From an optimization exercise on the open Yosys and OpenROAD flow, aimed at small area; shortcuts taken in it are not production practice. At most, simulation tests tie the RTL to the original design; equivalence was not proved. Some runs may be left out. An edit can pass the tests and still lose a function that they never use. Only the layout flow was run in runs 2 to 5; the RTL was not checked for function there. In runs 5 to 9 the design's own scripts or RTL, not TritonCTS, make the clock network. The clock input has no modelled driver; a real chip could not lean on it and would need a root buffer or a full tree. Power and IR drop assume default switching activity.

[design/flow/run.sh]
#!/bin/bash
# synth_recipe.tcl (not shown) runs the flow's synth.tcl, then flattens the netlist and writes it again
# the make line also repeats each setting of config.mk as NAME=value (left out here)
make -C /OpenROAD-flow-scripts/flow DESIGN_CONFIG=/design/flow/config.mk WORK_HOME=/design/flow/orfs CLKGATE_MAP_FILE= SYNTH_SCRIPT=/design/flow/synth_recipe.tcl finish
[design/flow/constraint.sdc]
create_clock -name core_clock -period 5.5 [get_ports {CK4}]
set_input_delay 1.1000 -clock core_clock [delete_from_list [all_inputs] [get_ports {CK4}]]
set_output_delay 1.1000 -clock core_clock [all_outputs]
set_load 0.01 [all_outputs]
[design/flow/design.v]
module ALU( input [15:0] A,B,
				input [3:0] aluC,
				input carryIn,
				output [15:0] Z,
				output carryOut );
	reg [15:0] aluRes;
	reg [16:0] temp;
	assign Z = aluRes;
	assign carryOut = temp[16];
	always @ (*)
	begin
		temp = {1'b0,A} + {1'b0,B};  
		aluRes = 0;
		case(aluC)
		4'b0000:  
			aluRes = A;
		4'b0001:  
			aluRes = B;
		4'b0010:  
			aluRes = ~A;
		4'b0011:  
			aluRes = ~B;
		4'b0100:  
			aluRes = A + B;
		4'b0101:  
			aluRes = A + B + {15'b0,carryIn};
		4'b0110:  
			aluRes = A | B;	
		4'b0111:  
			aluRes = A & B;
		4'b1000:  
			aluRes = 16'h0000;
		4'b1001:  
			aluRes = 16'h0001;
		4'b1010:  
			aluRes = 16'hFFFF;
		4'b1011:  
			temp[16] = 1'b0;
		4'b1100:  
			temp[16] = 1'b1;
		4'b1101:  
			aluRes = (A>B)?16'h0001:16'h0000;
		4'b1110:  
			aluRes = (A==B)?16'h0001:16'h0000;
		4'b1111:  
			aluRes = A ^ B;
		endcase
	end
endmodule
module shifter( input [15:0] Z,
					 input [1:0] SH,
					 output [15:0] C );
	reg [15:0] shRes;
	assign C = shRes;
	always @ (*)
	begin
		case(SH)
		2'b00:  
			shRes = Z;
		2'b01:  
			shRes = Z >> 1;
		2'b10:  
			shRes = Z << 1;
		2'b11:  
			shRes = Z >>> 1;
		endcase
	end
endmodule
module carryBlock (  input CYout, 
							input clk,  
							input [3:0] aluC,      
							output reg CY);
   always @ (posedge clk)
		begin
			case(aluC)
				4'b0100:  
					CY <= CYout;
				4'b0101:  
					CY <= CYout;
				4'b1011:  
					CY <= CYout;
				4'b1100:  
					CY <= CYout;
			endcase
		end
endmodule
module ALUUnit( input CK4,
                input [15:0] A,
                input [15:0] B,
                input [3:0] aluC,
                input [1:0] SH,
                output [15:0] C,
                output CY );
	wire [15:0] Z;
	wire [15:0] shRes;
	wire carryOut;
	wire carryFlag;
	reg [15:0] OperandRegister1;
	reg [15:0] OperandRegister2;
	reg inst5;
	ALU inst1( .A(A), .B(B), .aluC(aluC), .carryIn(carryFlag),
	           .Z(Z), .carryOut(carryOut) );
	shifter inst2( .Z(Z), .SH(SH), .C(shRes) );
	carryBlock inst( .CYout(carryOut), .clk(CK4), .aluC(aluC), .CY(carryFlag) );
	always @ (posedge CK4)
		OperandRegister1 <= shRes;
	always @ (negedge CK4)
		OperandRegister2 <= OperandRegister1;
	always @ (negedge CK4)
		inst5 <= carryFlag;
	assign C = OperandRegister2;
	assign CY = inst5;
endmodule
[design/flow/config.mk]
export PLATFORM = sky130hd
export DESIGN_NAME = ALUUnit
export DESIGN_NICKNAME = ALUUnit
export VERILOG_FILES = /design/flow/design.v
export SDC_FILE = /design/flow/constraint.sdc
export NUM_CORES = 4
export LEC_CHECK = 0
export CAP_MARGIN = 20
export CORE_MARGIN = 2
export CORE_UTILIZATION = 40
export SLEW_MARGIN = 20
### Routed metal per tile, run 1

Scale bar: 20 um. The die is cut into 21 by 21 equal tiles; black is low, pale yellow is high, scaled to the fullest tile. Values are wire area over tile area, all layers added.
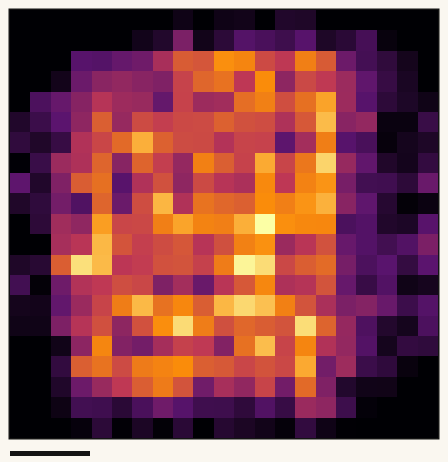
densest ninth of the die: centre
tiles over half the peak: 35%
nearly empty tiles: 15%
emptiest ninth of the die: north-west
fullest tile: 0.63
mean over tiles: 0.22
via count: 4726
routed len/inst: 19.7 um

### Clock network drawn from the DEF, run 1

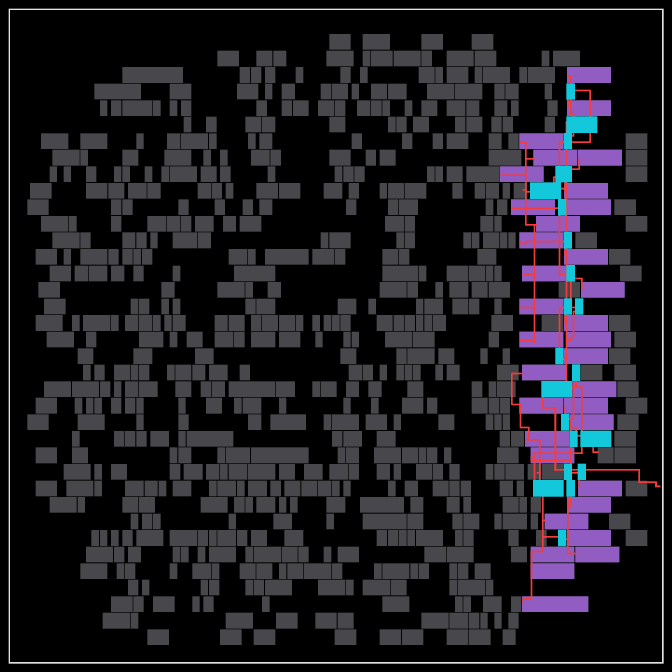
[cells driving clock nets] cyan | count: 22
[flip-flops] purple | count: 34
[clock wires] red | length: 405 um
flops lie: a vertical strip on the right
Worst Skew: 0.0635 ns
Clk. pwr: 224 uW
clock network power share: 0.225
Worst-Skew Late Latency: 0.34 ns

### Wiring by layer, run 1

Scale bar: 20 um. Two of the layers only.
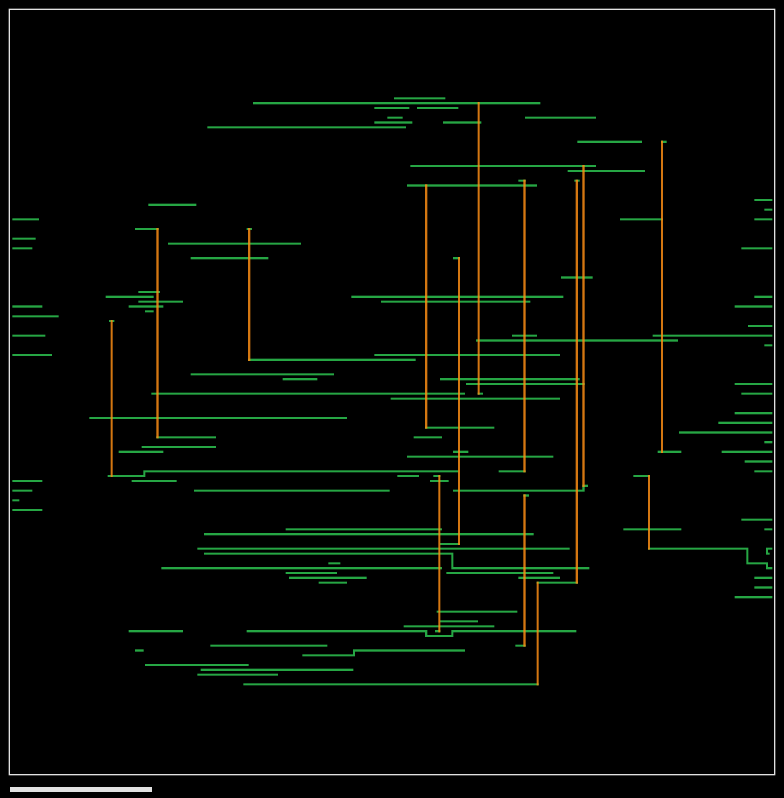
[met4] orange | wire length: 437 um
[met3] green | wire length: 1350 um
Detailed Route WL: 15400 um
Tot GR Track Use: 0.267

==> key figures, run 1 <==
Outcome
  – Status: timing/DRC/antenna clean

Drt
  – Starting DRT DRC Count: 346
  – Uppermost layer routed: met4
  – DRT Pass-1 Iters: 5
  – # DRC: 0
  – Met3 routed WL: 1350 um
  – Met1 Routed Length: 6620 um
  – Vias per cell: 6.05

Critical path
  – FF-to-FF path depth: 0
  – Crit Path Max Fanout: 1
  – Nature of the critical path endpoint: output pin
  – Slowest Stage Delay on Critical Path: 0.53 ns
  – Buffer and inverter count on the worst path: 1
  – Crit Path Class: flop to output pin
  – Worst-path cell chain: clkdlybuf4s50_1
  – Arr. time, crit path: 3.92 ns
  – Critical path's top delay family: buffers and inverters

Clock network
  – Num CTS Buffers: 5
  – Root Driver: clkbuf_8
  – Post_cts resized: 0
  – Setup Fix Bufs, Post-CTS: 0
  – Hold buffers post-CTS: 0
  – Clock Tree Buf Depth: 2
  – H-Tree Depth: 2
  – Clock transition at the registers of the reported paths: 0.07 ns

Yosys
  – Synth cell types: 86
  – Mapped Area: 4260 sq um
  – Post-synth EDFFs: 1
  – Most frequent cell after synthesis: nor2_1
  – Post-synth top flop: dfxtp_1
  – Yosys warns: 4
  – Syn nets: 669
  – Post-synthesis sequential area ratio: 0.162
  – Asr flop ratio synth: 0
  – Syn Area/Cell: 7.36 sq um
  – Yosys top cell area share: 0.155
  – Post-synth top cells: nor2_1 (71), ha_1 (50), nand2_1 (49)

Final layout
  – Multi-input gate share of total cell area: 0.643
  – Multi-In Gates: 472
  – Fin util: 0.496
  – Buffering overhead: 0.125
  – Fraction of area in registers: 0.135
  – Nets: 734
  – Clock buf count: 5
  – FILL cells: 1039
  – Most frequent cells in the layout: nor2_1 (71), inv_1 (62), clkdlybuf4s50_1 (55)
  – ClkCell Share: 0.0298
  – Non-Filler Instances: 781
  – Area of the multi-input gates: 3290 sq um
  – Storage cell area: 691 sq um
  – Area growth from synthesis to layout: 20.1%
  – Layout cell share with drive strength beyond 1: 0.0682
  – Buffers excl. clock: 67
  – Finished Cell Area: 5120 sq um

Floorplanning
  – Tap Count: 136
  – Height of the die: 107 um
  – # IOs: 56
  – Row count: 37
  – Core area: 10300 sq um
  – Total die area: 11500 sq um

Job
  – MaxCap Viol Count: 0

GRT
  – Largest net degree at the start of global routing: 30
  – Gr ovfl total: 0
  – Met1 usage: 0.347
  – Vias in the first global route: 4355
  – Grt peak-use layer: met2

Worst hold path
  – Worst Hold Class: flop to flop
  – Cell depth of the worst hold path: 8

Timing
  – Setup_tns: 0 ns
  – Final worst slack: 0.476 ns
  – Slew headroom: 0.268
  – Hold Vio Cnt, Final: 0
  – Final setup vio count: 0
  – Final Slew Violations: 0
  – RSZ-0062 raised after global routing: no

Placed design
  – Worst slack at placement: 0.764 ns
  – Placed Cells: 757
  – GPL Wtd Cong: 1.00
  – DP Area: 4970 sq um
  – Post-DP HPWL: 11900 um

Power
  – Leakage Power: 2.18 nW
  – Total power: 992 uW
-- run 1: worst paths after layout --
| path | startpoint | end | slack [ns] |
|---|---|---|---|
| setup reg to reg | inst.CY | inst5 | 2.26 |
| setup / recovery | inst5 | CY | 0.48 |
| hold / removal | inst.CY | OperandRegister1[0] | 1.26 |
| hold reg to reg | inst.CY | OperandRegister1[0] | 1.26 |
-- run 1: state kept, by name (all words and copies together) (netlist names) --
| signal | count |
|---|---|
| OperandRegister1 | 16 |
| inst.CY | 1 |
| OperandRegister2 | 16 |
| inst5 | 1 |
-- run 1: logic make-up (layout without fill, tap and decap cells) --
family | after synthesis | count (layout) | share of synthesized area
buffers and inverters | 73 | 139 | 0.0663
adder cells (fa/ha/maj) | 51 | 51 | 0.151
AND/OR/NAND/NOR | 200 | 200 | 0.244
flip-flops | 34 | 34 | 0.162
multiplexers | 9 | 9 | 0.0214
XOR/XNOR | 20 | 20 | 0.0411
AO/OA/AOI/OAI | 192 | 192 | 0.314
-- run 1: where the power goes --
part           leakage [nW]  internal, mW  switching, mW
clock network         0.136         0.106          0.118
registers             0.286         0.286        0.00791
logic                  1.76         0.196          0.278
total                  2.18         0.588          0.404
--- run 2 (changed files replaced; the others as in run 1) ---
removed: design/flow/run.sh
==> design/flow/design.v <==
module ALU( input [15:0] A,B,
				input [3:0] aluC,
				input carryIn,
				output [15:0] nZ,
				output carryOut,
				output carryLoad );
	wire o3 = aluC[3], o2 = aluC[2], o1 = aluC[1], o0 = aluC[0];
	wire x, t, no1, no2, ma, y0, y1, ny0, ny1;
	u_xor2  d0( .A(o1), .B(o0), .Y(x) );
	u_nand2 d1( .A(o3), .B(x), .Y(t) );
	u_mux2i d2( .A0(x), .A1(t), .S(o2), .Y(ny1) );
	u_inv   d3( .A(ny1), .Y(y1) );
	u_inv   d4( .A(o1), .Y(no1) );
	u_mux2i d5( .A0(no1), .A1(t), .S(o2), .Y(y0) );
	u_inv   d6( .A(y0), .Y(ny0) );
	u_inv   d7( .A(o2), .Y(no2) );
	u_o21ai d8( .A1(o3), .A2(o0), .B1(no2), .Y(ma) );
	wire ks  = ~o3 & o2 & ~o1;
	wire kp  = (~o3 & ~o2 & ~o1) | (~o3 & ~o2 & o1) | (aluC == 4'b0110) | (aluC == 4'b1010) | (aluC == 4'b1111);
	wire ke  = ~o3 & o2 & o1;
	wire kgt = (aluC == 4'b1101);
	wire keq = (aluC == 4'b1110);
	wire k1  = (aluC == 4'b1001);
	wire c0 = (aluC == 4'b0101) & carryIn;
	wire [16:0] c;       
	wire [15:0] p;
	wire [15:0] nZa;
	assign c[0] = c0;
	genvar i;
	generate for (i = 0; i < 16; i = i + 1) begin : bits
		if (i % 2 == 0) begin : ev
			aluBitEven b( .a(A[i]), .b(B[i]), .ma(ma), .ny0(ny0), .ny1(ny1),
			              .ks(ks), .kp(kp), .ke(ke),
			              .c(c[i]), .nco(c[i+1]), .p(p[i]), .nz(nZa[i]) );
		end else begin : od
			aluBitOdd b( .a(A[i]), .b(B[i]), .ma(ma), .y0(y0), .y1(y1),
			             .ks(ks), .kp(kp), .ke(ke),
			             .nc(c[i]), .co(c[i+1]), .p(p[i]), .nz(nZa[i]) );
		end
	end endgenerate
	wire allP = &p;
	wire ncmp = ~((c[16] & kgt) | (allP & keq) | k1);
	assign nZ = {nZa[15:1], nZa[0] & ncmp};
	assign carryLoad = (aluC[3:1] == 3'b010) | (aluC == 4'b1011) | (aluC == 4'b1100);
	assign carryOut = aluC[3] ? aluC[2] : (c[16] & ~allP);
endmodule
module aluBitEven( input a, b, ma, ny0, ny1, ks, kp, ke, c,
                   output nco, p, nz );
	wire nam, bm, s, e;
	u_nand2 g0( .A(a), .B(ma), .Y(nam) );
	u_mux2i g1( .A0(ny0), .A1(ny1), .S(b), .Y(bm) );
	u_xnor2 g2( .A(nam), .B(bm), .Y(p) );
	u_mux2i g3( .A0(bm), .A1(c), .S(p), .Y(nco) );
	u_xor2  g4( .A(p), .B(c), .Y(s) );
	u_nor2b g5( .A(nam), .B_N(bm), .Y(e) );
	u_a222oi g6( .A1(s), .A2(ks), .B1(p), .B2(kp), .C1(e), .C2(ke), .Y(nz) );
endmodule
module aluBitOdd( input a, b, ma, y0, y1, ks, kp, ke, nc,
                  output co, p, nz );
	wire nam, nbm, s, e;
	u_nand2 g0( .A(a), .B(ma), .Y(nam) );
	u_mux2i g1( .A0(y0), .A1(y1), .S(b), .Y(nbm) );
	u_xor2  g2( .A(nam), .B(nbm), .Y(p) );
	u_mux2i g3( .A0(nbm), .A1(nc), .S(p), .Y(co) );
	u_xnor2 g4( .A(p), .B(nc), .Y(s) );
	u_nor2  g5( .A(nam), .B(nbm), .Y(e) );
	u_a222oi g6( .A1(s), .A2(ks), .B1(p), .B2(kp), .C1(e), .C2(ke), .Y(nz) );
endmodule
module u_inv(input A, output Y); assign Y = ~A; endmodule
module u_o21ai(input A1, A2, B1, output Y); assign Y = ~((A1 | A2) & B1); endmodule
module u_nand2(input A, B, output Y); assign Y = ~(A & B); endmodule
module u_nor2(input A, B, output Y); assign Y = ~(A | B); endmodule
module u_nor2b(input A, B_N, output Y); assign Y = ~(A | ~B_N); endmodule
module u_xor2(input A, B, output Y); assign Y = A ^ B; endmodule
module u_xnor2(input A, B, output Y); assign Y = ~(A ^ B); endmodule
module u_mux2i(input A0, A1, S, output Y); assign Y = ~(S ? A1 : A0); endmodule
module u_a222oi(input A1, A2, B1, B2, C1, C2, output Y);
	assign Y = ~((A1 & A2) | (B1 & B2) | (C1 & C2));
endmodule
module shifter( input [15:0] nZ,
					 input [1:0] SH,
					 output [15:0] C );
	wire s0 = (SH == 2'b00);
	wire sR = SH[0];
	wire sL = (SH == 2'b10);
	genvar i;
	generate for (i = 1; i < 15; i = i + 1) begin : mid
		u_a222oi g( .A1(nZ[i]), .A2(s0), .B1(nZ[i+1]), .B2(sR), .C1(nZ[i-1]), .C2(sL), .Y(C[i]) );
	end endgenerate
	u_a221oi g15( .A1(nZ[15]), .A2(s0), .B1(nZ[14]), .B2(sL), .C1(sR), .Y(C[15]) );
	u_a221oi g0( .A1(nZ[0]), .A2(s0), .B1(nZ[1]), .B2(sR), .C1(sL), .Y(C[0]) );
endmodule
module u_a221oi(input A1, A2, B1, B2, C1, output Y);
	assign Y = ~((A1 & A2) | (B1 & B2) | C1);
endmodule
module ALUUnit( input CK4,
                input [15:0] A,
                input [15:0] B,
                input [3:0] aluC,
                input [1:0] SH,
                output [15:0] C,
                output CY );
	wire [15:0] nZ;
	wire [15:0] shRes;
	wire carryOut;
	wire carryLoad;
	reg carryFlag;
	reg [15:0] OperandRegister1;
	reg [15:0] OperandRegister2;
	reg inst5;
	ALU inst1( .A(A), .B(B), .aluC(aluC), .carryIn(carryFlag),
	           .nZ(nZ), .carryOut(carryOut), .carryLoad(carryLoad) );
	shifter inst2( .nZ(nZ), .SH(SH), .C(shRes) );
	always @ (posedge CK4)
		if (carryLoad)
			carryFlag <= carryOut;
	always @ (posedge CK4)
		OperandRegister1 <= shRes;
	always @ (negedge CK4)
		OperandRegister2 <= OperandRegister1;
	always @ (negedge CK4)
		inst5 <= carryFlag;
	assign C = OperandRegister2;
	assign CY = inst5;
endmodule
==> design/flow/flow/run.sh <==
#!/bin/bash
# Own flow: the standard layout (standard.sh) with a few ORFS hooks.
#  - every port keeps its buffer, made with the smallest buffer cell
#  - before floorplan, combinational cells go to their smallest drive
#    strength; the flow's timing repair upsizes only where timing needs it
#  - power recovery after global routing downsizes cells with slack left
set -euo pipefail
here=$(pwd)
export BUFFER_PORTS_ARGS="-buffer_cell sky130_fd_sc_hd__buf_1"
export PRE_FLOORPLAN_TCL="$here/flow/downsize.tcl"
export RECOVER_POWER=100
bash standard.sh > "$here/standard_flow.log" 2>&1
==> design/flow/flow/downsize.tcl <==
# Swap each combinational cell for the smallest cell of its family
# (same function and pins, e.g. a222oi_2 -> a222oi_1).
set db [ord::get_db]
set fam {}
foreach lib [$db getLibs] {
  foreach m [$lib getMasters] {
    set n [$m getName]
    if { [regexp {^(sky130_fd_sc_hd__[a-z0-9]+)_([0-9]+)$} $n -> base drive] } {
      set area [expr { [$m getWidth] * [$m getHeight] }]
      if { ![dict exists $fam $base] || $area < [lindex [dict get $fam $base] 1] || \
           ($area == [lindex [dict get $fam $base] 1] && $drive > [lindex [dict get $fam $base] 2]) } {
        dict set fam $base [list $m $area $drive]
      }
    }
  }
}
set swapped 0
foreach inst [[ord::get_db_block] getInsts] {
  set m [$inst getMaster]
  set n [$m getName]
  if { ![regexp {^(sky130_fd_sc_hd__[a-z0-9]+)_([0-9]+)$} $n -> base drive] } { continue }
  if { [regexp {^sky130_fd_sc_hd__(s?e?df|dl|sdl|clk|conb|tap|fill|decap|diode)} $n] } { continue }
  set best [lindex [dict get $fam $base] 0]
  if { [$best getName] ne $n } {
    $inst swapMaster $best
    incr swapped
  }
}
puts "downsize.tcl: swapped $swapped cells to their smallest drive strength"
==> design/flow/standard.sh <==
#!/bin/bash
# synth_recipe.tcl (not shown) runs the flow's synth.tcl, then flattens the netlist and writes it again
# the make line also repeats each setting of config.mk as NAME=value (left out here)
make -C /OpenROAD-flow-scripts/flow DESIGN_CONFIG=/design/flow/config.mk WORK_HOME=/design/flow/orfs CLKGATE_MAP_FILE= SYNTH_SCRIPT=/design/flow/synth_recipe.tcl "${@:-finish}"
==> design/flow/config.mk <==
export PLATFORM = sky130hd
export DESIGN_NAME = ALUUnit
export DESIGN_NICKNAME = ALUUnit
export VERILOG_FILES = /design/flow/design.v
export SDC_FILE = /design/flow/constraint.sdc
export NUM_CORES = 4
export LEC_CHECK = 0
export CAP_MARGIN = 20
export CORE_MARGIN = 2
export CORE_UTILIZATION = 40
export SLEW_MARGIN = 20
export SYNTH_HIERARCHICAL = 1
export SYNTH_MINIMUM_KEEP_SIZE = 0
### Clock network drawn from the DEF, run 2

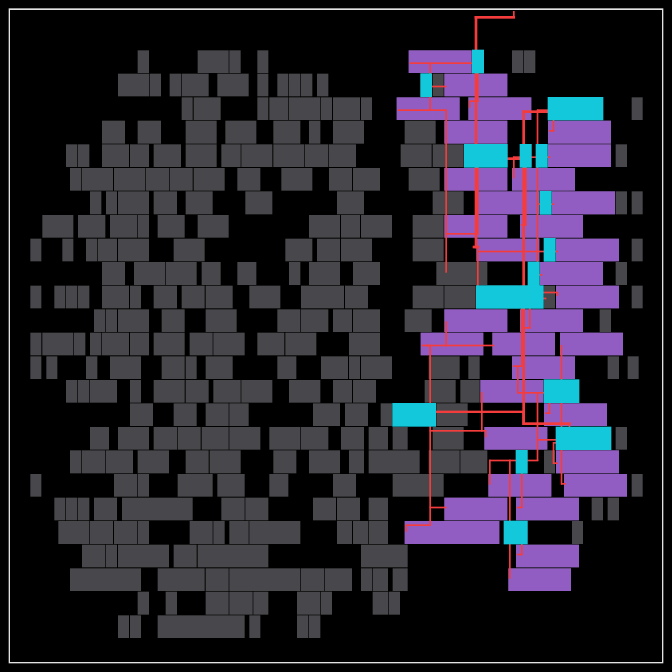
[flip-flops] purple | count: 34
[cells driving clock nets] cyan | count: 22
[clock wires] red | length: 371 um
flops lie: a vertical strip on the right
routed clock nets: 23
clock network power share: 0.281
Clk. pwr: 274 uW
Worst Skew: 0.0482 ns
Worst-Skew Late Latency: 0.35 ns

==> run 2 against run 1 <==
Compared with the run above: clock power rose by 22%; design area fell by 44%; register-to-register slack got worse by 0.93 ns; largest cell class unchanged; critical path type is now input port to flop; count of clock-buffer cells in the layout did not move; sequential power rose by 3%; highest routed layer unchanged; critical path depth rose by 25; final cell count fell by 50%; wire length fell by 67%; via count fell by 58%; clock skew fell by 0.015 ns; sequential cell count did not move; worst setup slack got worse by 0.20 ns.
==> key figures, run 2 <==
Outcome
  – Status: timing/DRC/antenna clean (unchanged)

Floorplanning
  – Row count: 25 (was 37)
  – Die Width: 75.3 um (was 107 um)
  – Height of the die: 75.3 um (was 107 um)
  – Starting density of the core: 0.422 (was 0.413)
  – Core area: 4820 sq um (was 10300 sq um)
  – Total die area: 5670 sq um (was 11500 sq um)
  – # IOs: 56 (unchanged)

Drt
  – Met3 routed WL: 255 um (was 1350 um)
  – Met2 wire len: 2300 um (was 7010 um)
  – DRT Pass-1 Iters: 10 (was 5)
  – Met1 Routed Length: 2460 um (was 6620 um)
  – Routed len/inst: 13.1 um (was 19.7 um)
  – Final ANT Viol Nets: 0 (unchanged)
  – Vias per cell: 5.13 (was 6.05)
  – # DRC: 0 (unchanged)
  – Detailed Route WL: 5080 um (was 15400 um)
  – Uppermost layer routed: met4 (unchanged)
  – Starting DRT DRC Count: 255 (was 346)
  – Via count: 1984 (was 4726)

Placed design
  – Post-DP HPWL: 3780 um (was 11900 um)
  – Worst slack at placement: -0.172 ns (was 0.764 ns)
  – DP Area: 2610 sq um (was 4970 sq um)
  – Port Buf Inserts: 55 (unchanged)
  – Placed Cells: 356 (was 757)
  – GPL Wtd Cong: 0.815 (was 1.00)

Final layout
  – Layout cell share with drive strength beyond 1: 0.269 (was 0.0682)
  – Most frequent cells in the layout: buf_1 (52), buf_4 (42), dfxtp_1 (33) (was nor2_1 (71), inv_1 (62), clkdlybuf4s50_1 (55))
  – Commonest non-fill, non-tap cell in the layout: buf_1 (was nor2_1)
  – Finished Cell Area: 2870 sq um (was 5120 sq um)
  – Regs by FF count: OperandRegister1 x16, OperandRegister2 x16 (unchanged)
  – Nets: 358 (was 734)
  – Antenna cells: 0 (unchanged)
  – Non-Filler Instances: 387 (was 781)
  – Fin util: 0.596 (was 0.496)

Clock network
  – Post_cts resized: 0 (unchanged)
  – Setup Fix Bufs, Post-CTS: 0 (unchanged)
  – CTS tree: done (unchanged)
  – Num CTS Buffers: 5 (unchanged)
  – Root Driver: clkbuf_8 (unchanged)
  – H-Tree Depth: 2 (unchanged)
  – Clock Tree Buf Depth: 2 (unchanged)
  – Hold buffers post-CTS: 0 (unchanged)
  – CTS Sinks: 34 (unchanged)
  – Clock transition at the registers of the reported paths: 0.09 ns (was 0.07 ns)

Power
  – Power share of the sequential group: 0.309 (was 0.297)
  – Worst vdd ir: 0.000169 V (was 0.000170 V)
  – Net Sw Frac: 0.369 (was 0.407)
  – Comb pwr share: 0.410 (was 0.478)
  – Leakage Power: 1.24 nW (was 2.18 nW)

Job
  – MaxCap Viol Count: 0 (unchanged)

Critical path
  – Slowest Stage Delay on Critical Path: 0.33 ns (was 0.53 ns)
  – Crit Path Max Fanout: 3 (was 1)
  – CP startpoint kind: input port (was flop)
  – Critical path's top delay family: multiplexers (was buffers and inverters)
  – CP dominant cell by count: mux2i_1
  – Worst path slowest cell: a222oi_1 (was clkdlybuf4s50_1)
  – Nature of the critical path endpoint: flop (was output pin)
  – Critical Path RT: 5.64 ns (was 4.40 ns)
  – Arr. time, crit path: 5.36 ns (was 3.92 ns)
  – Buffer and inverter count on the worst path: 4 (was 1)
  – Crit Path Class: input port to flop (was flop to output pin)

Timing
  – Final setup vio count: 0 (unchanged)
  – Final worst slack: 0.277 ns (was 0.476 ns)
  – Final min period: 5.22 ns
  – Worst Max-Slew Pin Slew: 0.920 ns (was 1.09 ns)
  – Slew headroom: 0.386 (was 0.268)
  – Setup_tns: 0 ns (unchanged)
  – WHS: 1.30 ns (was 1.26 ns)
  – Hold Vio Cnt, Final: 0 (unchanged)
  – Final Slew Violations: 0 (unchanged)
  – RSZ-0062 raised after global routing: yes (was no)
  – Fin crit share: 0.950
  – Fmax: 191 MHz

GRT
  – First-pass GRT wire length: 8020 um (was 23800 um)
  – Vias in the first global route: 1734 (was 4355)
  – Gr ovfl total: 0 (unchanged)
  – Antenna violations before repair: 0 (unchanged)
  – Tot GR Track Use: 0.186 (was 0.267)
  – Largest net degree at the start of global routing: 19 (was 30)

Yosys
  – Syn Inst Count: 216 (was 579)
  – Yosys warns: 7 (was 4)
  – Syn nets: 255 (was 669)

Worst hold path
  – Worst Hold Class: flop to flop (unchanged)
### IR drop map, run 2

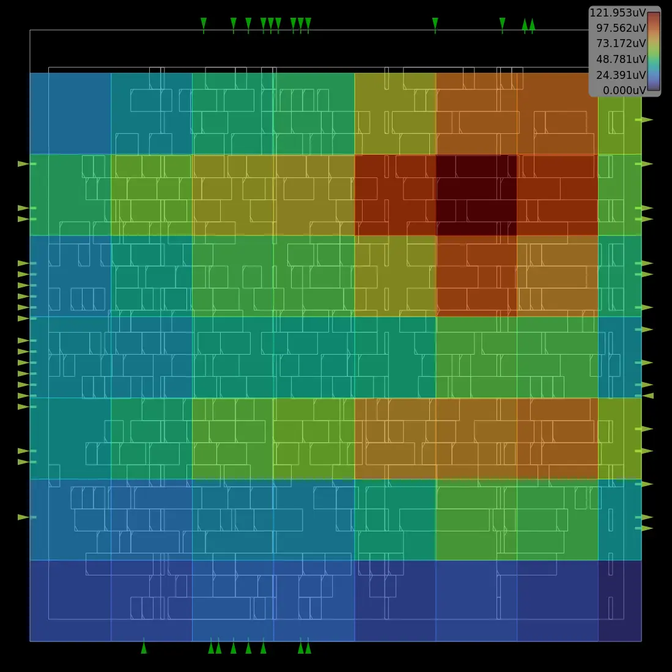
Power Internal: 616 uW
power per cell area: 340 nW/um^2
total power: 977 uW
P_sw: 361 uW

run 2: path summary, 6_finish.rpt:
| kind | from | cells past startpoint | endpoint | slack [ns] |
|---|---|---|---|---|
| setup / recovery | aluC[0] | 26 | OperandRegister1[14] | 0.28 |
| hold / removal | carryFlag | 7 | OperandRegister1[0] | 1.30 |
| setup reg to reg | carryFlag | 22 | OperandRegister1[1] | 1.33 |
| hold reg to reg | carryFlag | 7 | OperandRegister1[0] | 1.30 |
run 2: final cells by class:
class / instances / area (sq um)
multi-input cells: 160 / 1370
fillers: 446 / 1950
flip-flops and latches: 34 / 691
inverters: 4 / 15.0
clock buffers: 5 / 68.8
well taps: 67 / 83.8
repair buffers: 97 / 542
clock inverters: 20 / 100
run 2: power by group through the flow:
stage | Clock [mW] | Combinational [mW] | Sequential [mW]
after floorplan | 0.0207 | 0.230 | 0.317
after global placement | 0.0207 | 0.364 | 0.305
after detailed placement | 0.0207 | 0.368 | 0.306
after CTS | 0.282 | 0.371 | 0.303
after global routing | 0.306 | 0.437 | 0.307
final | 0.274 | 0.401 | 0.302
run 2: layer usage:
metal  track usage  up-vias
met2         0.288       73
met1         0.269      880
met3        0.0265        6
met4        0.0526        0
li1              -     1025
met5             0        -
==> run 3: changes to the inputs <==
--- a/design/flow/design.v
+++ b/design/flow/design.v
@@ -5,14 +5,13 @@
 				output carryOut,
 				output carryLoad );
 	wire o3 = aluC[3], o2 = aluC[2], o1 = aluC[1], o0 = aluC[0];
-	wire x, t, no1, no2, ma, y0, y1, ny0, ny1;
+	wire x, t, no1, no2, ma, y0, y1, ny1;
 	u_xor2  d0( .A(o1), .B(o0), .Y(x) );
 	u_nand2 d1( .A(o3), .B(x), .Y(t) );
 	u_mux2i d2( .A0(x), .A1(t), .S(o2), .Y(ny1) );
 	u_inv   d3( .A(ny1), .Y(y1) );
 	u_inv   d4( .A(o1), .Y(no1) );
 	u_mux2i d5( .A0(no1), .A1(t), .S(o2), .Y(y0) );
-	u_inv   d6( .A(y0), .Y(ny0) );
 	u_inv   d7( .A(o2), .Y(no2) );
 	u_o21ai d8( .A1(o3), .A2(o0), .B1(no2), .Y(ma) );
 	wire ks  = ~o3 & o2 & ~o1;
@@ -29,7 +28,7 @@
 	genvar i;
 	generate for (i = 0; i < 16; i = i + 1) begin : bits
 		if (i % 2 == 0) begin : ev
-			aluBitEven b( .a(A[i]), .b(B[i]), .ma(ma), .ny0(ny0), .ny1(ny1),
+			aluBitEven b( .a(A[i]), .b(B[i]), .ma(ma), .y0(y0), .y1(y1),
 			              .ks(ks), .kp(kp), .ke(ke),
 			              .c(c[i]), .nco(c[i+1]), .p(p[i]), .nz(nZa[i]) );
 		end else begin : od
@@ -44,28 +43,31 @@
 	assign carryLoad = (aluC[3:1] == 3'b010) | (aluC == 4'b1011) | (aluC == 4'b1100);
 	assign carryOut = aluC[3] ? aluC[2] : (c[16] & ~allP);
 endmodule
-module aluBitEven( input a, b, ma, ny0, ny1, ks, kp, ke, c,
+module aluBitEven( input a, b, ma, y0, y1, ks, kp, ke, c,
                    output nco, p, nz );
-	wire nam, bm, s, e;
-	u_nand2 g0( .A(a), .B(ma), .Y(nam) );
-	u_mux2i g1( .A0(ny0), .A1(ny1), .S(b), .Y(bm) );
-	u_xnor2 g2( .A(nam), .B(bm), .Y(p) );
-	u_mux2i g3( .A0(bm), .A1(c), .S(p), .Y(nco) );
-	u_xor2  g4( .A(p), .B(c), .Y(s) );
-	u_nor2b g5( .A(nam), .B_N(bm), .Y(e) );
+	wire nam, nbm, s, e;
+	u_nand2  g0( .A(a), .B(ma), .Y(nam) );
+	u_mux2i  g1( .A0(y0), .A1(y1), .S(b), .Y(nbm) );
+	u_xor2   g2( .A(nam), .B(nbm), .Y(p) );
+	u_nor2   g3( .A(nam), .B(nbm), .Y(e) );
+	u_a21oi  g4( .A1(p), .A2(c), .B1(e), .Y(nco) );
+	u_xor2   g5( .A(p), .B(c), .Y(s) );
 	u_a222oi g6( .A1(s), .A2(ks), .B1(p), .B2(kp), .C1(e), .C2(ke), .Y(nz) );
 endmodule
 module aluBitOdd( input a, b, ma, y0, y1, ks, kp, ke, nc,
                   output co, p, nz );
-	wire nam, nbm, s, e;
-	u_nand2 g0( .A(a), .B(ma), .Y(nam) );
-	u_mux2i g1( .A0(y0), .A1(y1), .S(b), .Y(nbm) );
-	u_xor2  g2( .A(nam), .B(nbm), .Y(p) );
-	u_mux2i g3( .A0(nbm), .A1(nc), .S(p), .Y(co) );
-	u_xnor2 g4( .A(p), .B(nc), .Y(s) );
-	u_nor2  g5( .A(nam), .B(nbm), .Y(e) );
+	wire nam, nbm, np, s, e;
+	u_nand2  g0( .A(a), .B(ma), .Y(nam) );
+	u_mux2i  g1( .A0(y0), .A1(y1), .S(b), .Y(nbm) );
+	u_xnor2  g2( .A(nam), .B(nbm), .Y(np) );
+	u_inv    g7( .A(np), .Y(p) );
+	u_nor2   g3( .A(nam), .B(nbm), .Y(e) );
+	u_o21bai g4( .A1(np), .A2(nc), .B1_N(e), .Y(co) );
+	u_xor2   g5( .A(np), .B(nc), .Y(s) );
 	u_a222oi g6( .A1(s), .A2(ks), .B1(p), .B2(kp), .C1(e), .C2(ke), .Y(nz) );
 endmodule
+module u_a21oi(input A1, A2, B1, output Y); assign Y = ~((A1 & A2) | B1); endmodule
+module u_o21bai(input A1, A2, B1_N, output Y); assign Y = ~((A1 | A2) & ~B1_N); endmodule
 module u_inv(input A, output Y); assign Y = ~A; endmodule
 module u_o21ai(input A1, A2, B1, output Y); assign Y = ~((A1 | A2) & B1); endmodule
 module u_nand2(input A, B, output Y); assign Y = ~(A & B); endmodule
--- a/design/flow/config.mk
+++ b/design/flow/config.mk
@@ -8,6 +8,7 @@
 export CAP_MARGIN = 20
 export CORE_MARGIN = 2
 export CORE_UTILIZATION = 40
+export GPL_TIMING_DRIVEN = 0
 export SLEW_MARGIN = 20
 export SYNTH_HIERARCHICAL = 1
 export SYNTH_MINIMUM_KEEP_SIZE = 0
### Selected gate families, run 3

Scale bar: 20 um.
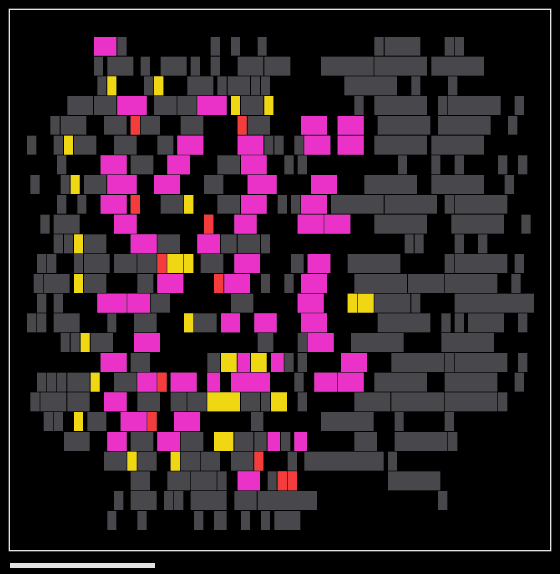
[inverters] red | cells: 11
[inverting AOI/OAI gates] magenta | cells: 56
[NOR gates] yellow | cells: 24
commonest non-fill, non-tap cell in the layout: buf_1
multi-input gate share of total cell area: 0.482
Non-Filler Instances: 381

==> run 3 against run 2 <==
Compared with the run above: non-clock buffer count decreased by 13; worst setup slack improved by 0.019 ns; wire length decreased by 7.8%; global-route usage decreased by 1.9 points; sequential share of layout area increased by 2.3 points; final cell count decreased by 1.6%; via count decreased by 1.8%; sequential cell count unchanged; power decreased by 9.5%; hold slack got worse by 0.0039 ns; critical path type unchanged; largest cell class unchanged; highest routed layer unchanged.
==> key figures, run 3 <==
Timing
  – Hold Vio Cnt, Final: 0 (unchanged)
  – Final setup vio count: 0 (unchanged)
  – WHS: 1.30 ns (about the same)
  – Final worst slack: 0.296 ns (was 0.277 ns)
  – Setup_tns: 0 ns (unchanged)
  – Worst Max-Slew Pin Slew: 0.998 ns (was 0.920 ns)
  – Final min period: 5.20 ns (was 5.22 ns)
  – Final Slew Violations: 0 (unchanged)
  – Fmax: 192 MHz (was 191 MHz)
  – Fin crit share: 0.946 (was 0.950)
  – Slew headroom: 0.334 (was 0.386)
  – Worst Skew: 0.0542 ns (was 0.0482 ns)

Critical path
  – Worst setup startpoint: aluC[1] (was aluC[0])
  – Worst path slowest cell: a222oi_1 (unchanged)
  – Worst setup path end: OperandRegister1[14] (unchanged)
  – Nature of the critical path endpoint: flop (unchanged)
  – CP startpoint kind: input port (unchanged)
  – Buffer and inverter count on the worst path: 4 (unchanged)
  – Reg2Reg Launch Point: carryFlag (unchanged)
  – Critical Path RT: 5.61 ns (was 5.64 ns)
  – Crit Path Class: input port to flop (unchanged)
  – FF-to-FF path depth: 21 (was 22)
  – Arr. time, crit path: 5.31 ns (was 5.36 ns)
  – CP dominant cell by count: a21oi_2 (was mux2i_1)
  – R2R setup slack: 1.59 ns (was 1.33 ns)
  – Number of cells on the critical path: 26 (unchanged)
  – Crit Path Max Fanout: 10 (was 3)
  – RR Endpoint: OperandRegister1[15] (was OperandRegister1[1])
  – Slowest Stage Delay on Critical Path: 0.36 ns (was 0.33 ns)
  – Critical path's top delay family: compound AO/OA/AOI/OAI gates (was multiplexers)

Final layout
  – Finished Cell Area: 2620 sq um (was 2870 sq um)
  – Regs by FF count: OperandRegister1 x16, OperandRegister2 x16 (unchanged)
  – Antenna cells: 0 (unchanged)
  – Fin util: 0.550 (was 0.596)
  – Nets: 352 (was 358)
  – Layout cell share with drive strength beyond 1: 0.217 (was 0.269)
  – Most frequent cells in the layout: buf_1 (68), dfxtp_1 (33), a222oi_1 (30) (was buf_1 (52), buf_4 (42), dfxtp_1 (33))

Yosys
  – Yosys warns: 7 (unchanged)
  – Syn nets: 262 (was 255)
  – Syn Inst Count: 223 (was 216)

Power
  – Clk. pwr: 291 uW (was 274 uW)
  – Comb pwr share: 0.332 (was 0.410)
  – Power of the sequential group: 299 uW (was 302 uW)
  – Top power group: sequential cells (was combinational cells)
  – Worst vdd ir: 0.000258 V (was 0.000169 V)
  – Power Internal: 571 uW (was 616 uW)
  – Leakage Power: 1.11 nW (was 1.24 nW)
  – P_comb: 293 uW (was 401 uW)
  – Power share of the sequential group: 0.339 (was 0.309)
  – Net Sw Frac: 0.354 (was 0.369)
  – Clock network power share: 0.329 (was 0.281)

Worst hold path
  – Cell depth of the worst hold path: 3 (was 7)
  – WHS Endpoint: carryFlag (was OperandRegister1[0])
  – Worst Hold Class: input port to flop (was flop to flop)
  – HP Start: aluC[0] (was carryFlag)

Drt
  – Detailed Route WL: 4690 um (was 5080 um)
  – Final ANT Viol Nets: 0 (unchanged)
  – # DRC: 0 (unchanged)
  – Routed len/inst: 12.3 um (was 13.1 um)
  – Via count: 1948 (was 1984)
  – Vias per cell: 5.11 (was 5.13)
  – DRT Pass-1 Iters: 8 (was 10)
  – Starting DRT DRC Count: 187 (was 255)

GRT
  – Antenna violations before repair: 0 (unchanged)
  – Largest net degree at the start of global routing: 19 (unchanged)
  – Tot GR Track Use: 0.166 (was 0.186)
  – First-pass GRT wire length: 7180 um (was 8020 um)
  – Vias in the first global route: 1594 (was 1734)
  – Gr ovfl total: 0 (unchanged)

Placed design
  – Post-DP HPWL: 3270 um (was 3780 um)
  – Port Buf Inserts: 55 (unchanged)
  – GPL Wtd Cong: 0.822 (was 0.815)
  – DP Area: 2300 sq um (was 2610 sq um)
  – Worst slack at placement: -0.868 ns (was -0.172 ns)
  – Placed Cells: 346 (was 356)

Job
  – MaxCap Viol Count: 0 (unchanged)

Floorplanning
  – Starting density of the core: 0.417 (was 0.422)
  – Core area: 4750 sq um (was 4820 sq um)
  – # IOs: 56 (unchanged)
  – Row count: 25 (unchanged)
  – Height of the die: 74.4 um (was 75.3 um)
  – Die Width: 74.4 um (was 75.3 um)
  – Total die area: 5530 sq um (was 5670 sq um)

Clock network
  – Root Driver: clkbuf_8 (unchanged)
  – CTS tree: done (unchanged)
  – Clock transition at the registers of the reported paths: 0.08 ns (was 0.09 ns)
  – Clock Tree Buf Depth: 2 (unchanged)
  – Num CTS Buffers: 5 (unchanged)
  – Worst-Skew Late Latency: 0.34 ns (was 0.35 ns)
  – CTS Sinks: 34 (unchanged)
  – Hold buffers post-CTS: 0 (unchanged)
  – H-Tree Depth: 2 (unchanged)

Outcome
  – Status: timing/DRC/antenna clean (unchanged)
### IR drop map, run 3

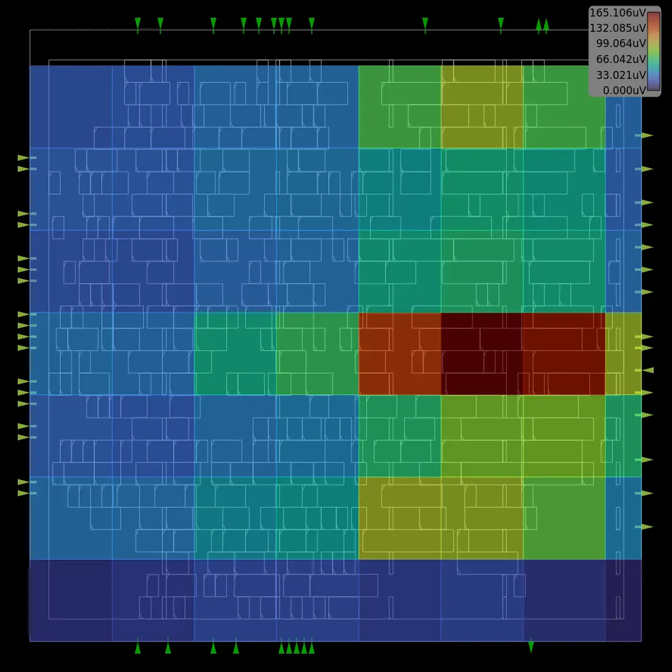
P_sw: 312 uW
total power: 883 uW
power per cell area: 338 nW/um^2

run 3: cell count changes in the layout (fill, tap and decap cells not counted), sizes merged:
cell / delta
mux2i: -16
buf: -14
a21oi: +8
nor2: +8
nor2b: -8
o21bai: +8
xnor2: -8
xor2: +8
inv: +5
clkbuf: +2
bufinv: +1
run 3: area by class of cell:
cell class                      count  area (sq um)
Buffer                             17          65.1
Clock buffer                        6          72.6
Clock inverter                     19           103
Fill cell                         488          2140
Inverter                           11          41.3
Multi-Input combinational cell    160          1260
Sequential cell                    34           691
Tap cell                           67          83.8
Timing Repair Buffer               67           299
run 3: per-layer routing:
metal | track usage | wire length [um] | vias to the layer above
met5 | 0 | 0 | -
met4 | 0.0754 | 61 | 0
met3 | 0.0203 | 298 | 6
met2 | 0.255 | 2120 | 75
met1 | 0.233 | 2200 | 849
li1 | - | - | 1018
run 3: what timing repair did:
| item | 4_1_cts | 5_1_grt |
|---|---|---|
| gates resized for setup | 5 | 13 |
| setup buffers | 7 | 4 |
| gates cloned | 0 | 0 |
| pin swaps | 5 | 8 |
| endpoints found under the setup margin | 8 | 8 |
==> run 4: changes to the inputs <==
--- a/design/flow/flow/run.sh
+++ b/design/flow/flow/run.sh
@@ -4,9 +4,12 @@
 #  - before floorplan, combinational cells go to their smallest drive
 #    strength; the flow's timing repair upsizes only where timing needs it
 #  - power recovery after global routing downsizes cells with slack left
+#  - CTS: no dummy loads, and the falling-edge registers share one clock inverter
 set -euo pipefail
 here=$(pwd)
 export BUFFER_PORTS_ARGS="-buffer_cell sky130_fd_sc_hd__buf_1"
 export PRE_FLOORPLAN_TCL="$here/flow/downsize.tcl"
 export RECOVER_POWER=100
+export PRE_CTS_TCL="$here/flow/pre_cts.tcl"
+export CTS_ARGS="-sink_clustering_enable -repair_clock_nets -dont_use_dummy_load"
 bash standard.sh > "$here/standard_flow.log" 2>&1
==> design/flow/flow/pre_cts.tcl (new file) <==
# Keep the falling-edge registers on one shared clock inverter instead of
# one cloned inverter per register; CTS buffers the inverted clock itself.
proc repair_clock_inverters { args } {
  puts "pre_cts.tcl: clock inverters left shared"
}
### Wiring by layer, run 4

Scale bar: 20 um. Two of the layers only.
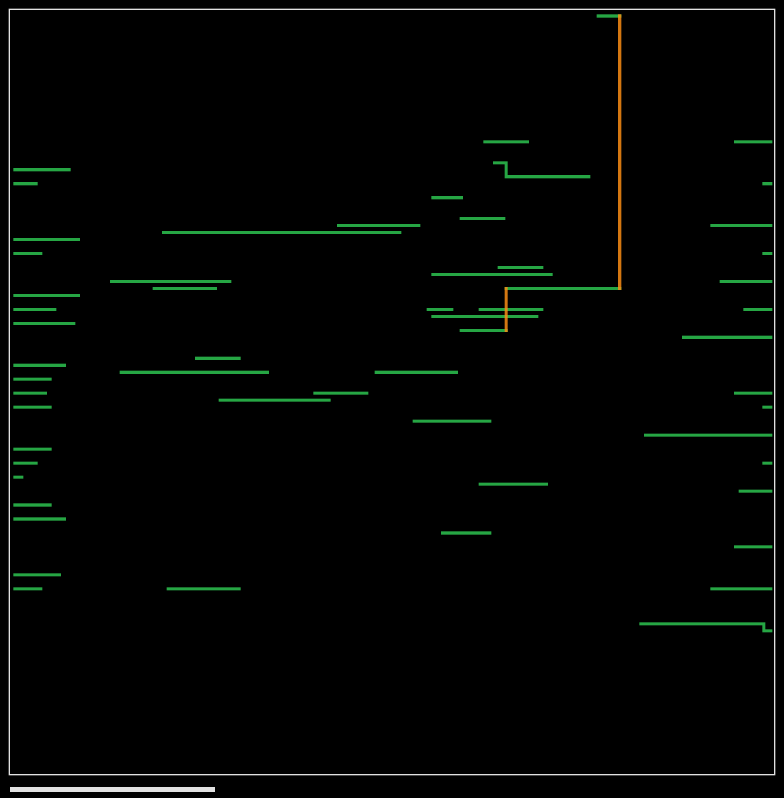
[met4] orange | wire length: 30.6 um
[met3] green | wire length: 326 um
via count: 1901
Tot GR Track Use: 0.172
routed len/inst: 12.7 um
Detailed Route WL: 4610 um

==> run 4 against run 3 <==
Compared with the run above: sequential share of layout area rose by 0.58 points; still clean on timing, DRC and antenna; fmax rose by 1.4%; hold slack worse by 0.26 ns; die area stayed put; count of clock-buffer cells in the layout is 6 higher; synthesized cell count unchanged; global-route usage increased by 0.57 points; via count shrank 2.4%; worst setup slack better by 0.072 ns; utilization decreased by 1.2 points; sequential power is essentially flat.
==> key figures, run 4 <==
Final layout
  – Antenna cells: 0 (unchanged)
  – Fin util: 0.538 (was 0.550)
  – Most frequent cells in the layout: buf_1 (69), dfxtp_1 (33), a222oi_1 (30) (was buf_1 (68), dfxtp_1 (33), a222oi_1 (30))
  – Regs by FF count: OperandRegister1 x16, OperandRegister2 x16 (unchanged)
  – Non-Filler Instances: 364 (was 381)
  – Nets: 338 (was 352)
  – Layout cell share with drive strength beyond 1: 0.162 (was 0.217)
  – Finished Cell Area: 2560 sq um (was 2620 sq um)
  – FILL cells: 487 (was 488)
  – Commonest non-fill, non-tap cell in the layout: buf_1 (unchanged)

Timing
  – WHS: 1.04 ns (was 1.30 ns)
  – Slew headroom: 0.363 (was 0.334)
  – Setup_tns: 0 ns (unchanged)
  – Worst Skew: 0.0210 ns (was 0.0542 ns)
  – Final Slew Violations: 0 (unchanged)
  – Final worst slack: 0.368 ns (was 0.296 ns)
  – Final min period: 5.13 ns (was 5.20 ns)
  – Final setup vio count: 0 (unchanged)
  – Fmax: 195 MHz (was 192 MHz)
  – Hold Vio Cnt, Final: 0 (unchanged)
  – Fin crit share: 0.933 (was 0.946)
  – Worst Max-Slew Pin Slew: 0.954 ns (was 0.998 ns)

Drt
  – Starting DRT DRC Count: 254 (was 187)
  – Vias per cell: 5.22 (was 5.11)
  – # DRC: 0 (unchanged)
  – DRT Pass-1 Iters: 7 (was 8)
  – Final ANT Viol Nets: 0 (unchanged)

Critical path
  – FF-to-FF path depth: 21 (unchanged)
  – Nature of the critical path endpoint: flop (unchanged)
  – Slowest Stage Delay on Critical Path: 0.39 ns (was 0.36 ns)
  – CP dominant cell by count: a21oi_2 (unchanged)
  – Critical Path RT: 5.94 ns (was 5.61 ns)
  – Number of cells on the critical path: 26 (unchanged)
  – Crit Path Class: input port to flop (unchanged)
  – Worst path slowest cell: a222oi_1 (unchanged)
  – Crit Path Max Fanout: 16 (was 10)
  – CP startpoint kind: input port (unchanged)
  – Buffer and inverter count on the worst path: 4 (unchanged)
  – Arr. time, crit path: 5.58 ns (was 5.31 ns)
  – Critical path's top delay family: compound AO/OA/AOI/OAI gates (unchanged)

Floorplanning
  – Core area: 4750 sq um (unchanged)
  – Row count: 25 (unchanged)
  – # IOs: 56 (unchanged)
  – Starting density of the core: 0.417 (unchanged)
  – Die Width: 74.4 um (unchanged)
  – Height of the die: 74.4 um (unchanged)
  – Total die area: 5530 sq um (unchanged)

GRT
  – Met2 usage: 0.257 (was 0.255)
  – Gr ovfl total: 0 (unchanged)
  – Met1 usage: 0.233 (about the same)
  – Antenna violations before repair: 0 (unchanged)
  – Largest net degree at the start of global routing: 19 (unchanged)
  – First-pass GRT wire length: 7160 um (was 7180 um)
  – Grt peak-use layer: met2 (unchanged)
  – Vias in the first global route: 1626 (was 1594)
  – Met3 usage: 0.0352 (was 0.0203)

Clock network
  – Worst-Skew Late Latency: 0.57 ns (was 0.34 ns)
  – Hold buffers post-CTS: 0 (unchanged)
  – CTS tree: done (unchanged)
  – Clock transition at the registers of the reported paths: 0.06 ns (was 0.08 ns)

Power
  – Net Sw Frac: 0.313 (was 0.354)
  – Power Internal: 593 uW (was 571 uW)
  – Top power group: sequential cells (unchanged)
  – Power of the sequential group: 298 uW (was 299 uW)
  – Comb pwr share: 0.325 (was 0.332)
  – Leakage Power: 1.03 nW (was 1.11 nW)
  – Clk. pwr: 285 uW (was 291 uW)
  – P_sw: 270 uW (was 312 uW)
  – Clock network power share: 0.330 (was 0.329)
  – Worst vdd ir: 0.000132 V (was 0.000258 V)
  – Power share of the sequential group: 0.345 (was 0.339)
  – P_comb: 280 uW (was 293 uW)

Placed design
  – Placed Cells: 346 (unchanged)
  – GPL Wtd Cong: 0.822 (unchanged)
  – DP Area: 2300 sq um (unchanged)
  – Post-DP HPWL: 3270 um (unchanged)
  – Port Buf Inserts: 55 (unchanged)
  – Worst slack at placement: -0.868 ns (unchanged)

Worst hold path
  – Worst Hold Class: input port to flop (unchanged)
  – Cell depth of the worst hold path: 3 (unchanged)

Yosys
  – Syn Inst Count: 223 (unchanged)
  – Syn nets: 262 (unchanged)
  – Yosys warns: 7 (unchanged)

Outcome
  – Status: timing/DRC/antenna clean (unchanged)

Job
  – MaxCap Viol Count: 0 (unchanged)
### IR drop map, run 4

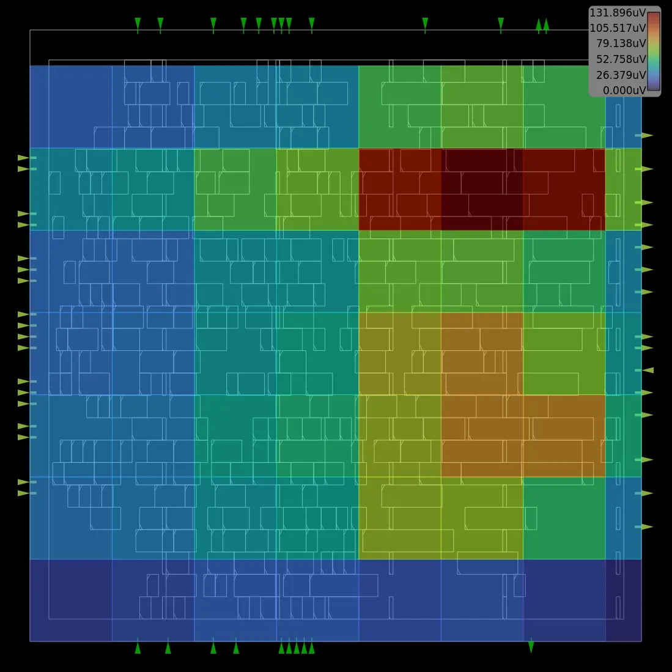
total power: 863 uW
power per cell area: 337 nW/um^2

-- run 4: final timing paths --
check / from / endpoint / slack, ns
max: aluC[1] / OperandRegister1[14] / 0.37
min: aluC[0] / carryFlag / 1.04
max reg2reg: carryFlag / OperandRegister1[14] / 1.44
min reg2reg: carryFlag / OperandRegister1[0] / 1.33
-- run 4: worst min-delay path: stages --
cell     delay (ns)
buf_2          0.16
nand3_1        0.10
o21ai_1        0.06
-- run 4: layout make-up --
class | count | area [sq um] | share of cell area
Buffer | 17 | 63.8 | 0.0249
Tap cell | 67 | 83.8 | 0.0327
Inverter | 12 | 45.0 | 0.0176
Multi-Input combinational cell | 160 | 1250 | 0.488
Timing Repair Buffer | 62 | 262 | 0.102
Sequential cell | 34 | 691 | 0.270
Clock buffer | 12 | 165 | 0.0645
-- run 4: what timing repair did --
| action | CTS | global route |
|---|---|---|
| resized for setup | 3 | 11 |
| pin swaps | 1 | 6 |
| setup buffers | 3 | 3 |
| endpoints found under the setup margin | 5 | 7 |
-- run 4: routing by layer --
layer | vias to the layer above | wire length, um
li1 | 983 | -
met1 | 833 | 2150
met2 | 81 | 2100
met3 | 4 | 325
met4 | 0 | 30
met5 | - | 0
--- run 5 (changed files replaced; the others as in run 4) ---
==> design/flow/design.v <==
module ALU( input [15:0] A,B,
				input [3:0] aluC,
				input carryIn,
				output [15:0] nZ,
				output carryOut,
				output carryLoad );
	wire x, no2, a32, ma, y0, y1;
	u_xor2  d0( .A(aluC[1]), .B(aluC[0]), .Y(x) );
	u_inv   d1( .A(aluC[2]), .Y(no2) );
	u_and2  d2( .A(aluC[3]), .B(aluC[2]), .X(a32) );
	u_mux2i d3( .A0(no2), .A1(a32), .S(x), .Y(y1) );
	u_a22o  d4( .A1(x), .A2(aluC[3]), .B1(aluC[1]), .B2(no2), .X(y0) );
	u_o21ai d5( .A1(aluC[3]), .A2(aluC[0]), .B1(no2), .Y(ma) );
	wire ks  = (aluC[3:1] == 3'b010);
	wire kp  = (aluC[3:2] == 2'b00) | (aluC == 4'b0110) | (aluC == 4'b1010) | (aluC == 4'b1111);
	wire ke  = (aluC[3:1] == 3'b011);
	wire kgt = (aluC == 4'b1101);
	wire keq = (aluC == 4'b1110);
	wire k1  = (aluC == 4'b1001);
	wire [16:0] c;       
	wire [15:0] p;
	wire nZa0;
	assign c[0] = (aluC == 4'b0101) & carryIn;
	genvar i;
	generate for (i = 0; i < 16; i = i + 1) begin : bits
		if (i == 0) begin : ev0
			aluBitEven b( .a(A[i]), .b(B[i]), .ma(ma), .y0(y0), .y1(y1),
			              .ks(ks), .kp(kp), .ke(ke),
			              .c(c[i]), .nco(c[i+1]), .p(p[i]), .nz(nZa0) );
		end else if (i % 2 == 0) begin : ev
			aluBitEven b( .a(A[i]), .b(B[i]), .ma(ma), .y0(y0), .y1(y1),
			              .ks(ks), .kp(kp), .ke(ke),
			              .c(c[i]), .nco(c[i+1]), .p(p[i]), .nz(nZ[i]) );
		end else begin : od
			aluBitOdd b( .a(A[i]), .b(B[i]), .ma(ma), .y0(y0), .y1(y1),
			             .ks(ks), .kp(kp), .ke(ke),
			             .nc(c[i]), .co(c[i+1]), .p(p[i]), .nz(nZ[i]) );
		end
	end endgenerate
	wire allP = &p;
	wire ncmp = ~((c[16] & kgt) | (allP & keq) | k1);
	assign nZ[0] = nZa0 & ncmp;
	assign carryLoad = (aluC[3:1] == 3'b010) | (aluC == 4'b1011) | (aluC == 4'b1100);
	assign carryOut = aluC[3] ? aluC[2] : (c[16] & ~allP);
endmodule
module aluBitEven( input a, b, ma, y0, y1, ks, kp, ke, c,
                   output nco, p, nz );
	wire nam, nbm, s, e;
	u_nand2  g0( .A(a), .B(ma), .Y(nam) );
	u_mux2i  g1( .A0(y0), .A1(y1), .S(b), .Y(nbm) );
	u_xor2   g2( .A(nam), .B(nbm), .Y(p) );
	u_nor2   g3( .A(nam), .B(nbm), .Y(e) );
	u_a21oi  g4( .A1(p), .A2(c), .B1(e), .Y(nco) );
	u_xor2   g5( .A(p), .B(c), .Y(s) );
	u_a222oi g6( .A1(s), .A2(ks), .B1(p), .B2(kp), .C1(e), .C2(ke), .Y(nz) );
endmodule
module aluBitOdd( input a, b, ma, y0, y1, ks, kp, ke, nc,
                  output co, p, nz );
	wire nam, nbm, np, s, e;
	u_nand2  g0( .A(a), .B(ma), .Y(nam) );
	u_mux2i  g1( .A0(y0), .A1(y1), .S(b), .Y(nbm) );
	u_xnor2  g2( .A(nam), .B(nbm), .Y(np) );
	u_inv    g7( .A(np), .Y(p) );
	u_nor2   g3( .A(nam), .B(nbm), .Y(e) );
	u_o21bai g4( .A1(np), .A2(nc), .B1_N(e), .Y(co) );
	u_xor2   g5( .A(np), .B(nc), .Y(s) );
	u_a222oi g6( .A1(s), .A2(ks), .B1(p), .B2(kp), .C1(e), .C2(ke), .Y(nz) );
endmodule
module u_and2(input A, B, output X); assign X = A & B; endmodule
module u_a22o(input A1, A2, B1, B2, output X); assign X = (A1 & A2) | (B1 & B2); endmodule
module u_a21oi(input A1, A2, B1, output Y); assign Y = ~((A1 & A2) | B1); endmodule
module u_o21bai(input A1, A2, B1_N, output Y); assign Y = ~((A1 | A2) & ~B1_N); endmodule
module u_inv(input A, output Y); assign Y = ~A; endmodule
module u_o21ai(input A1, A2, B1, output Y); assign Y = ~((A1 | A2) & B1); endmodule
module u_nand2(input A, B, output Y); assign Y = ~(A & B); endmodule
module u_nor2(input A, B, output Y); assign Y = ~(A | B); endmodule
module u_nor2b(input A, B_N, output Y); assign Y = ~(A | ~B_N); endmodule
module u_xor2(input A, B, output Y); assign Y = A ^ B; endmodule
module u_xnor2(input A, B, output Y); assign Y = ~(A ^ B); endmodule
module u_mux2i(input A0, A1, S, output Y); assign Y = ~(S ? A1 : A0); endmodule
module u_a222oi(input A1, A2, B1, B2, C1, C2, output Y);
	assign Y = ~((A1 & A2) | (B1 & B2) | (C1 & C2));
endmodule
module shifter( input [15:0] nZ,
					 input [1:0] SH,
					 output [15:0] C );
	wire s0 = (SH == 2'b00);
	wire sL = (SH == 2'b10);
	genvar i;
	generate for (i = 1; i < 15; i = i + 1) begin : mid
		u_a222oi g( .A1(nZ[i]), .A2(s0), .B1(nZ[i+1]), .B2(SH[0]), .C1(nZ[i-1]), .C2(sL), .Y(C[i]) );
	end endgenerate
	u_a221oi g15( .A1(nZ[15]), .A2(s0), .B1(nZ[14]), .B2(sL), .C1(SH[0]), .Y(C[15]) );
	u_a221oi g0( .A1(nZ[0]), .A2(s0), .B1(nZ[1]), .B2(SH[0]), .C1(sL), .Y(C[0]) );
endmodule
module u_a221oi(input A1, A2, B1, B2, C1, output Y);
	assign Y = ~((A1 & A2) | (B1 & B2) | C1);
endmodule
module ALUUnit( input CK4,
                input [15:0] A,
                input [15:0] B,
                input [3:0] aluC,
                input [1:0] SH,
                output [15:0] C,
                output CY );
	wire [15:0] nZ;
	wire [15:0] shRes;
	wire carryOut;
	wire carryLoad;
	reg carryFlag;
	reg [15:0] OperandRegister1;
	reg [15:0] OperandRegister2;
	reg inst5;
	ALU inst1( .A(A), .B(B), .aluC(aluC), .carryIn(carryFlag),
	           .nZ(nZ), .carryOut(carryOut), .carryLoad(carryLoad) );
	shifter inst2( .nZ(nZ), .SH(SH), .C(shRes) );
	always @ (posedge CK4)
		if (carryLoad)
			carryFlag <= carryOut;
	always @ (posedge CK4)
		OperandRegister1 <= shRes;
	always @ (negedge CK4)
		OperandRegister2 <= OperandRegister1;
	always @ (negedge CK4)
		inst5 <= carryFlag;
	assign C = OperandRegister2;
	assign CY = inst5;
endmodule
==> design/flow/flow/run.sh <==
#!/bin/bash
# Own flow: the standard layout (standard.sh) with a few ORFS hooks.
#  - every port keeps its buffer, made with the smallest buffer cell
#  - before floorplan, combinational cells go to their smallest drive
#    strength; the flow's timing repair upsizes only where timing needs it
#  - the clock network is built by hand (pre_cts.tcl): CK4 drives one clock
#    buffer for the rising-edge registers and the synthesis inverter for the
#    falling-edge ones
#  - power recovery after global routing downsizes cells with slack left
set -euo pipefail
here=$(pwd)
export BUFFER_PORTS_ARGS="-buffer_cell sky130_fd_sc_hd__buf_1"
export PRE_FLOORPLAN_TCL="$here/flow/downsize.tcl"
export PRE_CTS_TCL="$here/flow/pre_cts.tcl"
export FLOW_CLK_BUF=sky130_fd_sc_hd__clkbuf_8
export FLOW_CLK_INV=sky130_fd_sc_hd__clkinv_4
export RECOVER_POWER=100
bash standard.sh > "$here/standard_flow.log" 2>&1
==> design/flow/flow/pre_cts.tcl <==
# Clock network built by hand instead of by CTS.  The design has 18
# rising-edge registers on CK4 and 17 falling-edge registers behind the
# clock inverter that synthesis made.  CK4 drives two cells only: one clock
# buffer for the rising-edge registers and that inverter, sized up, for the
# falling-edge ones.  Each register sees a single clock cell, so the
# registers of each edge get their clock at nearly the same time.
proc repair_clock_inverters { args } {
  puts "pre_cts.tcl: falling-edge registers keep their shared clock inverter"
}

proc my_place_near { inst iterms } {
  set n 0; set sx 0; set sy 0
  foreach it $iterms {
    set loc [[$it getInst] getLocation]
    set sx [expr { $sx + [lindex $loc 0] }]
    set sy [expr { $sy + [lindex $loc 1] }]
    incr n
  }
  $inst setLocation [expr { $sx / $n }] [expr { $sy / $n }]
  $inst setPlacementStatus PLACED
}

rename clock_tree_synthesis my_unused_clock_tree_synthesis
proc clock_tree_synthesis { args } {
  set db [ord::get_db]
  set block [ord::get_db_block]
  set ck [$block findNet CK4]
  set regs {}
  set invs {}
  foreach it [$ck getITerms] {
    set m [[$it getInst] getMaster]
    if { [$m isSequential] } {
      lappend regs $it
    } elseif { [string match "sky130_fd_sc_hd__*inv_*" [$m getName]] } {
      lappend invs $it
    } else {
      error "pre_cts.tcl: unexpected clock load [[$it getInst] getName] ([$m getName])"
    }
  }
  if { [llength $invs] != 1 } { error "pre_cts.tcl: expected one clock inverter, found [llength $invs]" }
  $ck setSigType CLOCK

  # rising edge: CK4 -> clkbuf -> registers
  set buf [odb::dbInst_create $block [$db findMaster $::env(FLOW_CLK_BUF)] clkbuf_0_CK4]
  set net [odb::dbNet_create $block clknet_0_CK4]
  $net setSigType CLOCK
  [$buf findITerm A] connect $ck
  [$buf findITerm X] connect $net
  foreach it $regs {
    $it disconnect
    $it connect $net
  }
  my_place_near $buf $regs

  # falling edge: the synthesis inverter, sized for its registers
  set inv [[lindex $invs 0] getInst]
  $inv swapMaster [$db findMaster $::env(FLOW_CLK_INV)]
  set onet [[$inv findITerm Y] getNet]
  $onet setSigType CLOCK
  set oregs {}
  foreach it [$onet getITerms] {
    if { [[$it getInst] getName] ne [$inv getName] } { lappend oregs $it }
  }
  my_place_near $inv $oregs
  puts "pre_cts.tcl: [llength $regs] rising-edge registers on [$buf getName],\
    [llength $oregs] falling-edge registers on [$inv getName]"
  set_propagated_clock [all_clocks]
}
### Wiring by layer, run 5

Scale bar: 20 um. Two of the layers only.
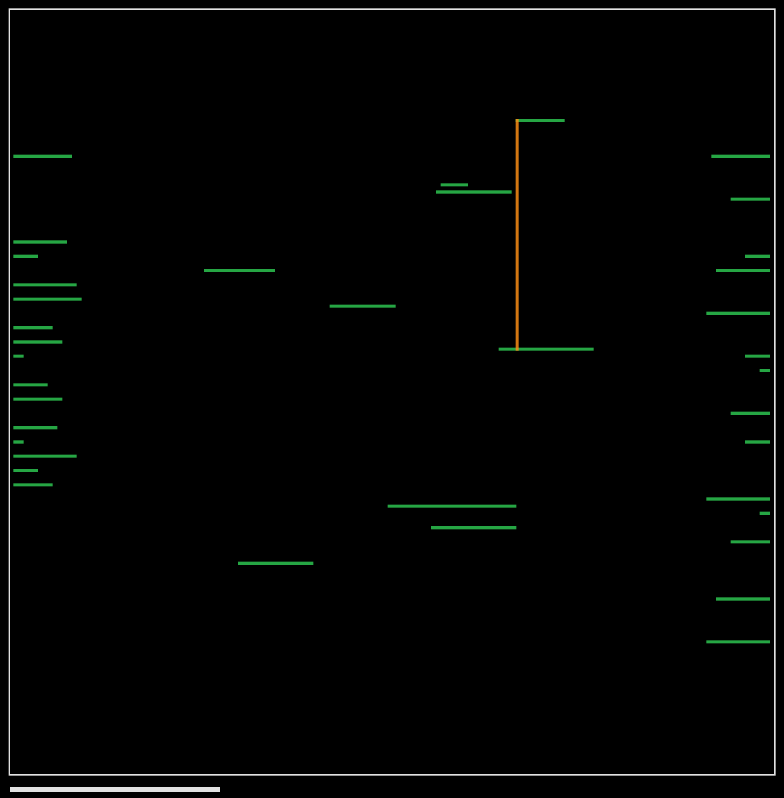
[met3] green | wire length: 167 um
[met4] orange | wire length: 21.8 um
routed len/inst: 13.5 um
via count: 1821

==> run 5 against run 4 <==
Compared with the run above: design area down 2.2%; synthesized cell count decreased by 10%; still clean; critical endpoint is now OperandRegister1[1]; fmax shrank 1.3%.
==> key figures, run 5 <==
Critical path
  – Buffer and inverter count on the worst path: 2 (was 4)
  – Number of cells on the critical path: 25 (was 26)
  – FF-to-FF path depth: 21 (unchanged)
  – Crit Path Class: input port to flop (unchanged)
  – CP startpoint kind: input port (unchanged)
  – Worst setup startpoint: aluC[0] (was aluC[1])
  – Worst path slowest cell: a222oi_1 (unchanged)
  – Arr. time, crit path: 5.25 ns (was 5.58 ns)
  – Critical Path RT: 5.55 ns (was 5.94 ns)
  – Critical path's top delay family: compound AO/OA/AOI/OAI gates (unchanged)
  – Worst setup path end: OperandRegister1[1] (was OperandRegister1[14])
  – R2R setup slack: 1.69 ns (was 1.44 ns)
  – RR Endpoint: OperandRegister1[1] (was OperandRegister1[14])
  – Crit Path Max Fanout: 6 (was 16)
  – Reg2Reg Launch Point: carryFlag (unchanged)
  – Nature of the critical path endpoint: flop (unchanged)
  – CP dominant cell by count: a21oi_2 (unchanged)
  – Slowest Stage Delay on Critical Path: 0.33 ns (was 0.39 ns)

Timing
  – Worst Skew: 0.0805 ns (was 0.0210 ns)
  – Hold Vio Cnt, Final: 0 (unchanged)
  – Final Slew Violations: 0 (unchanged)
  – Fin crit share: 0.945 (was 0.933)
  – Worst Max-Slew Pin Slew: 0.985 ns (was 0.954 ns)
  – Final setup vio count: 0 (unchanged)
  – Fmax: 192 MHz (was 195 MHz)
  – WHS: 1.33 ns (was 1.04 ns)
  – Final worst slack: 0.301 ns (was 0.368 ns)
  – Slew headroom: 0.342 (was 0.363)
  – Setup_tns: 0 ns (unchanged)
  – Final min period: 5.20 ns (was 5.13 ns)

Power
  – Worst vdd ir: 0.000114 V (was 0.000132 V)
  – P_comb: 297 uW (was 280 uW)
  – Top power group: sequential cells (unchanged)
  – Net Sw Frac: 0.346 (was 0.313)
  – Comb pwr share: 0.445 (was 0.325)
  – Power per cell area: 267 nW/um^2 (was 337 nW/um^2)
  – Clock network power share: 0.111 (was 0.330)
  – Power Internal: 438 uW (was 593 uW)
  – Clk. pwr: 74.2 uW (was 285 uW)
  – Total power: 669 uW (was 863 uW)
  – Power share of the sequential group: 0.444 (was 0.345)
  – P_sw: 231 uW (was 270 uW)
  – Power of the sequential group: 297 uW (was 298 uW)
  – Leakage Power: 1.01 nW (was 1.03 nW)

Floorplanning
  – Core area: 4630 sq um (was 4750 sq um)
  – Total die area: 5290 sq um (was 5530 sq um)
  – Starting density of the core: 0.408 (was 0.417)
  – # IOs: 56 (unchanged)
  – Die Width: 72.8 um (was 74.4 um)
  – Height of the die: 72.8 um (was 74.4 um)
  – Row count: 25 (unchanged)

Final layout
  – Non-Filler Instances: 327 (was 364)
  – Fin util: 0.541 (was 0.538)
  – Most frequent cells in the layout: buf_1 (51), dfxtp_1 (33), a222oi_1 (30) (was buf_1 (69), dfxtp_1 (33), a222oi_1 (30))
  – Regs by FF count: OperandRegister1 x16, OperandRegister2 x16 (unchanged)
  – Layout cell share with drive strength beyond 1: 0.220 (was 0.162)
  – Commonest non-fill, non-tap cell in the layout: buf_1 (unchanged)
  – Finished Cell Area: 2500 sq um (was 2560 sq um)
  – Nets: 314 (was 338)
  – Antenna cells: 0 (unchanged)

Yosys
  – Yosys warns: 7 (unchanged)
  – Syn nets: 239 (was 262)
  – Syn Inst Count: 200 (was 223)

GRT
  – Gr ovfl total: 0 (unchanged)
  – Largest net degree at the start of global routing: 19 (unchanged)
  – Vias in the first global route: 1494 (was 1626)
  – First-pass GRT wire length: 6670 um (was 7160 um)
  – Antenna violations before repair: 0 (unchanged)

Placed design
  – Placed Cells: 309 (was 346)
  – GPL Wtd Cong: 0.819 (was 0.822)
  – Worst slack at placement: -1.13 ns (was -0.868 ns)
  – Post-DP HPWL: 3180 um (was 3270 um)
  – Port Buf Inserts: 55 (unchanged)
  – DP Area: 2200 sq um (was 2300 sq um)

Clock network
  – Hold buffers post-CTS: 0 (unchanged)
  – Worst-Skew Late Latency: 0.15 ns (was 0.57 ns)
  – Clock transition at the registers of the reported paths: 0.09 ns (was 0.06 ns)

Drt
  – # DRC: 0 (unchanged)
  – Starting DRT DRC Count: 126 (was 254)
  – Vias per cell: 5.57 (was 5.22)
  – DRT Pass-1 Iters: 6 (was 7)
  – Final ANT Viol Nets: 0 (unchanged)

Job
  – MaxCap Viol Count: 0 (unchanged)

Worst hold path
  – Worst Hold Class: flop to flop (was input port to flop)

Outcome
  – Status: timing/DRC/antenna clean (unchanged)
### Routed metal per tile, run 5

Scale bar: 20 um. The die is cut into 15 by 15 equal tiles; black is low, pale yellow is high, scaled to the fullest tile. Values are wire area over tile area, all layers added.
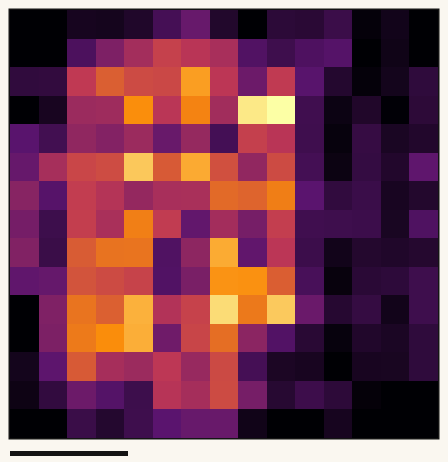
tiles over half the peak: 23%
densest ninth of the die: centre
fullest tile: 0.43
Tot GR Track Use: 0.152
Detailed Route WL: 4420 um

[run 5: timing repair]
item                                    CTS  global route
pin swaps                                15            15
buffers inserted                         11             6
endpoints found under the hold margin     0             0
endpoints found under the setup margin    9             8
gates resized for setup                  13            25
[run 5: layout make-up]
| class | instances | area [sq um] |
|---|---|---|
| sequential | 34 | 691 |
| tap | 54 | 67.6 |
| inverter | 10 | 42.5 |
| timing repair buffer | 72 | 352 |
| fill | 453 | 2130 |
| multi-input combinational | 156 | 1340 |
| buffer | 1 | 13.8 |
[run 5: worst min-delay path by stage]
stage / from / end / depth (start not counted)
2_1_floorplan: carryFlag / OperandRegister1[0] / 6
3_3_place_gp: carryFlag / OperandRegister1[0] / 5
3_5_place_dp: carryFlag / OperandRegister1[0] / 5
4_1_cts: carryFlag / OperandRegister1[0] / 6
5_1_grt: aluC[1] / carryFlag / 3
6_report: carryFlag / OperandRegister1[0] / 6
[run 5: layer usage]
layer  vias up  track usage  routed length, um
met5         -            0                  0
met1       842        0.218               2110
met2        47        0.263               2110
li1        930            -                  -
met4         0       0.0165                 21
met3         2      0.00552                167
==> run 6: changes to the inputs <==
--- a/design/flow/design.v
+++ b/design/flow/design.v
@@ -17,59 +17,69 @@
 	wire kgt = (aluC == 4'b1101);
 	wire keq = (aluC == 4'b1110);
 	wire k1  = (aluC == 4'b1001);
-	wire [16:0] c;       
-	wire [15:0] p;
+	wire [8:0] cc;
+	wire [15:0] p, e, nam;
 	wire nZa0;
-	assign c[0] = (aluC == 4'b0101) & carryIn;
-	genvar i;
-	generate for (i = 0; i < 16; i = i + 1) begin : bits
-		if (i == 0) begin : ev0
-			aluBitEven b( .a(A[i]), .b(B[i]), .ma(ma), .y0(y0), .y1(y1),
-			              .ks(ks), .kp(kp), .ke(ke),
-			              .c(c[i]), .nco(c[i+1]), .p(p[i]), .nz(nZa0) );
-		end else if (i % 2 == 0) begin : ev
-			aluBitEven b( .a(A[i]), .b(B[i]), .ma(ma), .y0(y0), .y1(y1),
-			              .ks(ks), .kp(kp), .ke(ke),
-			              .c(c[i]), .nco(c[i+1]), .p(p[i]), .nz(nZ[i]) );
-		end else begin : od
-			aluBitOdd b( .a(A[i]), .b(B[i]), .ma(ma), .y0(y0), .y1(y1),
-			             .ks(ks), .kp(kp), .ke(ke),
-			             .nc(c[i]), .co(c[i+1]), .p(p[i]), .nz(nZ[i]) );
+	assign cc[0] = (aluC == 4'b0101) & carryIn;
+	genvar k;
+	generate for (k = 0; k < 8; k = k + 1) begin : pairs
+		if (k % 2 == 0) begin : t
+			wire nch, G, P;
+			if (k == 0) begin : b0
+				aluBitT lo( .a(A[0]), .b(B[0]), .ma(ma), .y0(y0), .y1(y1), .ks(ks), .kp(kp), .ke(ke),
+				            .c(cc[0]), .nam(nam[0]), .p(p[0]), .e(e[0]), .nz(nZa0) );
+			end else begin : bk
+				aluBitT lo( .a(A[2*k]), .b(B[2*k]), .ma(ma), .y0(y0), .y1(y1), .ks(ks), .kp(kp), .ke(ke),
+				            .c(cc[k]), .nam(nam[2*k]), .p(p[2*k]), .e(e[2*k]), .nz(nZ[2*k]) );
+			end
+			u_a21oi c1( .A1(p[2*k]), .A2(cc[k]), .B1(e[2*k]), .Y(nch) );
+			aluBitN hi( .a(A[2*k+1]), .b(B[2*k+1]), .ma(ma), .y0(y0), .y1(y1), .ks(ks), .kp(kp), .ke(ke),
+			            .nc(nch), .nam(nam[2*k+1]), .p(p[2*k+1]), .e(e[2*k+1]), .nz(nZ[2*k+1]) );
+			u_a21o  g( .A1(p[2*k+1]), .A2(e[2*k]), .B1(e[2*k+1]), .X(G) );
+			u_and2  q( .A(p[2*k+1]), .B(p[2*k]), .X(P) );
+			u_a21oi c2( .A1(P), .A2(cc[k]), .B1(G), .Y(cc[k+1]) );
+		end else begin : n
+			wire ch, nG, nP;
+			aluBitN lo( .a(A[2*k]), .b(B[2*k]), .ma(ma), .y0(y0), .y1(y1), .ks(ks), .kp(kp), .ke(ke),
+			            .nc(cc[k]), .nam(nam[2*k]), .p(p[2*k]), .e(e[2*k]), .nz(nZ[2*k]) );
+			u_mux2i c1( .A0(nam[2*k]), .A1(cc[k]), .S(p[2*k]), .Y(ch) );
+			aluBitT hi( .a(A[2*k+1]), .b(B[2*k+1]), .ma(ma), .y0(y0), .y1(y1), .ks(ks), .kp(kp), .ke(ke),
+			            .c(ch), .nam(nam[2*k+1]), .p(p[2*k+1]), .e(e[2*k+1]), .nz(nZ[2*k+1]) );
+			u_a21oi g( .A1(p[2*k+1]), .A2(e[2*k]), .B1(e[2*k+1]), .Y(nG) );
+			u_nand2 q( .A(p[2*k+1]), .B(p[2*k]), .Y(nP) );
+			u_o21ai c2( .A1(nP), .A2(cc[k]), .B1(nG), .Y(cc[k+1]) );
 		end
 	end endgenerate
 	wire allP = &p;
-	wire ncmp = ~((c[16] & kgt) | (allP & keq) | k1);
+	wire ncmp = ~((cc[8] & kgt) | (allP & keq) | k1);
 	assign nZ[0] = nZa0 & ncmp;
 	assign carryLoad = (aluC[3:1] == 3'b010) | (aluC == 4'b1011) | (aluC == 4'b1100);
-	assign carryOut = aluC[3] ? aluC[2] : (c[16] & ~allP);
+	assign carryOut = aluC[3] ? aluC[2] : (cc[8] & ~allP);
 endmodule
-module aluBitEven( input a, b, ma, y0, y1, ks, kp, ke, c,
-                   output nco, p, nz );
-	wire nam, nbm, s, e;
+module aluBitT( input a, b, ma, y0, y1, ks, kp, ke, c,
+                output nam, p, e, nz );
+	wire nbm, s;
 	u_nand2  g0( .A(a), .B(ma), .Y(nam) );
 	u_mux2i  g1( .A0(y0), .A1(y1), .S(b), .Y(nbm) );
 	u_xor2   g2( .A(nam), .B(nbm), .Y(p) );
 	u_nor2   g3( .A(nam), .B(nbm), .Y(e) );
-	u_a21oi  g4( .A1(p), .A2(c), .B1(e), .Y(nco) );
 	u_xor2   g5( .A(p), .B(c), .Y(s) );
 	u_a222oi g6( .A1(s), .A2(ks), .B1(p), .B2(kp), .C1(e), .C2(ke), .Y(nz) );
 endmodule
-module aluBitOdd( input a, b, ma, y0, y1, ks, kp, ke, nc,
-                  output co, p, nz );
-	wire nam, nbm, np, s, e;
+module aluBitN( input a, b, ma, y0, y1, ks, kp, ke, nc,
+                output nam, p, e, nz );
+	wire nbm, s;
 	u_nand2  g0( .A(a), .B(ma), .Y(nam) );
 	u_mux2i  g1( .A0(y0), .A1(y1), .S(b), .Y(nbm) );
-	u_xnor2  g2( .A(nam), .B(nbm), .Y(np) );
-	u_inv    g7( .A(np), .Y(p) );
+	u_xor2   g2( .A(nam), .B(nbm), .Y(p) );
 	u_nor2   g3( .A(nam), .B(nbm), .Y(e) );
-	u_o21bai g4( .A1(np), .A2(nc), .B1_N(e), .Y(co) );
-	u_xor2   g5( .A(np), .B(nc), .Y(s) );
+	u_xnor2  g5( .A(p), .B(nc), .Y(s) );
 	u_a222oi g6( .A1(s), .A2(ks), .B1(p), .B2(kp), .C1(e), .C2(ke), .Y(nz) );
 endmodule
+module u_a21o(input A1, A2, B1, output X); assign X = (A1 & A2) | B1; endmodule
 module u_and2(input A, B, output X); assign X = A & B; endmodule
 module u_a22o(input A1, A2, B1, B2, output X); assign X = (A1 & A2) | (B1 & B2); endmodule
 module u_a21oi(input A1, A2, B1, output Y); assign Y = ~((A1 & A2) | B1); endmodule
-module u_o21bai(input A1, A2, B1_N, output Y); assign Y = ~((A1 | A2) & ~B1_N); endmodule
 module u_inv(input A, output Y); assign Y = ~A; endmodule
 module u_o21ai(input A1, A2, B1, output Y); assign Y = ~((A1 | A2) & B1); endmodule
 module u_nand2(input A, B, output Y); assign Y = ~(A & B); endmodule
### Clock network drawn from the DEF, run 6

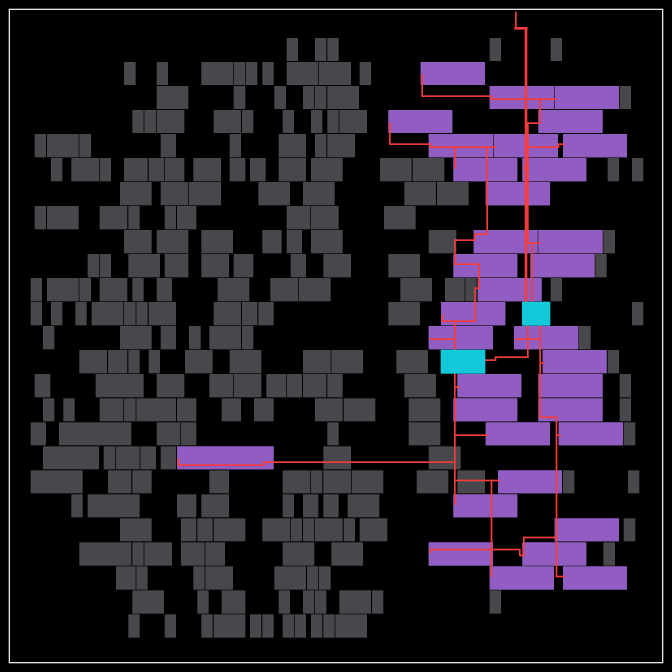
[cells driving clock nets] cyan | count: 2
[flip-flops] purple | count: 34
[clock wires] red | length: 279 um
flops lie: a vertical strip on the right
Worst-Skew Late Latency: 0.15 ns
clock network power share: 0.119
Clk. pwr: 77.2 uW

==> run 6 against run 5 <==
Compared with the run above: hold slack better by 0.070 ns; register-to-register slack better by 0.31 ns; power fell by 3.4%; fmax grew 0.31%; first-iteration DRC count grew 66%; clock power increased by 4.0%; combinational power decreased by 9.1%; critical endpoint is now OperandRegister1[15].
==> key figures, run 6 <==
GRT
  – Gr ovfl total: 0 (unchanged)
  – Met2 usage: 0.270 (was 0.263)
  – Grt peak-use layer: met2 (unchanged)
  – Vias in the first global route: 1617 (was 1494)
  – Met3 usage: 0.00549 (was 0.00552)
  – Antenna violations before repair: 0 (unchanged)
  – Largest net degree at the start of global routing: 19 (unchanged)
  – Tot GR Track Use: 0.163 (was 0.152)
  – Met1 usage: 0.244 (was 0.218)

Timing
  – Hold Vio Cnt, Final: 0 (unchanged)
  – Final Slew Violations: 0 (unchanged)
  – Final worst slack: 0.318 ns (was 0.301 ns)
  – Worst Max-Slew Pin Slew: 0.945 ns (was 0.985 ns)
  – WHS: 1.40 ns (was 1.33 ns)
  – RSZ-0062 raised after global routing: no
  – Worst Skew: 0.0816 ns (was 0.0805 ns)
  – Final min period: 5.18 ns (was 5.20 ns)
  – Final setup vio count: 0 (unchanged)
  – Fin crit share: 0.942 (was 0.945)

Drt
  – Detailed Route WL: 4490 um (was 4420 um)
  – Vias per cell: 5.59 (was 5.57)
  – DRT Pass-1 Iters: 8 (was 6)
  – Starting DRT DRC Count: 209 (was 126)
  – Final ANT Viol Nets: 0 (unchanged)
  – Via count: 1873 (was 1821)

Clock network
  – Clock transition at the registers of the reported paths: 0.10 ns (was 0.09 ns)

Critical path
  – Critical path's top delay family: compound AO/OA/AOI/OAI gates (unchanged)
  – Crit Path Max Fanout: 16 (was 6)
  – Critical Path RT: 5.49 ns (was 5.55 ns)
  – Buffer and inverter count on the worst path: 2 (unchanged)
  – CP startpoint kind: input port (unchanged)
  – Worst-path cell chain: clkbuf_2 -> xor2_2 -> a22o_4 -> mux2i_1 -> xor2_2 -> and2_1 -> a21oi_1 -> o21ai_1 -> a21oi_1 -> o21ai_1 -> a21oi_1 -> o21ai_1 -> a21oi_1 -> mux2i_1 -> xor2_1 -> a222oi_1 -> buf_4 -> a221oi_1
  – CP dominant cell by count: a21oi_1 (was a21oi_2)
  – Nature of the critical path endpoint: flop (unchanged)
  – Crit Path Class: input port to flop (unchanged)
  – Worst path slowest cell: a22o_4 (was a222oi_1)

Floorplanning
  – Total die area: 5450 sq um (was 5290 sq um)
  – Core area: 4720 sq um (was 4630 sq um)
  – Starting density of the core: 0.413 (was 0.408)
  – Die Width: 73.8 um (was 72.8 um)
  – # IOs: 56 (unchanged)
  – Height of the die: 73.8 um (was 72.8 um)

Power
  – P_sw: 227 uW (was 231 uW)
  – Power Internal: 419 uW (was 438 uW)
  – Power share of the sequential group: 0.462 (was 0.444)
  – Comb pwr share: 0.418 (was 0.445)
  – P_comb: 270 uW (was 297 uW)
  – Top power group: sequential cells (unchanged)
  – Power of the sequential group: 299 uW (was 297 uW)
  – Power per cell area: 275 nW/um^2 (was 267 nW/um^2)
  – Leakage Power: 0.951 nW (was 1.01 nW)
  – Total power: 646 uW (was 669 uW)

Placed design
  – Worst slack at placement: -0.585 ns (was -1.13 ns)
  – Post-DP HPWL: 3380 um (was 3180 um)
  – Placed Cells: 331 (was 309)
  – GPL Wtd Cong: 0.930 (was 0.819)

Outcome
  – Status: timing/DRC/antenna clean (unchanged)

Worst hold path
  – Worst Hold Class: flop to flop (unchanged)

Final layout
  – Commonest non-fill, non-tap cell in the layout: buf_1 (unchanged)
  – Fin util: 0.498 (was 0.541)
  – Most frequent cells in the layout: buf_1 (52), dfxtp_1 (33), a222oi_1 (30) (was buf_1 (51), dfxtp_1 (33), a222oi_1 (30))
  – Nets: 309 (was 314)
  – Regs by FF count: OperandRegister1 x16, OperandRegister2 x16 (unchanged)
  – Antenna cells: 0 (unchanged)
  – Finished Cell Area: 2350 sq um (was 2500 sq um)

Yosys
  – Yosys warns: 7 (unchanged)
  – Syn Inst Count: 208 (was 200)
  – Syn nets: 247 (was 239)
### Selected gate families, run 6

Scale bar: 20 um.
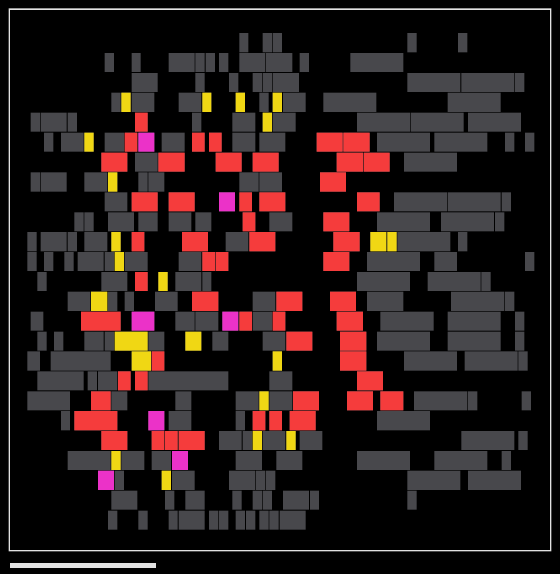
[AND and OR gates] magenta | cells: 7
[inverting AOI/OAI gates] red | cells: 54
[NOR gates] yellow | cells: 22
multi-input gate share of total cell area: 0.558
Non-Filler Instances: 335

run 6: cell type report:
class / instances / area, sq um / area share
timing repair buffer: 59 / 239 / 0.102
multi-input combinational: 172 / 1310 / 0.558
inverter: 2 / 12.5 / 0.00532
buffer: 1 / 13.8 / 0.00585
sequential: 34 / 691 / 0.294
tap: 67 / 83.8 / 0.0357
run 6: what timing repair did:
item                                    CTS  global route
cloned                                    0             0
hold buffers                              0             0
gates resized for setup                   4             5
buffers inserted                          2             1
endpoints found under the setup margin    6             7
pin swaps                                 0             2
run 6: worst paths after layout:
kind | cells after the start | slack, ns | to | from
max reg2reg | 13 | 2.00 | OperandRegister1[15] | carryFlag
max | 18 | 0.32 | OperandRegister1[15] | aluC[0]
min reg2reg | 5 | 1.40 | OperandRegister1[0] | carryFlag
min | 5 | 1.40 | OperandRegister1[0] | carryFlag
run 6: metal layers:
layer / wire, um / up-vias
met5: 0 / -
met4: 45 / 0
met3: 238 / 4
met2: 2060 / 64
met1: 2140 / 866
li1: - / 939
==> run 7: changes to the inputs <==
--- a/design/flow/design.v
+++ b/design/flow/design.v
@@ -12,7 +12,8 @@
 	u_a22o  d4( .A1(x), .A2(aluC[3]), .B1(aluC[1]), .B2(no2), .X(y0) );
 	u_o21ai d5( .A1(aluC[3]), .A2(aluC[0]), .B1(no2), .Y(ma) );
 	wire ks  = (aluC[3:1] == 3'b010);
-	wire kp  = (aluC[3:2] == 2'b00) | (aluC == 4'b0110) | (aluC == 4'b1010) | (aluC == 4'b1111);
+	wire nks = ~ks;
+	wire kq  = (aluC[3:2] == 2'b00) | (aluC[3:1] == 3'b010) | (aluC == 4'b0110) | (aluC == 4'b1010) | (aluC == 4'b1111);
 	wire ke  = (aluC[3:1] == 3'b011);
 	wire kgt = (aluC == 4'b1101);
 	wire keq = (aluC == 4'b1110);
@@ -26,24 +27,24 @@
 		if (k % 2 == 0) begin : t
 			wire nch, G, P;
 			if (k == 0) begin : b0
-				aluBitT lo( .a(A[0]), .b(B[0]), .ma(ma), .y0(y0), .y1(y1), .ks(ks), .kp(kp), .ke(ke),
+				aluBitT lo( .a(A[0]), .b(B[0]), .ma(ma), .y0(y0), .y1(y1), .kq(kq), .ke(ke), .ks(ks),
 				            .c(cc[0]), .nam(nam[0]), .p(p[0]), .e(e[0]), .nz(nZa0) );
 			end else begin : bk
-				aluBitT lo( .a(A[2*k]), .b(B[2*k]), .ma(ma), .y0(y0), .y1(y1), .ks(ks), .kp(kp), .ke(ke),
+				aluBitT lo( .a(A[2*k]), .b(B[2*k]), .ma(ma), .y0(y0), .y1(y1), .kq(kq), .ke(ke), .ks(ks),
 				            .c(cc[k]), .nam(nam[2*k]), .p(p[2*k]), .e(e[2*k]), .nz(nZ[2*k]) );
 			end
 			u_a21oi c1( .A1(p[2*k]), .A2(cc[k]), .B1(e[2*k]), .Y(nch) );
-			aluBitN hi( .a(A[2*k+1]), .b(B[2*k+1]), .ma(ma), .y0(y0), .y1(y1), .ks(ks), .kp(kp), .ke(ke),
+			aluBitN hi( .a(A[2*k+1]), .b(B[2*k+1]), .ma(ma), .y0(y0), .y1(y1), .kq(kq), .ke(ke), .nks(nks),
 			            .nc(nch), .nam(nam[2*k+1]), .p(p[2*k+1]), .e(e[2*k+1]), .nz(nZ[2*k+1]) );
 			u_a21o  g( .A1(p[2*k+1]), .A2(e[2*k]), .B1(e[2*k+1]), .X(G) );
 			u_and2  q( .A(p[2*k+1]), .B(p[2*k]), .X(P) );
 			u_a21oi c2( .A1(P), .A2(cc[k]), .B1(G), .Y(cc[k+1]) );
 		end else begin : n
 			wire ch, nG, nP;
-			aluBitN lo( .a(A[2*k]), .b(B[2*k]), .ma(ma), .y0(y0), .y1(y1), .ks(ks), .kp(kp), .ke(ke),
+			aluBitN lo( .a(A[2*k]), .b(B[2*k]), .ma(ma), .y0(y0), .y1(y1), .kq(kq), .ke(ke), .nks(nks),
 			            .nc(cc[k]), .nam(nam[2*k]), .p(p[2*k]), .e(e[2*k]), .nz(nZ[2*k]) );
 			u_mux2i c1( .A0(nam[2*k]), .A1(cc[k]), .S(p[2*k]), .Y(ch) );
-			aluBitT hi( .a(A[2*k+1]), .b(B[2*k+1]), .ma(ma), .y0(y0), .y1(y1), .ks(ks), .kp(kp), .ke(ke),
+			aluBitT hi( .a(A[2*k+1]), .b(B[2*k+1]), .ma(ma), .y0(y0), .y1(y1), .kq(kq), .ke(ke), .ks(ks),
 			            .c(ch), .nam(nam[2*k+1]), .p(p[2*k+1]), .e(e[2*k+1]), .nz(nZ[2*k+1]) );
 			u_a21oi g( .A1(p[2*k+1]), .A2(e[2*k]), .B1(e[2*k+1]), .Y(nG) );
 			u_nand2 q( .A(p[2*k+1]), .B(p[2*k]), .Y(nP) );
@@ -56,26 +57,29 @@
 	assign carryLoad = (aluC[3:1] == 3'b010) | (aluC == 4'b1011) | (aluC == 4'b1100);
 	assign carryOut = aluC[3] ? aluC[2] : (cc[8] & ~allP);
 endmodule
-module aluBitT( input a, b, ma, y0, y1, ks, kp, ke, c,
+module aluBitT( input a, b, ma, y0, y1, kq, ke, ks, c,
                 output nam, p, e, nz );
-	wire nbm, s;
+	wire nbm, nq, ncg;
 	u_nand2  g0( .A(a), .B(ma), .Y(nam) );
 	u_mux2i  g1( .A0(y0), .A1(y1), .S(b), .Y(nbm) );
 	u_xor2   g2( .A(nam), .B(nbm), .Y(p) );
 	u_nor2   g3( .A(nam), .B(nbm), .Y(e) );
-	u_xor2   g5( .A(p), .B(c), .Y(s) );
-	u_a222oi g6( .A1(s), .A2(ks), .B1(p), .B2(kp), .C1(e), .C2(ke), .Y(nz) );
+	u_a22oi  g4( .A1(p), .A2(kq), .B1(e), .B2(ke), .Y(nq) );
+	u_nand2  g5( .A(c), .B(ks), .Y(ncg) );
+	u_xnor2  g6( .A(nq), .B(ncg), .Y(nz) );
 endmodule
-module aluBitN( input a, b, ma, y0, y1, ks, kp, ke, nc,
+module aluBitN( input a, b, ma, y0, y1, kq, ke, nks, nc,
                 output nam, p, e, nz );
-	wire nbm, s;
+	wire nbm, nq, cg;
 	u_nand2  g0( .A(a), .B(ma), .Y(nam) );
 	u_mux2i  g1( .A0(y0), .A1(y1), .S(b), .Y(nbm) );
 	u_xor2   g2( .A(nam), .B(nbm), .Y(p) );
 	u_nor2   g3( .A(nam), .B(nbm), .Y(e) );
-	u_xnor2  g5( .A(p), .B(nc), .Y(s) );
-	u_a222oi g6( .A1(s), .A2(ks), .B1(p), .B2(kp), .C1(e), .C2(ke), .Y(nz) );
+	u_a22oi  g4( .A1(p), .A2(kq), .B1(e), .B2(ke), .Y(nq) );
+	u_nor2   g5( .A(nc), .B(nks), .Y(cg) );
+	u_xor2   g6( .A(nq), .B(cg), .Y(nz) );
 endmodule
+module u_a22oi(input A1, A2, B1, B2, output Y); assign Y = ~((A1 & A2) | (B1 & B2)); endmodule
 module u_a21o(input A1, A2, B1, output X); assign X = (A1 & A2) | B1; endmodule
 module u_and2(input A, B, output X); assign X = A & B; endmodule
 module u_a22o(input A1, A2, B1, B2, output X); assign X = (A1 & A2) | (B1 & B2); endmodule
### Clock network drawn from the DEF, run 7

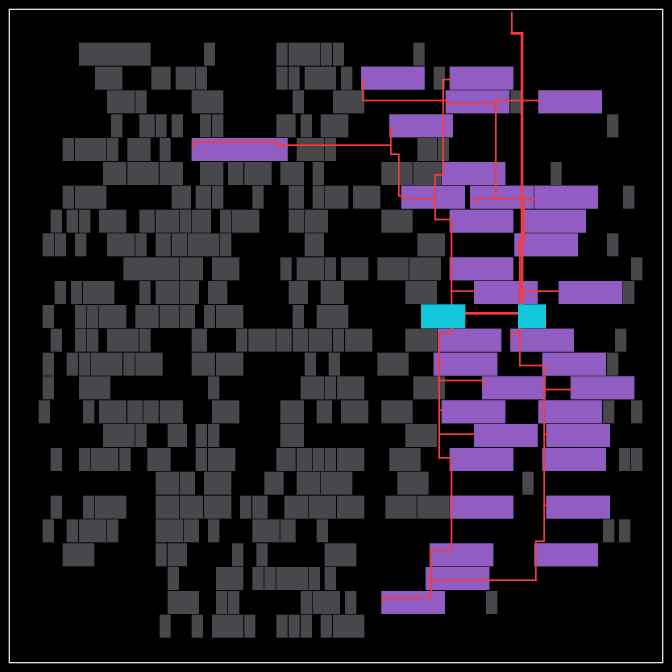
[clock wires] red | length: 285 um
[cells driving clock nets] cyan | count: 2
[flip-flops] purple | count: 34
flops lie: a vertical strip on the right
Clk. pwr: 77.3 uW
clock network power share: 0.125
Worst Skew: 0.0789 ns

==> run 7 against run 6 <==
Compared with the run above: worst setup slack gained 0.24 ns; critical endpoint is now OperandRegister1[0]; sequential power is essentially flat; clock skew decreased by 0.0027 ns; critical path depth stayed put; highest routed layer unchanged; register-to-register slack better by 0.16 ns.
==> key figures, run 7 <==
Critical path
  – FF-to-FF path depth: 0 (was 13)
  – R2R setup slack: 2.16 ns (was 2.00 ns)
  – Arr. time, crit path: 5.00 ns (was 5.17 ns)
  – Crit Path Class: input port to flop (unchanged)
  – Crit Path Max Fanout: 7 (was 16)
  – Worst setup path end: OperandRegister1[0] (was OperandRegister1[15])
  – Critical Path RT: 5.56 ns (was 5.49 ns)
  – Reg2Reg Launch Point: carryFlag (unchanged)
  – CP startpoint kind: input port (unchanged)
  – Worst setup startpoint: aluC[0] (unchanged)
  – Nature of the critical path endpoint: flop (unchanged)
  – RR Endpoint: inst5 (was OperandRegister1[15])

Drt
  – Via count: 1822 (was 1873)
  – Met3 routed WL: 186 um (was 238 um)
  – Routed len/inst: 12.4 um (was 13.4 um)
  – Detailed Route WL: 4400 um (was 4490 um)
  – Met1 Routed Length: 2170 um (was 2140 um)
  – # DRC: 0 (unchanged)
  – Final ANT Viol Nets: 0 (unchanged)
  – Starting DRT DRC Count: 160 (was 209)
  – Vias per cell: 5.15 (was 5.59)
  – Met2 wire len: 1990 um (was 2060 um)
  – Uppermost layer routed: met4 (unchanged)
  – DRT Pass-1 Iters: 4 (was 8)

GRT
  – Tot GR Track Use: 0.155 (was 0.163)
  – Largest net degree at the start of global routing: 19 (unchanged)
  – Met2 usage: 0.271 (was 0.270)
  – Grt peak-use layer: met2 (unchanged)
  – Met1 usage: 0.224 (was 0.244)
  – Antenna violations before repair: 0 (unchanged)
  – Vias in the first global route: 1618 (was 1617)
  – Met3 usage: 0.00678 (was 0.00549)
  – First-pass GRT wire length: 7200 um (was 7310 um)
  – Gr ovfl total: 0 (unchanged)

Timing
  – Final setup vio count: 0 (unchanged)
  – Worst Max-Slew Pin Slew: 1.06 ns (was 0.945 ns)
  – Final worst slack: 0.555 ns (was 0.318 ns)
  – Fmax: 202 MHz (was 193 MHz)
  – Slew headroom: 0.292 (was 0.369)
  – WHS: 1.17 ns (was 1.40 ns)
  – Setup_tns: 0 ns (unchanged)
  – Hold Vio Cnt, Final: 0 (unchanged)
  – Final Slew Violations: 0 (unchanged)
  – Fin crit share: 0.899 (was 0.942)
  – Final min period: 4.94 ns (was 5.18 ns)

Placed design
  – Post-DP HPWL: 3410 um (was 3380 um)
  – DP Area: 2280 sq um (was 2260 sq um)
  – Worst slack at placement: 0.0276 ns (was -0.585 ns)
  – GPL Wtd Cong: 0.903 (was 0.930)
  – Port Buf Inserts: 55 (unchanged)
  – Placed Cells: 352 (was 331)

Floorplanning
  – Die Width: 74.4 um (was 73.8 um)
  – # IOs: 56 (unchanged)
  – Core area: 4750 sq um (was 4720 sq um)
  – Total die area: 5540 sq um (was 5450 sq um)
  – Starting density of the core: 0.417 (was 0.413)
  – Height of the die: 74.4 um (was 73.8 um)
  – Row count: 25 (unchanged)

Power
  – Leakage Power: 0.941 nW (was 0.951 nW)
  – Power per cell area: 266 nW/um^2 (was 275 nW/um^2)
  – Total power: 620 uW (was 646 uW)
  – Worst vdd ir: 0.000122 V (was 0.000104 V)

Worst hold path
  – Cell depth of the worst hold path: 5 (unchanged)
  – WHS Endpoint: OperandRegister1[2] (was OperandRegister1[0])
  – Worst Hold Class: flop to flop (unchanged)
  – HP Start: carryFlag (unchanged)

Final layout
  – Antenna cells: 0 (unchanged)
  – Storage cell area: 691 sq um (unchanged)
  – Commonest non-fill, non-tap cell in the layout: buf_1 (unchanged)
  – Area of the multi-input gates: 1300 sq um (was 1310 sq um)
  – Fin util: 0.490 (was 0.498)
  – Regs by FF count: OperandRegister1 x16, OperandRegister2 x16 (unchanged)
  – Finished Cell Area: 2330 sq um (was 2350 sq um)
  – Nets: 328 (was 309)
  – Layout cell share with drive strength beyond 1: 0.0348 (was 0.0597)
  – FILL cells: 506 (was 484)
  – Most frequent cells in the layout: buf_1 (54), dfxtp_1 (33), nand2_1 (32) (was buf_1 (52), dfxtp_1 (33), a222oi_1 (30))

Clock network
  – Clock transition at the registers of the reported paths: 0.10 ns (about the same)
  – Setup Fix Bufs, Post-CTS: 0 (was 2)
  – Worst-Skew Late Latency: 0.15 ns (about the same)
  – Hold buffers post-CTS: 0 (unchanged)
  – Post_cts resized: 0 (was 4)

Yosys
  – Yosys warns: 7 (unchanged)
  – Syn nets: 268 (was 247)
  – Syn Inst Count: 229 (was 208)

Job
  – MaxCap Viol Count: 0 (unchanged)

Outcome
  – Status: timing/DRC/antenna clean (unchanged)
### Selected gate families, run 7

Scale bar: 20 um.
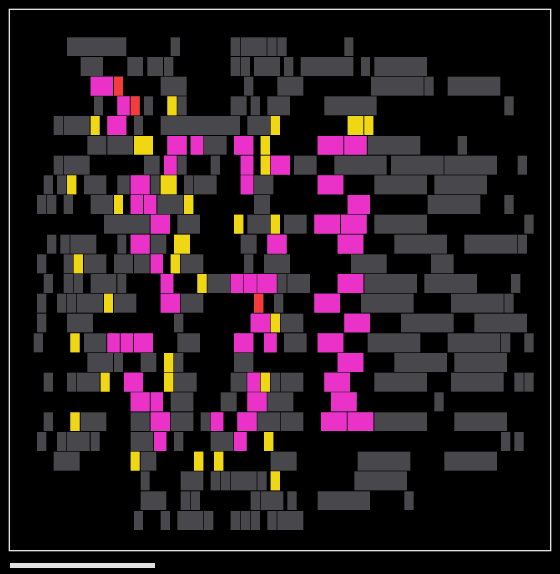
[inverters] red | cells: 3
[NOR gates] yellow | cells: 31
[inverting AOI/OAI gates] magenta | cells: 54
multi-input gate share of total cell area: 0.557
Non-Filler Instances: 354

## run 7: cell count changes in the layout (fill, tap and decap cells not counted), moves of 2 or more
cell,before,now
a22oi_1,0,17
a222oi_1,30,14
nand2_1,22,32
nor2_1,17,27
buf_4,4,1
buf_1,52,54
clkbuf_2,2,0
inv_2,1,3
mux2i_1,20,22
xor2_2,2,0
## run 7: area by class of cell
class | count | area share
Buffer | 2 | 0.00752
Inverter | 4 | 0.00859
Multi-Input combinational cell | 190 | 0.557
Sequential cell | 34 | 0.296
Tap cell | 67 | 0.0360
Timing Repair Buffer | 57 | 0.0940
## run 7: critical path, cell delays in order
cell,delay (ns)
clkbuf_1,0.26
xor2_1,0.44
mux2i_4,0.36
mux2i_1,0.15
xor2_1,0.30
and2_0,0.18
a21oi_1,0.10
o21ai_1,0.24
a21oi_1,0.14
o21ai_1,0.24
a21oi_1,0.15
o21ai_1,0.25
a21oi_1,0.15
o21ai_1,0.20
nor2b_1,0.07
o31ai_1,0.22
a21oi_1,0.10
a221oi_1,0.34
## run 7: power by group
part	internal, mW	switching, mW
logic	0.0936	0.149
registers	0.292	0.00856
clock network	0.0217	0.0556
==> run 8: changes to the inputs <==
--- a/design/flow/design.v
+++ b/design/flow/design.v
@@ -19,6 +19,7 @@
 	wire keq = (aluC == 4'b1110);
 	wire k1  = (aluC == 4'b1001);
 	wire [8:0] cc;
+	wire [7:0] pp;       
 	wire [15:0] p, e, nam;
 	wire nZa0;
 	assign cc[0] = (aluC == 4'b0101) & carryIn;
@@ -38,6 +39,7 @@
 			            .nc(nch), .nam(nam[2*k+1]), .p(p[2*k+1]), .e(e[2*k+1]), .nz(nZ[2*k+1]) );
 			u_a21o  g( .A1(p[2*k+1]), .A2(e[2*k]), .B1(e[2*k+1]), .X(G) );
 			u_and2  q( .A(p[2*k+1]), .B(p[2*k]), .X(P) );
+			assign pp[k] = P;
 			u_a21oi c2( .A1(P), .A2(cc[k]), .B1(G), .Y(cc[k+1]) );
 		end else begin : n
 			wire ch, nG, nP;
@@ -48,10 +50,11 @@
 			            .c(ch), .nam(nam[2*k+1]), .p(p[2*k+1]), .e(e[2*k+1]), .nz(nZ[2*k+1]) );
 			u_a21oi g( .A1(p[2*k+1]), .A2(e[2*k]), .B1(e[2*k+1]), .Y(nG) );
 			u_nand2 q( .A(p[2*k+1]), .B(p[2*k]), .Y(nP) );
+			assign pp[k] = nP;
 			u_o21ai c2( .A1(nP), .A2(cc[k]), .B1(nG), .Y(cc[k+1]) );
 		end
 	end endgenerate
-	wire allP = &p;
+	wire allP = (&{pp[6], pp[4], pp[2], pp[0]}) & ~(|{pp[7], pp[5], pp[3], pp[1]});
 	wire ncmp = ~((cc[8] & kgt) | (allP & keq) | k1);
 	assign nZ[0] = nZa0 & ncmp;
 	assign carryLoad = (aluC[3:1] == 3'b010) | (aluC == 4'b1011) | (aluC == 4'b1100);
### IR drop map, run 8

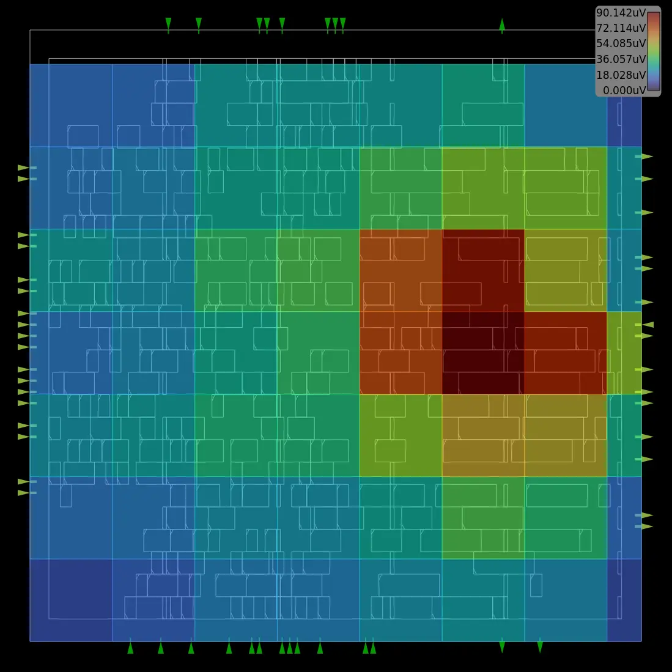
total power: 613 uW
power per cell area: 264 nW/um^2
P_sw: 206 uW
Power Internal: 407 uW

==> run 8 against run 7 <==
Compared with the run above: final cell count shrank 0.28%; sequential cell count unchanged; power decreased by 1.2%; still clean on timing, DRC and antenna; synthesized cell count is 0.87% lower.
==> key figures, run 8 <==
Placed design
  – Port Buf Inserts: 55 (unchanged)
  – DP Area: 2270 sq um (was 2280 sq um)
  – Worst slack at placement: 0.0509 ns (was 0.0276 ns)
  – Post-DP HPWL: 3340 um (was 3410 um)
  – Placed Cells: 350 (was 352)
  – GPL Wtd Cong: 0.841 (was 0.903)

Power
  – Leakage Power: 0.942 nW (was 0.941 nW)
  – Comb pwr share: 0.390 (was 0.392)
  – Power share of the sequential group: 0.490 (was 0.484)
  – Clock network power share: 0.120 (was 0.125)
  – Net Sw Frac: 0.336 (was 0.344)
  – Worst vdd ir: 0.000116 V (was 0.000122 V)

Critical path
  – RR Endpoint: inst5 (unchanged)
  – Reg2Reg Launch Point: carryFlag (unchanged)
  – Arr. time, crit path: 4.98 ns (was 5.00 ns)
  – R2R setup slack: 2.13 ns (was 2.16 ns)
  – Crit Path Class: input port to flop (unchanged)
  – Worst setup path end: OperandRegister1[0] (unchanged)
  – CP startpoint kind: input port (unchanged)
  – Critical Path RT: 5.54 ns (was 5.56 ns)
  – Nature of the critical path endpoint: flop (unchanged)
  – Crit Path Max Fanout: 16 (was 7)
  – FF-to-FF path depth: 0 (unchanged)

Floorplanning
  – Die Width: 74.2 um (was 74.4 um)
  – Row count: 25 (unchanged)
  – # IOs: 56 (unchanged)
  – Height of the die: 74.2 um (was 74.4 um)
  – Starting density of the core: 0.417 (about the same)
  – Core area: 4720 sq um (was 4750 sq um)

GRT
  – Met2 usage: 0.248 (was 0.271)
  – First-pass GRT wire length: 6650 um (was 7200 um)
  – Vias in the first global route: 1444 (was 1618)
  – Met1 usage: 0.218 (was 0.224)
  – Grt peak-use layer: met2 (unchanged)
  – Gr ovfl total: 0 (unchanged)
  – Antenna violations before repair: 0 (unchanged)
  – Met3 usage: 0.00542 (was 0.00678)
  – Largest net degree at the start of global routing: 19 (unchanged)

Drt
  – Vias per cell: 5.11 (was 5.15)
  – # DRC: 0 (unchanged)
  – Uppermost layer routed: met4 (unchanged)
  – Met2 wire len: 1870 um (was 1990 um)
  – Final ANT Viol Nets: 0 (unchanged)
  – DRT Pass-1 Iters: 6 (was 4)

Final layout
  – Layout cell share with drive strength beyond 1: 0.0385 (was 0.0348)
  – Nets: 327 (was 328)
  – Fraction of area in registers: 0.298 (was 0.296)
  – Inverters: 4 (unchanged)
  – Non-Filler Instances: 353 (was 354)
  – Leading cell kind: multi-input gates (unchanged)
  – Commonest non-fill, non-tap cell in the layout: buf_1 (unchanged)
  – FILL cells: 497 (was 506)
  – FF+latch count: 34 (unchanged)
  – Area of the multi-input gates: 1280 sq um (was 1300 sq um)
  – Regs by FF count: OperandRegister1 x16, OperandRegister2 x16 (unchanged)
  – Multi-In Gates: 188 (was 190)
  – Antenna cells: 0 (unchanged)
  – Fin util: 0.491 (was 0.490)
  – Most frequent cells in the layout: buf_1 (54), dfxtp_1 (33), nand2_1 (32) (unchanged)
  – Storage cell area: 691 sq um (unchanged)
  – Finished Cell Area: 2320 sq um (was 2330 sq um)

Timing
  – Worst Skew: 0.0801 ns (was 0.0789 ns)
  – Setup_tns: 0 ns (unchanged)
  – Final setup vio count: 0 (unchanged)
  – RSZ-0062 raised after global routing: no
  – Final worst slack: 0.568 ns (was 0.555 ns)
  – Slew headroom: 0.308 (was 0.292)
  – Final Slew Violations: 0 (unchanged)
  – Fin crit share: 0.897 (was 0.899)
  – WHS: 1.24 ns (was 1.17 ns)
  – Final min period: 4.93 ns (was 4.94 ns)
  – Worst Max-Slew Pin Slew: 1.03 ns (was 1.06 ns)

Worst hold path
  – HP Start: carryFlag (unchanged)
  – WHS Endpoint: OperandRegister1[1] (was OperandRegister1[2])
  – Worst Hold Class: flop to flop (unchanged)
  – Cell depth of the worst hold path: 5 (unchanged)

Clock network
  – Clock transition at the registers of the reported paths: 0.09 ns (was 0.10 ns)
  – Worst-Skew Late Latency: 0.15 ns (about the same)

Yosys
  – Yosys warns: 7 (unchanged)
  – Syn nets: 266 (was 268)
  – Syn Inst Count: 227 (was 229)

Job
  – MaxCap Viol Count: 0 (unchanged)

Outcome
  – Status: timing/DRC/antenna clean (unchanged)
### Wiring by layer, run 8

Scale bar: 20 um. Two of the layers only.
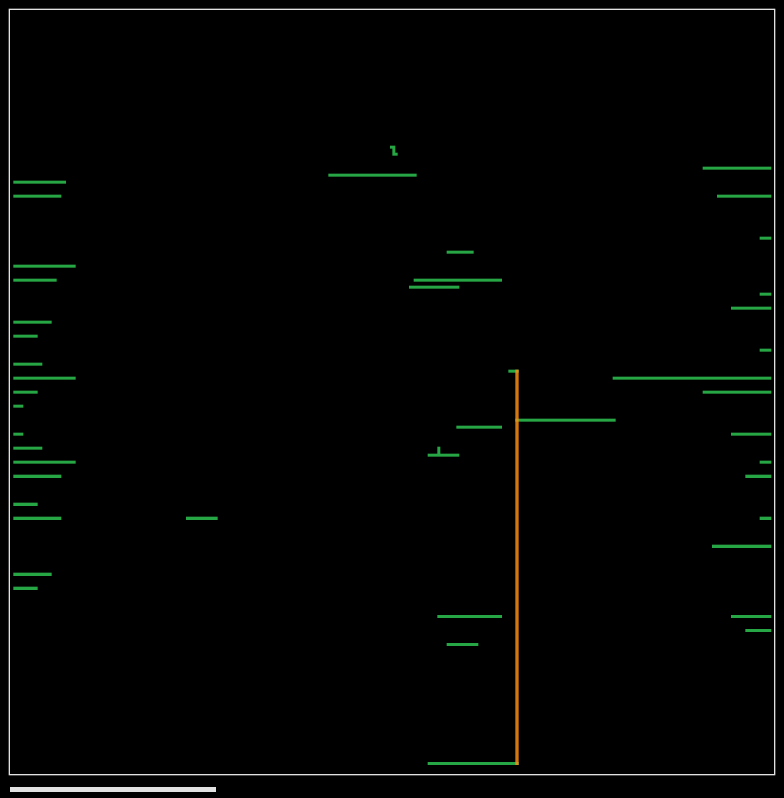
[met4] orange | wire length: 38.1 um
[met3] green | wire length: 181 um
routed len/inst: 12.0 um
Tot GR Track Use: 0.147
Detailed Route WL: 4240 um
via count: 1805

run 8: worst max-delay path, cell delays in order:
cell	delay, ns
clkbuf_1	0.16
o21ai_1	0.84
nand2_1	0.18
xor2_1	0.26
and2_1	0.19
a21oi_1	0.12
o21ai_1	0.25
a21oi_1	0.15
o21ai_1	0.25
a21oi_1	0.14
o21ai_1	0.24
a21oi_1	0.14
o21ai_1	0.21
nor2b_1	0.07
o31ai_1	0.22
a21oi_1	0.09
a221oi_1	0.35
run 8: power groups by stage:
| stage | clock network (mW) | registers [mW] | logic [mW] |
|---|---|---|---|
| final | 0.0734 | 0.300 | 0.239 |
| after global routing | 0.0850 | 0.304 | 0.267 |
| after CTS | 0.0775 | 0.301 | 0.234 |
| after detailed placement | 0.0207 | 0.307 | 0.233 |
| after global placement | 0.0207 | 0.306 | 0.230 |
| after floorplan | 0.0207 | 0.318 | 0.157 |
run 8: repair_timing:
action	CTS	global route
hold buffers	0	0
setup endpoints to repair	0	5
setup buffers	0	2
hold endpoints to repair	0	0
resized for setup	0	2
==> run 9: changes to the inputs <==
==> design/flow/config.mk (replaced) <==
export PLATFORM = sky130hd
export DESIGN_NAME = ALUUnit
export DESIGN_NICKNAME = ALUUnit
export VERILOG_FILES = /design/flow/design.v
export SDC_FILE = /design/flow/constraint.sdc
export NUM_CORES = 4
export LEC_CHECK = 0
export CAP_MARGIN = 0
export CORE_MARGIN = 2
export CORE_UTILIZATION = 40
export GPL_TIMING_DRIVEN = 0
export SETUP_SLACK_MARGIN = -0.2
export SLEW_MARGIN = 0
export SYNTH_HIERARCHICAL = 1
export SYNTH_MINIMUM_KEEP_SIZE = 0
### Routed metal per tile, run 9

Scale bar: 20 um. The die is cut into 15 by 15 equal tiles; black is low, pale yellow is high, scaled to the fullest tile. Values are wire area over tile area, all layers added.
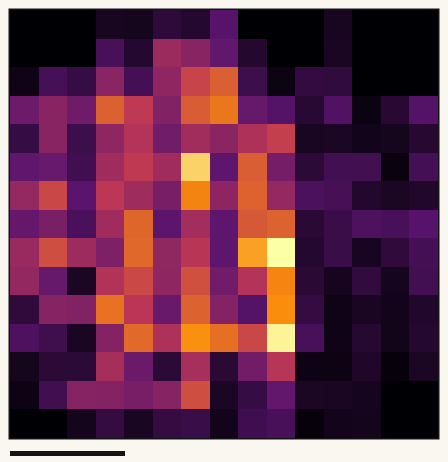
densest ninth of the die: centre
nearly empty tiles: 12%
mean over tiles: 0.12
tiles over half the peak: 14%
Tot GR Track Use: 0.143
via count: 1756
routed len/inst: 11.9 um
Detailed Route WL: 4190 um

==> run 9 against run 8 <==
Compared with the run above: design area fell by 1.3%; final cell count fell by 0.57%; wire length fell by 1.1%; power fell by 0.77%; largest cell class unchanged; global-route usage fell by 0.33 points; clock skew fell by 0.0057 ns.
==> key figures, run 9 <==
Final layout
  – Regs by FF count: OperandRegister1 x16, OperandRegister2 x16 (unchanged)
  – Area of the multi-input gates: 1260 sq um (was 1280 sq um)
  – Nets: 325 (was 327)
  – Leading cell kind: multi-input gates (unchanged)
  – Layout cell share with drive strength beyond 1: 0.0211 (was 0.0385)
  – FILL cells: 489 (was 497)
  – Fin util: 0.484 (was 0.491)
  – Finished Cell Area: 2290 sq um (was 2320 sq um)
  – Antenna cells: 0 (unchanged)
  – Inverters: 4 (unchanged)
  – Most frequent cells in the layout: buf_1 (55), dfxtp_1 (33), nand2_1 (32) (was buf_1 (54), dfxtp_1 (33), nand2_1 (32))
  – Commonest non-fill, non-tap cell in the layout: buf_1 (unchanged)
  – Storage cell area: 691 sq um (unchanged)
  – Fraction of area in registers: 0.302 (was 0.298)
  – FF+latch count: 34 (unchanged)
  – Multi-In Gates: 188 (unchanged)

Clock network
  – Hold buffers post-CTS: 0 (unchanged)
  – Clock transition at the registers of the reported paths: 0.09 ns (about the same)
  – Worst-Skew Late Latency: 0.15 ns (about the same)
  – Post_cts resized: 0 (unchanged)
  – Setup Fix Bufs, Post-CTS: 0 (unchanged)

Critical path
  – Slowest Stage Delay on Critical Path: 0.52 ns (was 0.84 ns)
  – R2R setup slack: 2.14 ns (was 2.13 ns)
  – Arr. time, crit path: 5.02 ns (was 4.98 ns)
  – Crit Path Class: input port to flop (unchanged)
  – Critical Path RT: 5.54 ns (about the same)
  – Nature of the critical path endpoint: flop (unchanged)
  – CP dominant cell by count: a21oi_1
  – Worst path slowest cell: a22o_1 (was o21ai_1)
  – Critical path's top delay family: compound AO/OA/AOI/OAI gates (unchanged)
  – CP startpoint kind: input port (unchanged)
  – Buffer and inverter count on the worst path: 1 (unchanged)
  – Worst-path cell chain: buf_1 -> xor2_1 -> a22o_1 -> mux2i_1 -> xor2_1 -> and2_1 -> a21oi_1 -> o21ai_1 -> a21oi_1 -> o21ai_1 -> a21oi_1 -> o21ai_1 -> a21oi_1 -> o21ai_1 -> nor2b_1 -> o31ai_1 -> a21oi_1 -> a222oi_1 (was clkbuf_1 -> o21ai_1 -> nand2_1 -> xor2_1 -> and2_1 -> a21oi_1 -> o21ai_1 -> a21oi_1 -> o21ai_1 -> a21oi_1 -> o21ai_1 -> a21oi_1 -> o21ai_1 -> nor2b_1 -> o31ai_1 -> a21oi_1 -> a221oi_1)
  – Crit Path Max Fanout: 16 (unchanged)

Power
  – Net Sw Frac: 0.336 (about the same)
  – Comb pwr share: 0.386 (was 0.390)
  – Worst vdd ir: 0.000106 V (was 0.000116 V)
  – Leakage Power: 0.933 nW (was 0.942 nW)
  – Total power: 608 uW (was 613 uW)
  – Power per cell area: 266 nW/um^2 (was 264 nW/um^2)
  – Power share of the sequential group: 0.494 (was 0.490)
  – Power Internal: 403 uW (was 407 uW)
  – Clock network power share: 0.120 (about the same)
  – P_sw: 205 uW (was 206 uW)

Floorplanning
  – Core area: 4720 sq um (unchanged)
  – Total die area: 5500 sq um (unchanged)
  – # IOs: 56 (unchanged)
  – Die Width: 74.2 um (unchanged)
  – Row count: 25 (unchanged)
  – Starting density of the core: 0.417 (unchanged)
  – Height of the die: 74.2 um (unchanged)
  – Tap Count: 67 (unchanged)

Drt
  – # DRC: 0 (unchanged)
  – Vias per cell: 5.00 (was 5.11)
  – Final ANT Viol Nets: 0 (unchanged)
  – Starting DRT DRC Count: 133 (was 130)
  – DRT Pass-1 Iters: 6 (unchanged)

Yosys
  – Yosys warns: 7 (unchanged)
  – Syn Inst Count: 227 (unchanged)
  – Syn nets: 266 (unchanged)

Job
  – MaxCap Viol Count: 0 (unchanged)

Placed design
  – Placed Cells: 349 (was 350)
  – Post-DP HPWL: 3230 um (was 3340 um)
  – Worst slack at placement: -0.235 ns (was 0.0509 ns)
  – DP Area: 2260 sq um (was 2270 sq um)
  – Port Buf Inserts: 55 (unchanged)
  – GPL Wtd Cong: 0.841 (unchanged)

Timing
  – Final setup vio count: 0 (unchanged)
  – Fin crit share: 0.905 (was 0.897)
  – Final Slew Violations: 0 (unchanged)
  – Worst Max-Slew Pin Slew: 1.37 ns (was 1.03 ns)
  – Hold Vio Cnt, Final: 0 (unchanged)
  – Worst Skew: 0.0744 ns (was 0.0801 ns)
  – Final worst slack: 0.521 ns (was 0.568 ns)
  – Slew headroom: 0.0876 (was 0.308)
  – Fmax: 201 MHz (was 203 MHz)
  – Final min period: 4.98 ns (was 4.93 ns)
  – Setup_tns: 0 ns (unchanged)
  – WHS: 1.21 ns (was 1.24 ns)

Worst hold path
  – Worst Hold Class: flop to flop (unchanged)

GRT
  – Largest net degree at the start of global routing: 19 (unchanged)
  – Gr ovfl total: 0 (unchanged)
  – First-pass GRT wire length: 6540 um (was 6650 um)
  – Antenna violations before repair: 0 (unchanged)
  – Vias in the first global route: 1455 (was 1444)

Outcome
  – Status: timing/DRC/antenna clean (unchanged)
### Selected gate families, run 9

Scale bar: 20 um.
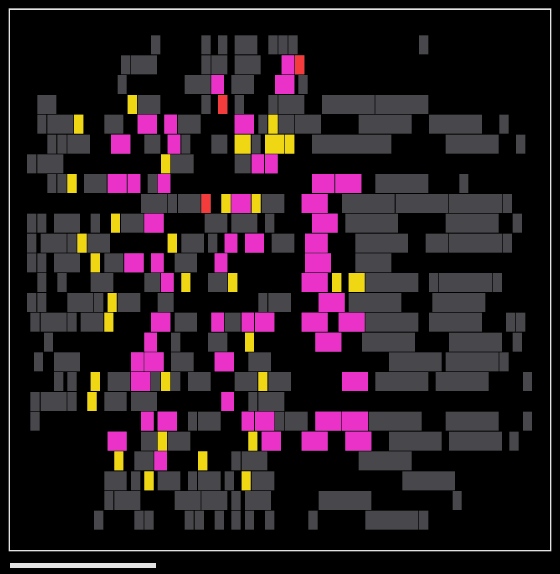
[inverters] red | cells: 3
[NOR gates] yellow | cells: 31
[inverting AOI/OAI gates] magenta | cells: 54
multi-input gate share of total cell area: 0.551
Non-Filler Instances: 351

==> run 9: changes by cell type in the layout (fill, tap and decap cells not counted), sizes merged <==
cell | before | now
buf | 57 | 56
clkbuf | 3 | 2
==> run 9: metal layers <==
| metal | GRT usage | vias up | share of wire |
|---|---|---|---|
| met3 | 0.00949 | 2 | 0.042 |
| met1 | 0.212 | 749 | 0.51 |
| li1 | - | 951 | - |
| met2 | 0.238 | 54 | 0.44 |
| met4 | 0.0141 | 0 | 0.0091 |
| met5 | 0 | - | 0 |
==> run 9: power groups by stage <==
stage	clock network, mW	registers [mW]	logic, mW
after floorplan	0.0207	0.318	0.157
after global placement	0.0207	0.306	0.230
after global routing	0.0855	0.304	0.262
final	0.0731	0.300	0.235
after CTS	0.0782	0.301	0.232
after detailed placement	0.0207	0.307	0.230
==> run 9: path summary, 6_finish.rpt <==
path              from                  end  cells after the start
max            aluC[0]  OperandRegister1[1]                     18
min          carryFlag  OperandRegister1[1]                      6
max reg2reg  carryFlag                inst5                      0
min reg2reg  carryFlag  OperandRegister1[1]                      6

## Gallery

Routed metal per tile.
Scale bar: 20 um. The die is cut into 15 by 15 equal tiles; black is low, pale yellow is high, scaled to the fullest tile. Values are wire area over tile area, all layers added.
Plate I
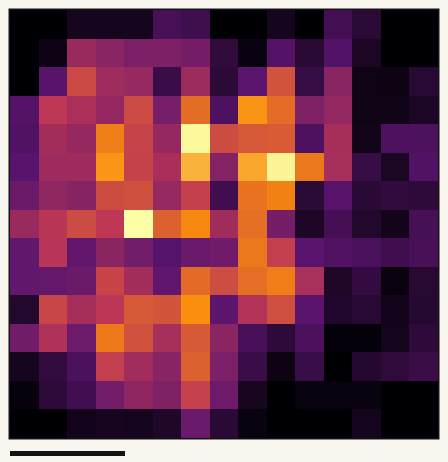
Plate II
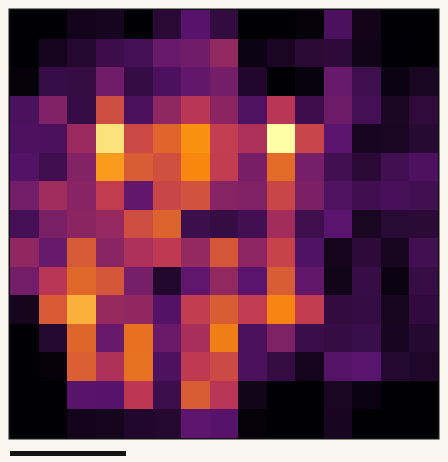
Plate III
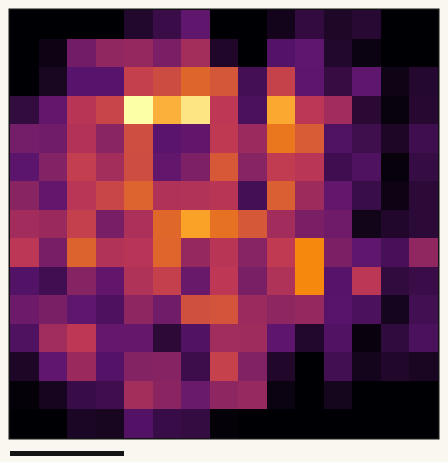
Plate IV
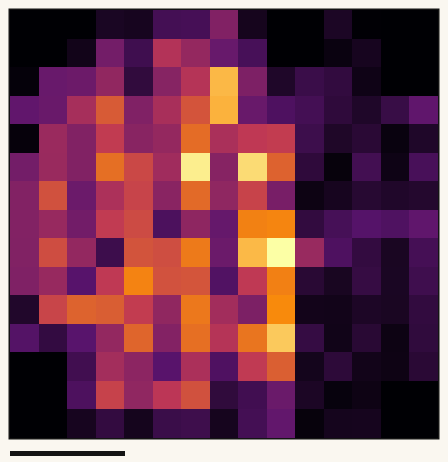
For run 4, see Plate I.
For run 2, see Plate III.
For run 8, see Plate IV.
For run 6, see Plate II.


==> screenshots <==
IR drop map.
panel A
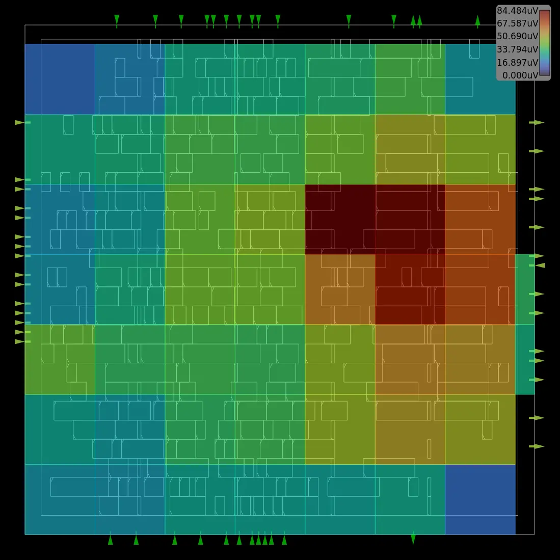
panel B
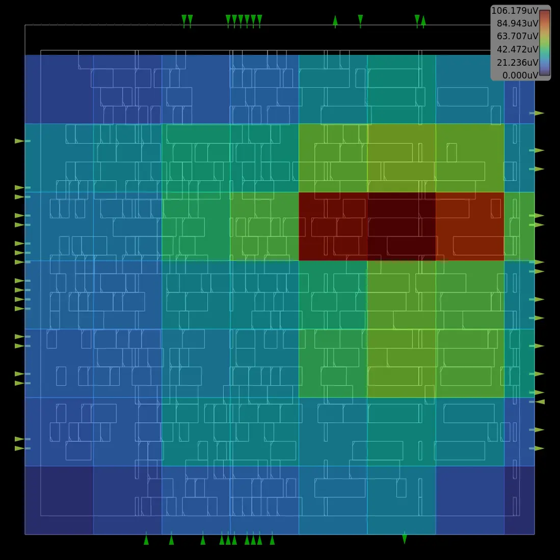
panel C
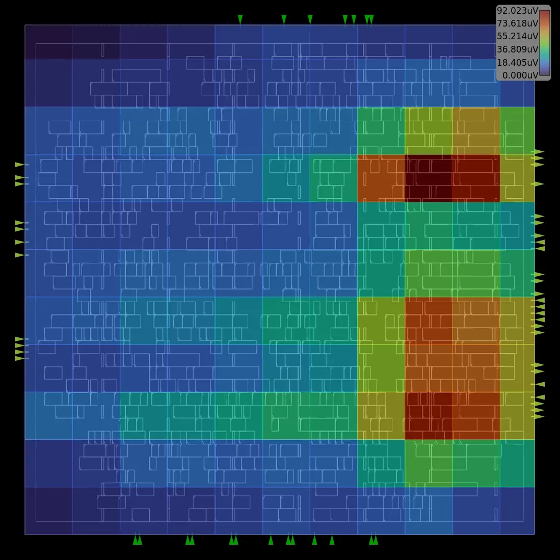
Panel A comes from run 5.
Panel C comes from run 1.
Panel B comes from run 7.

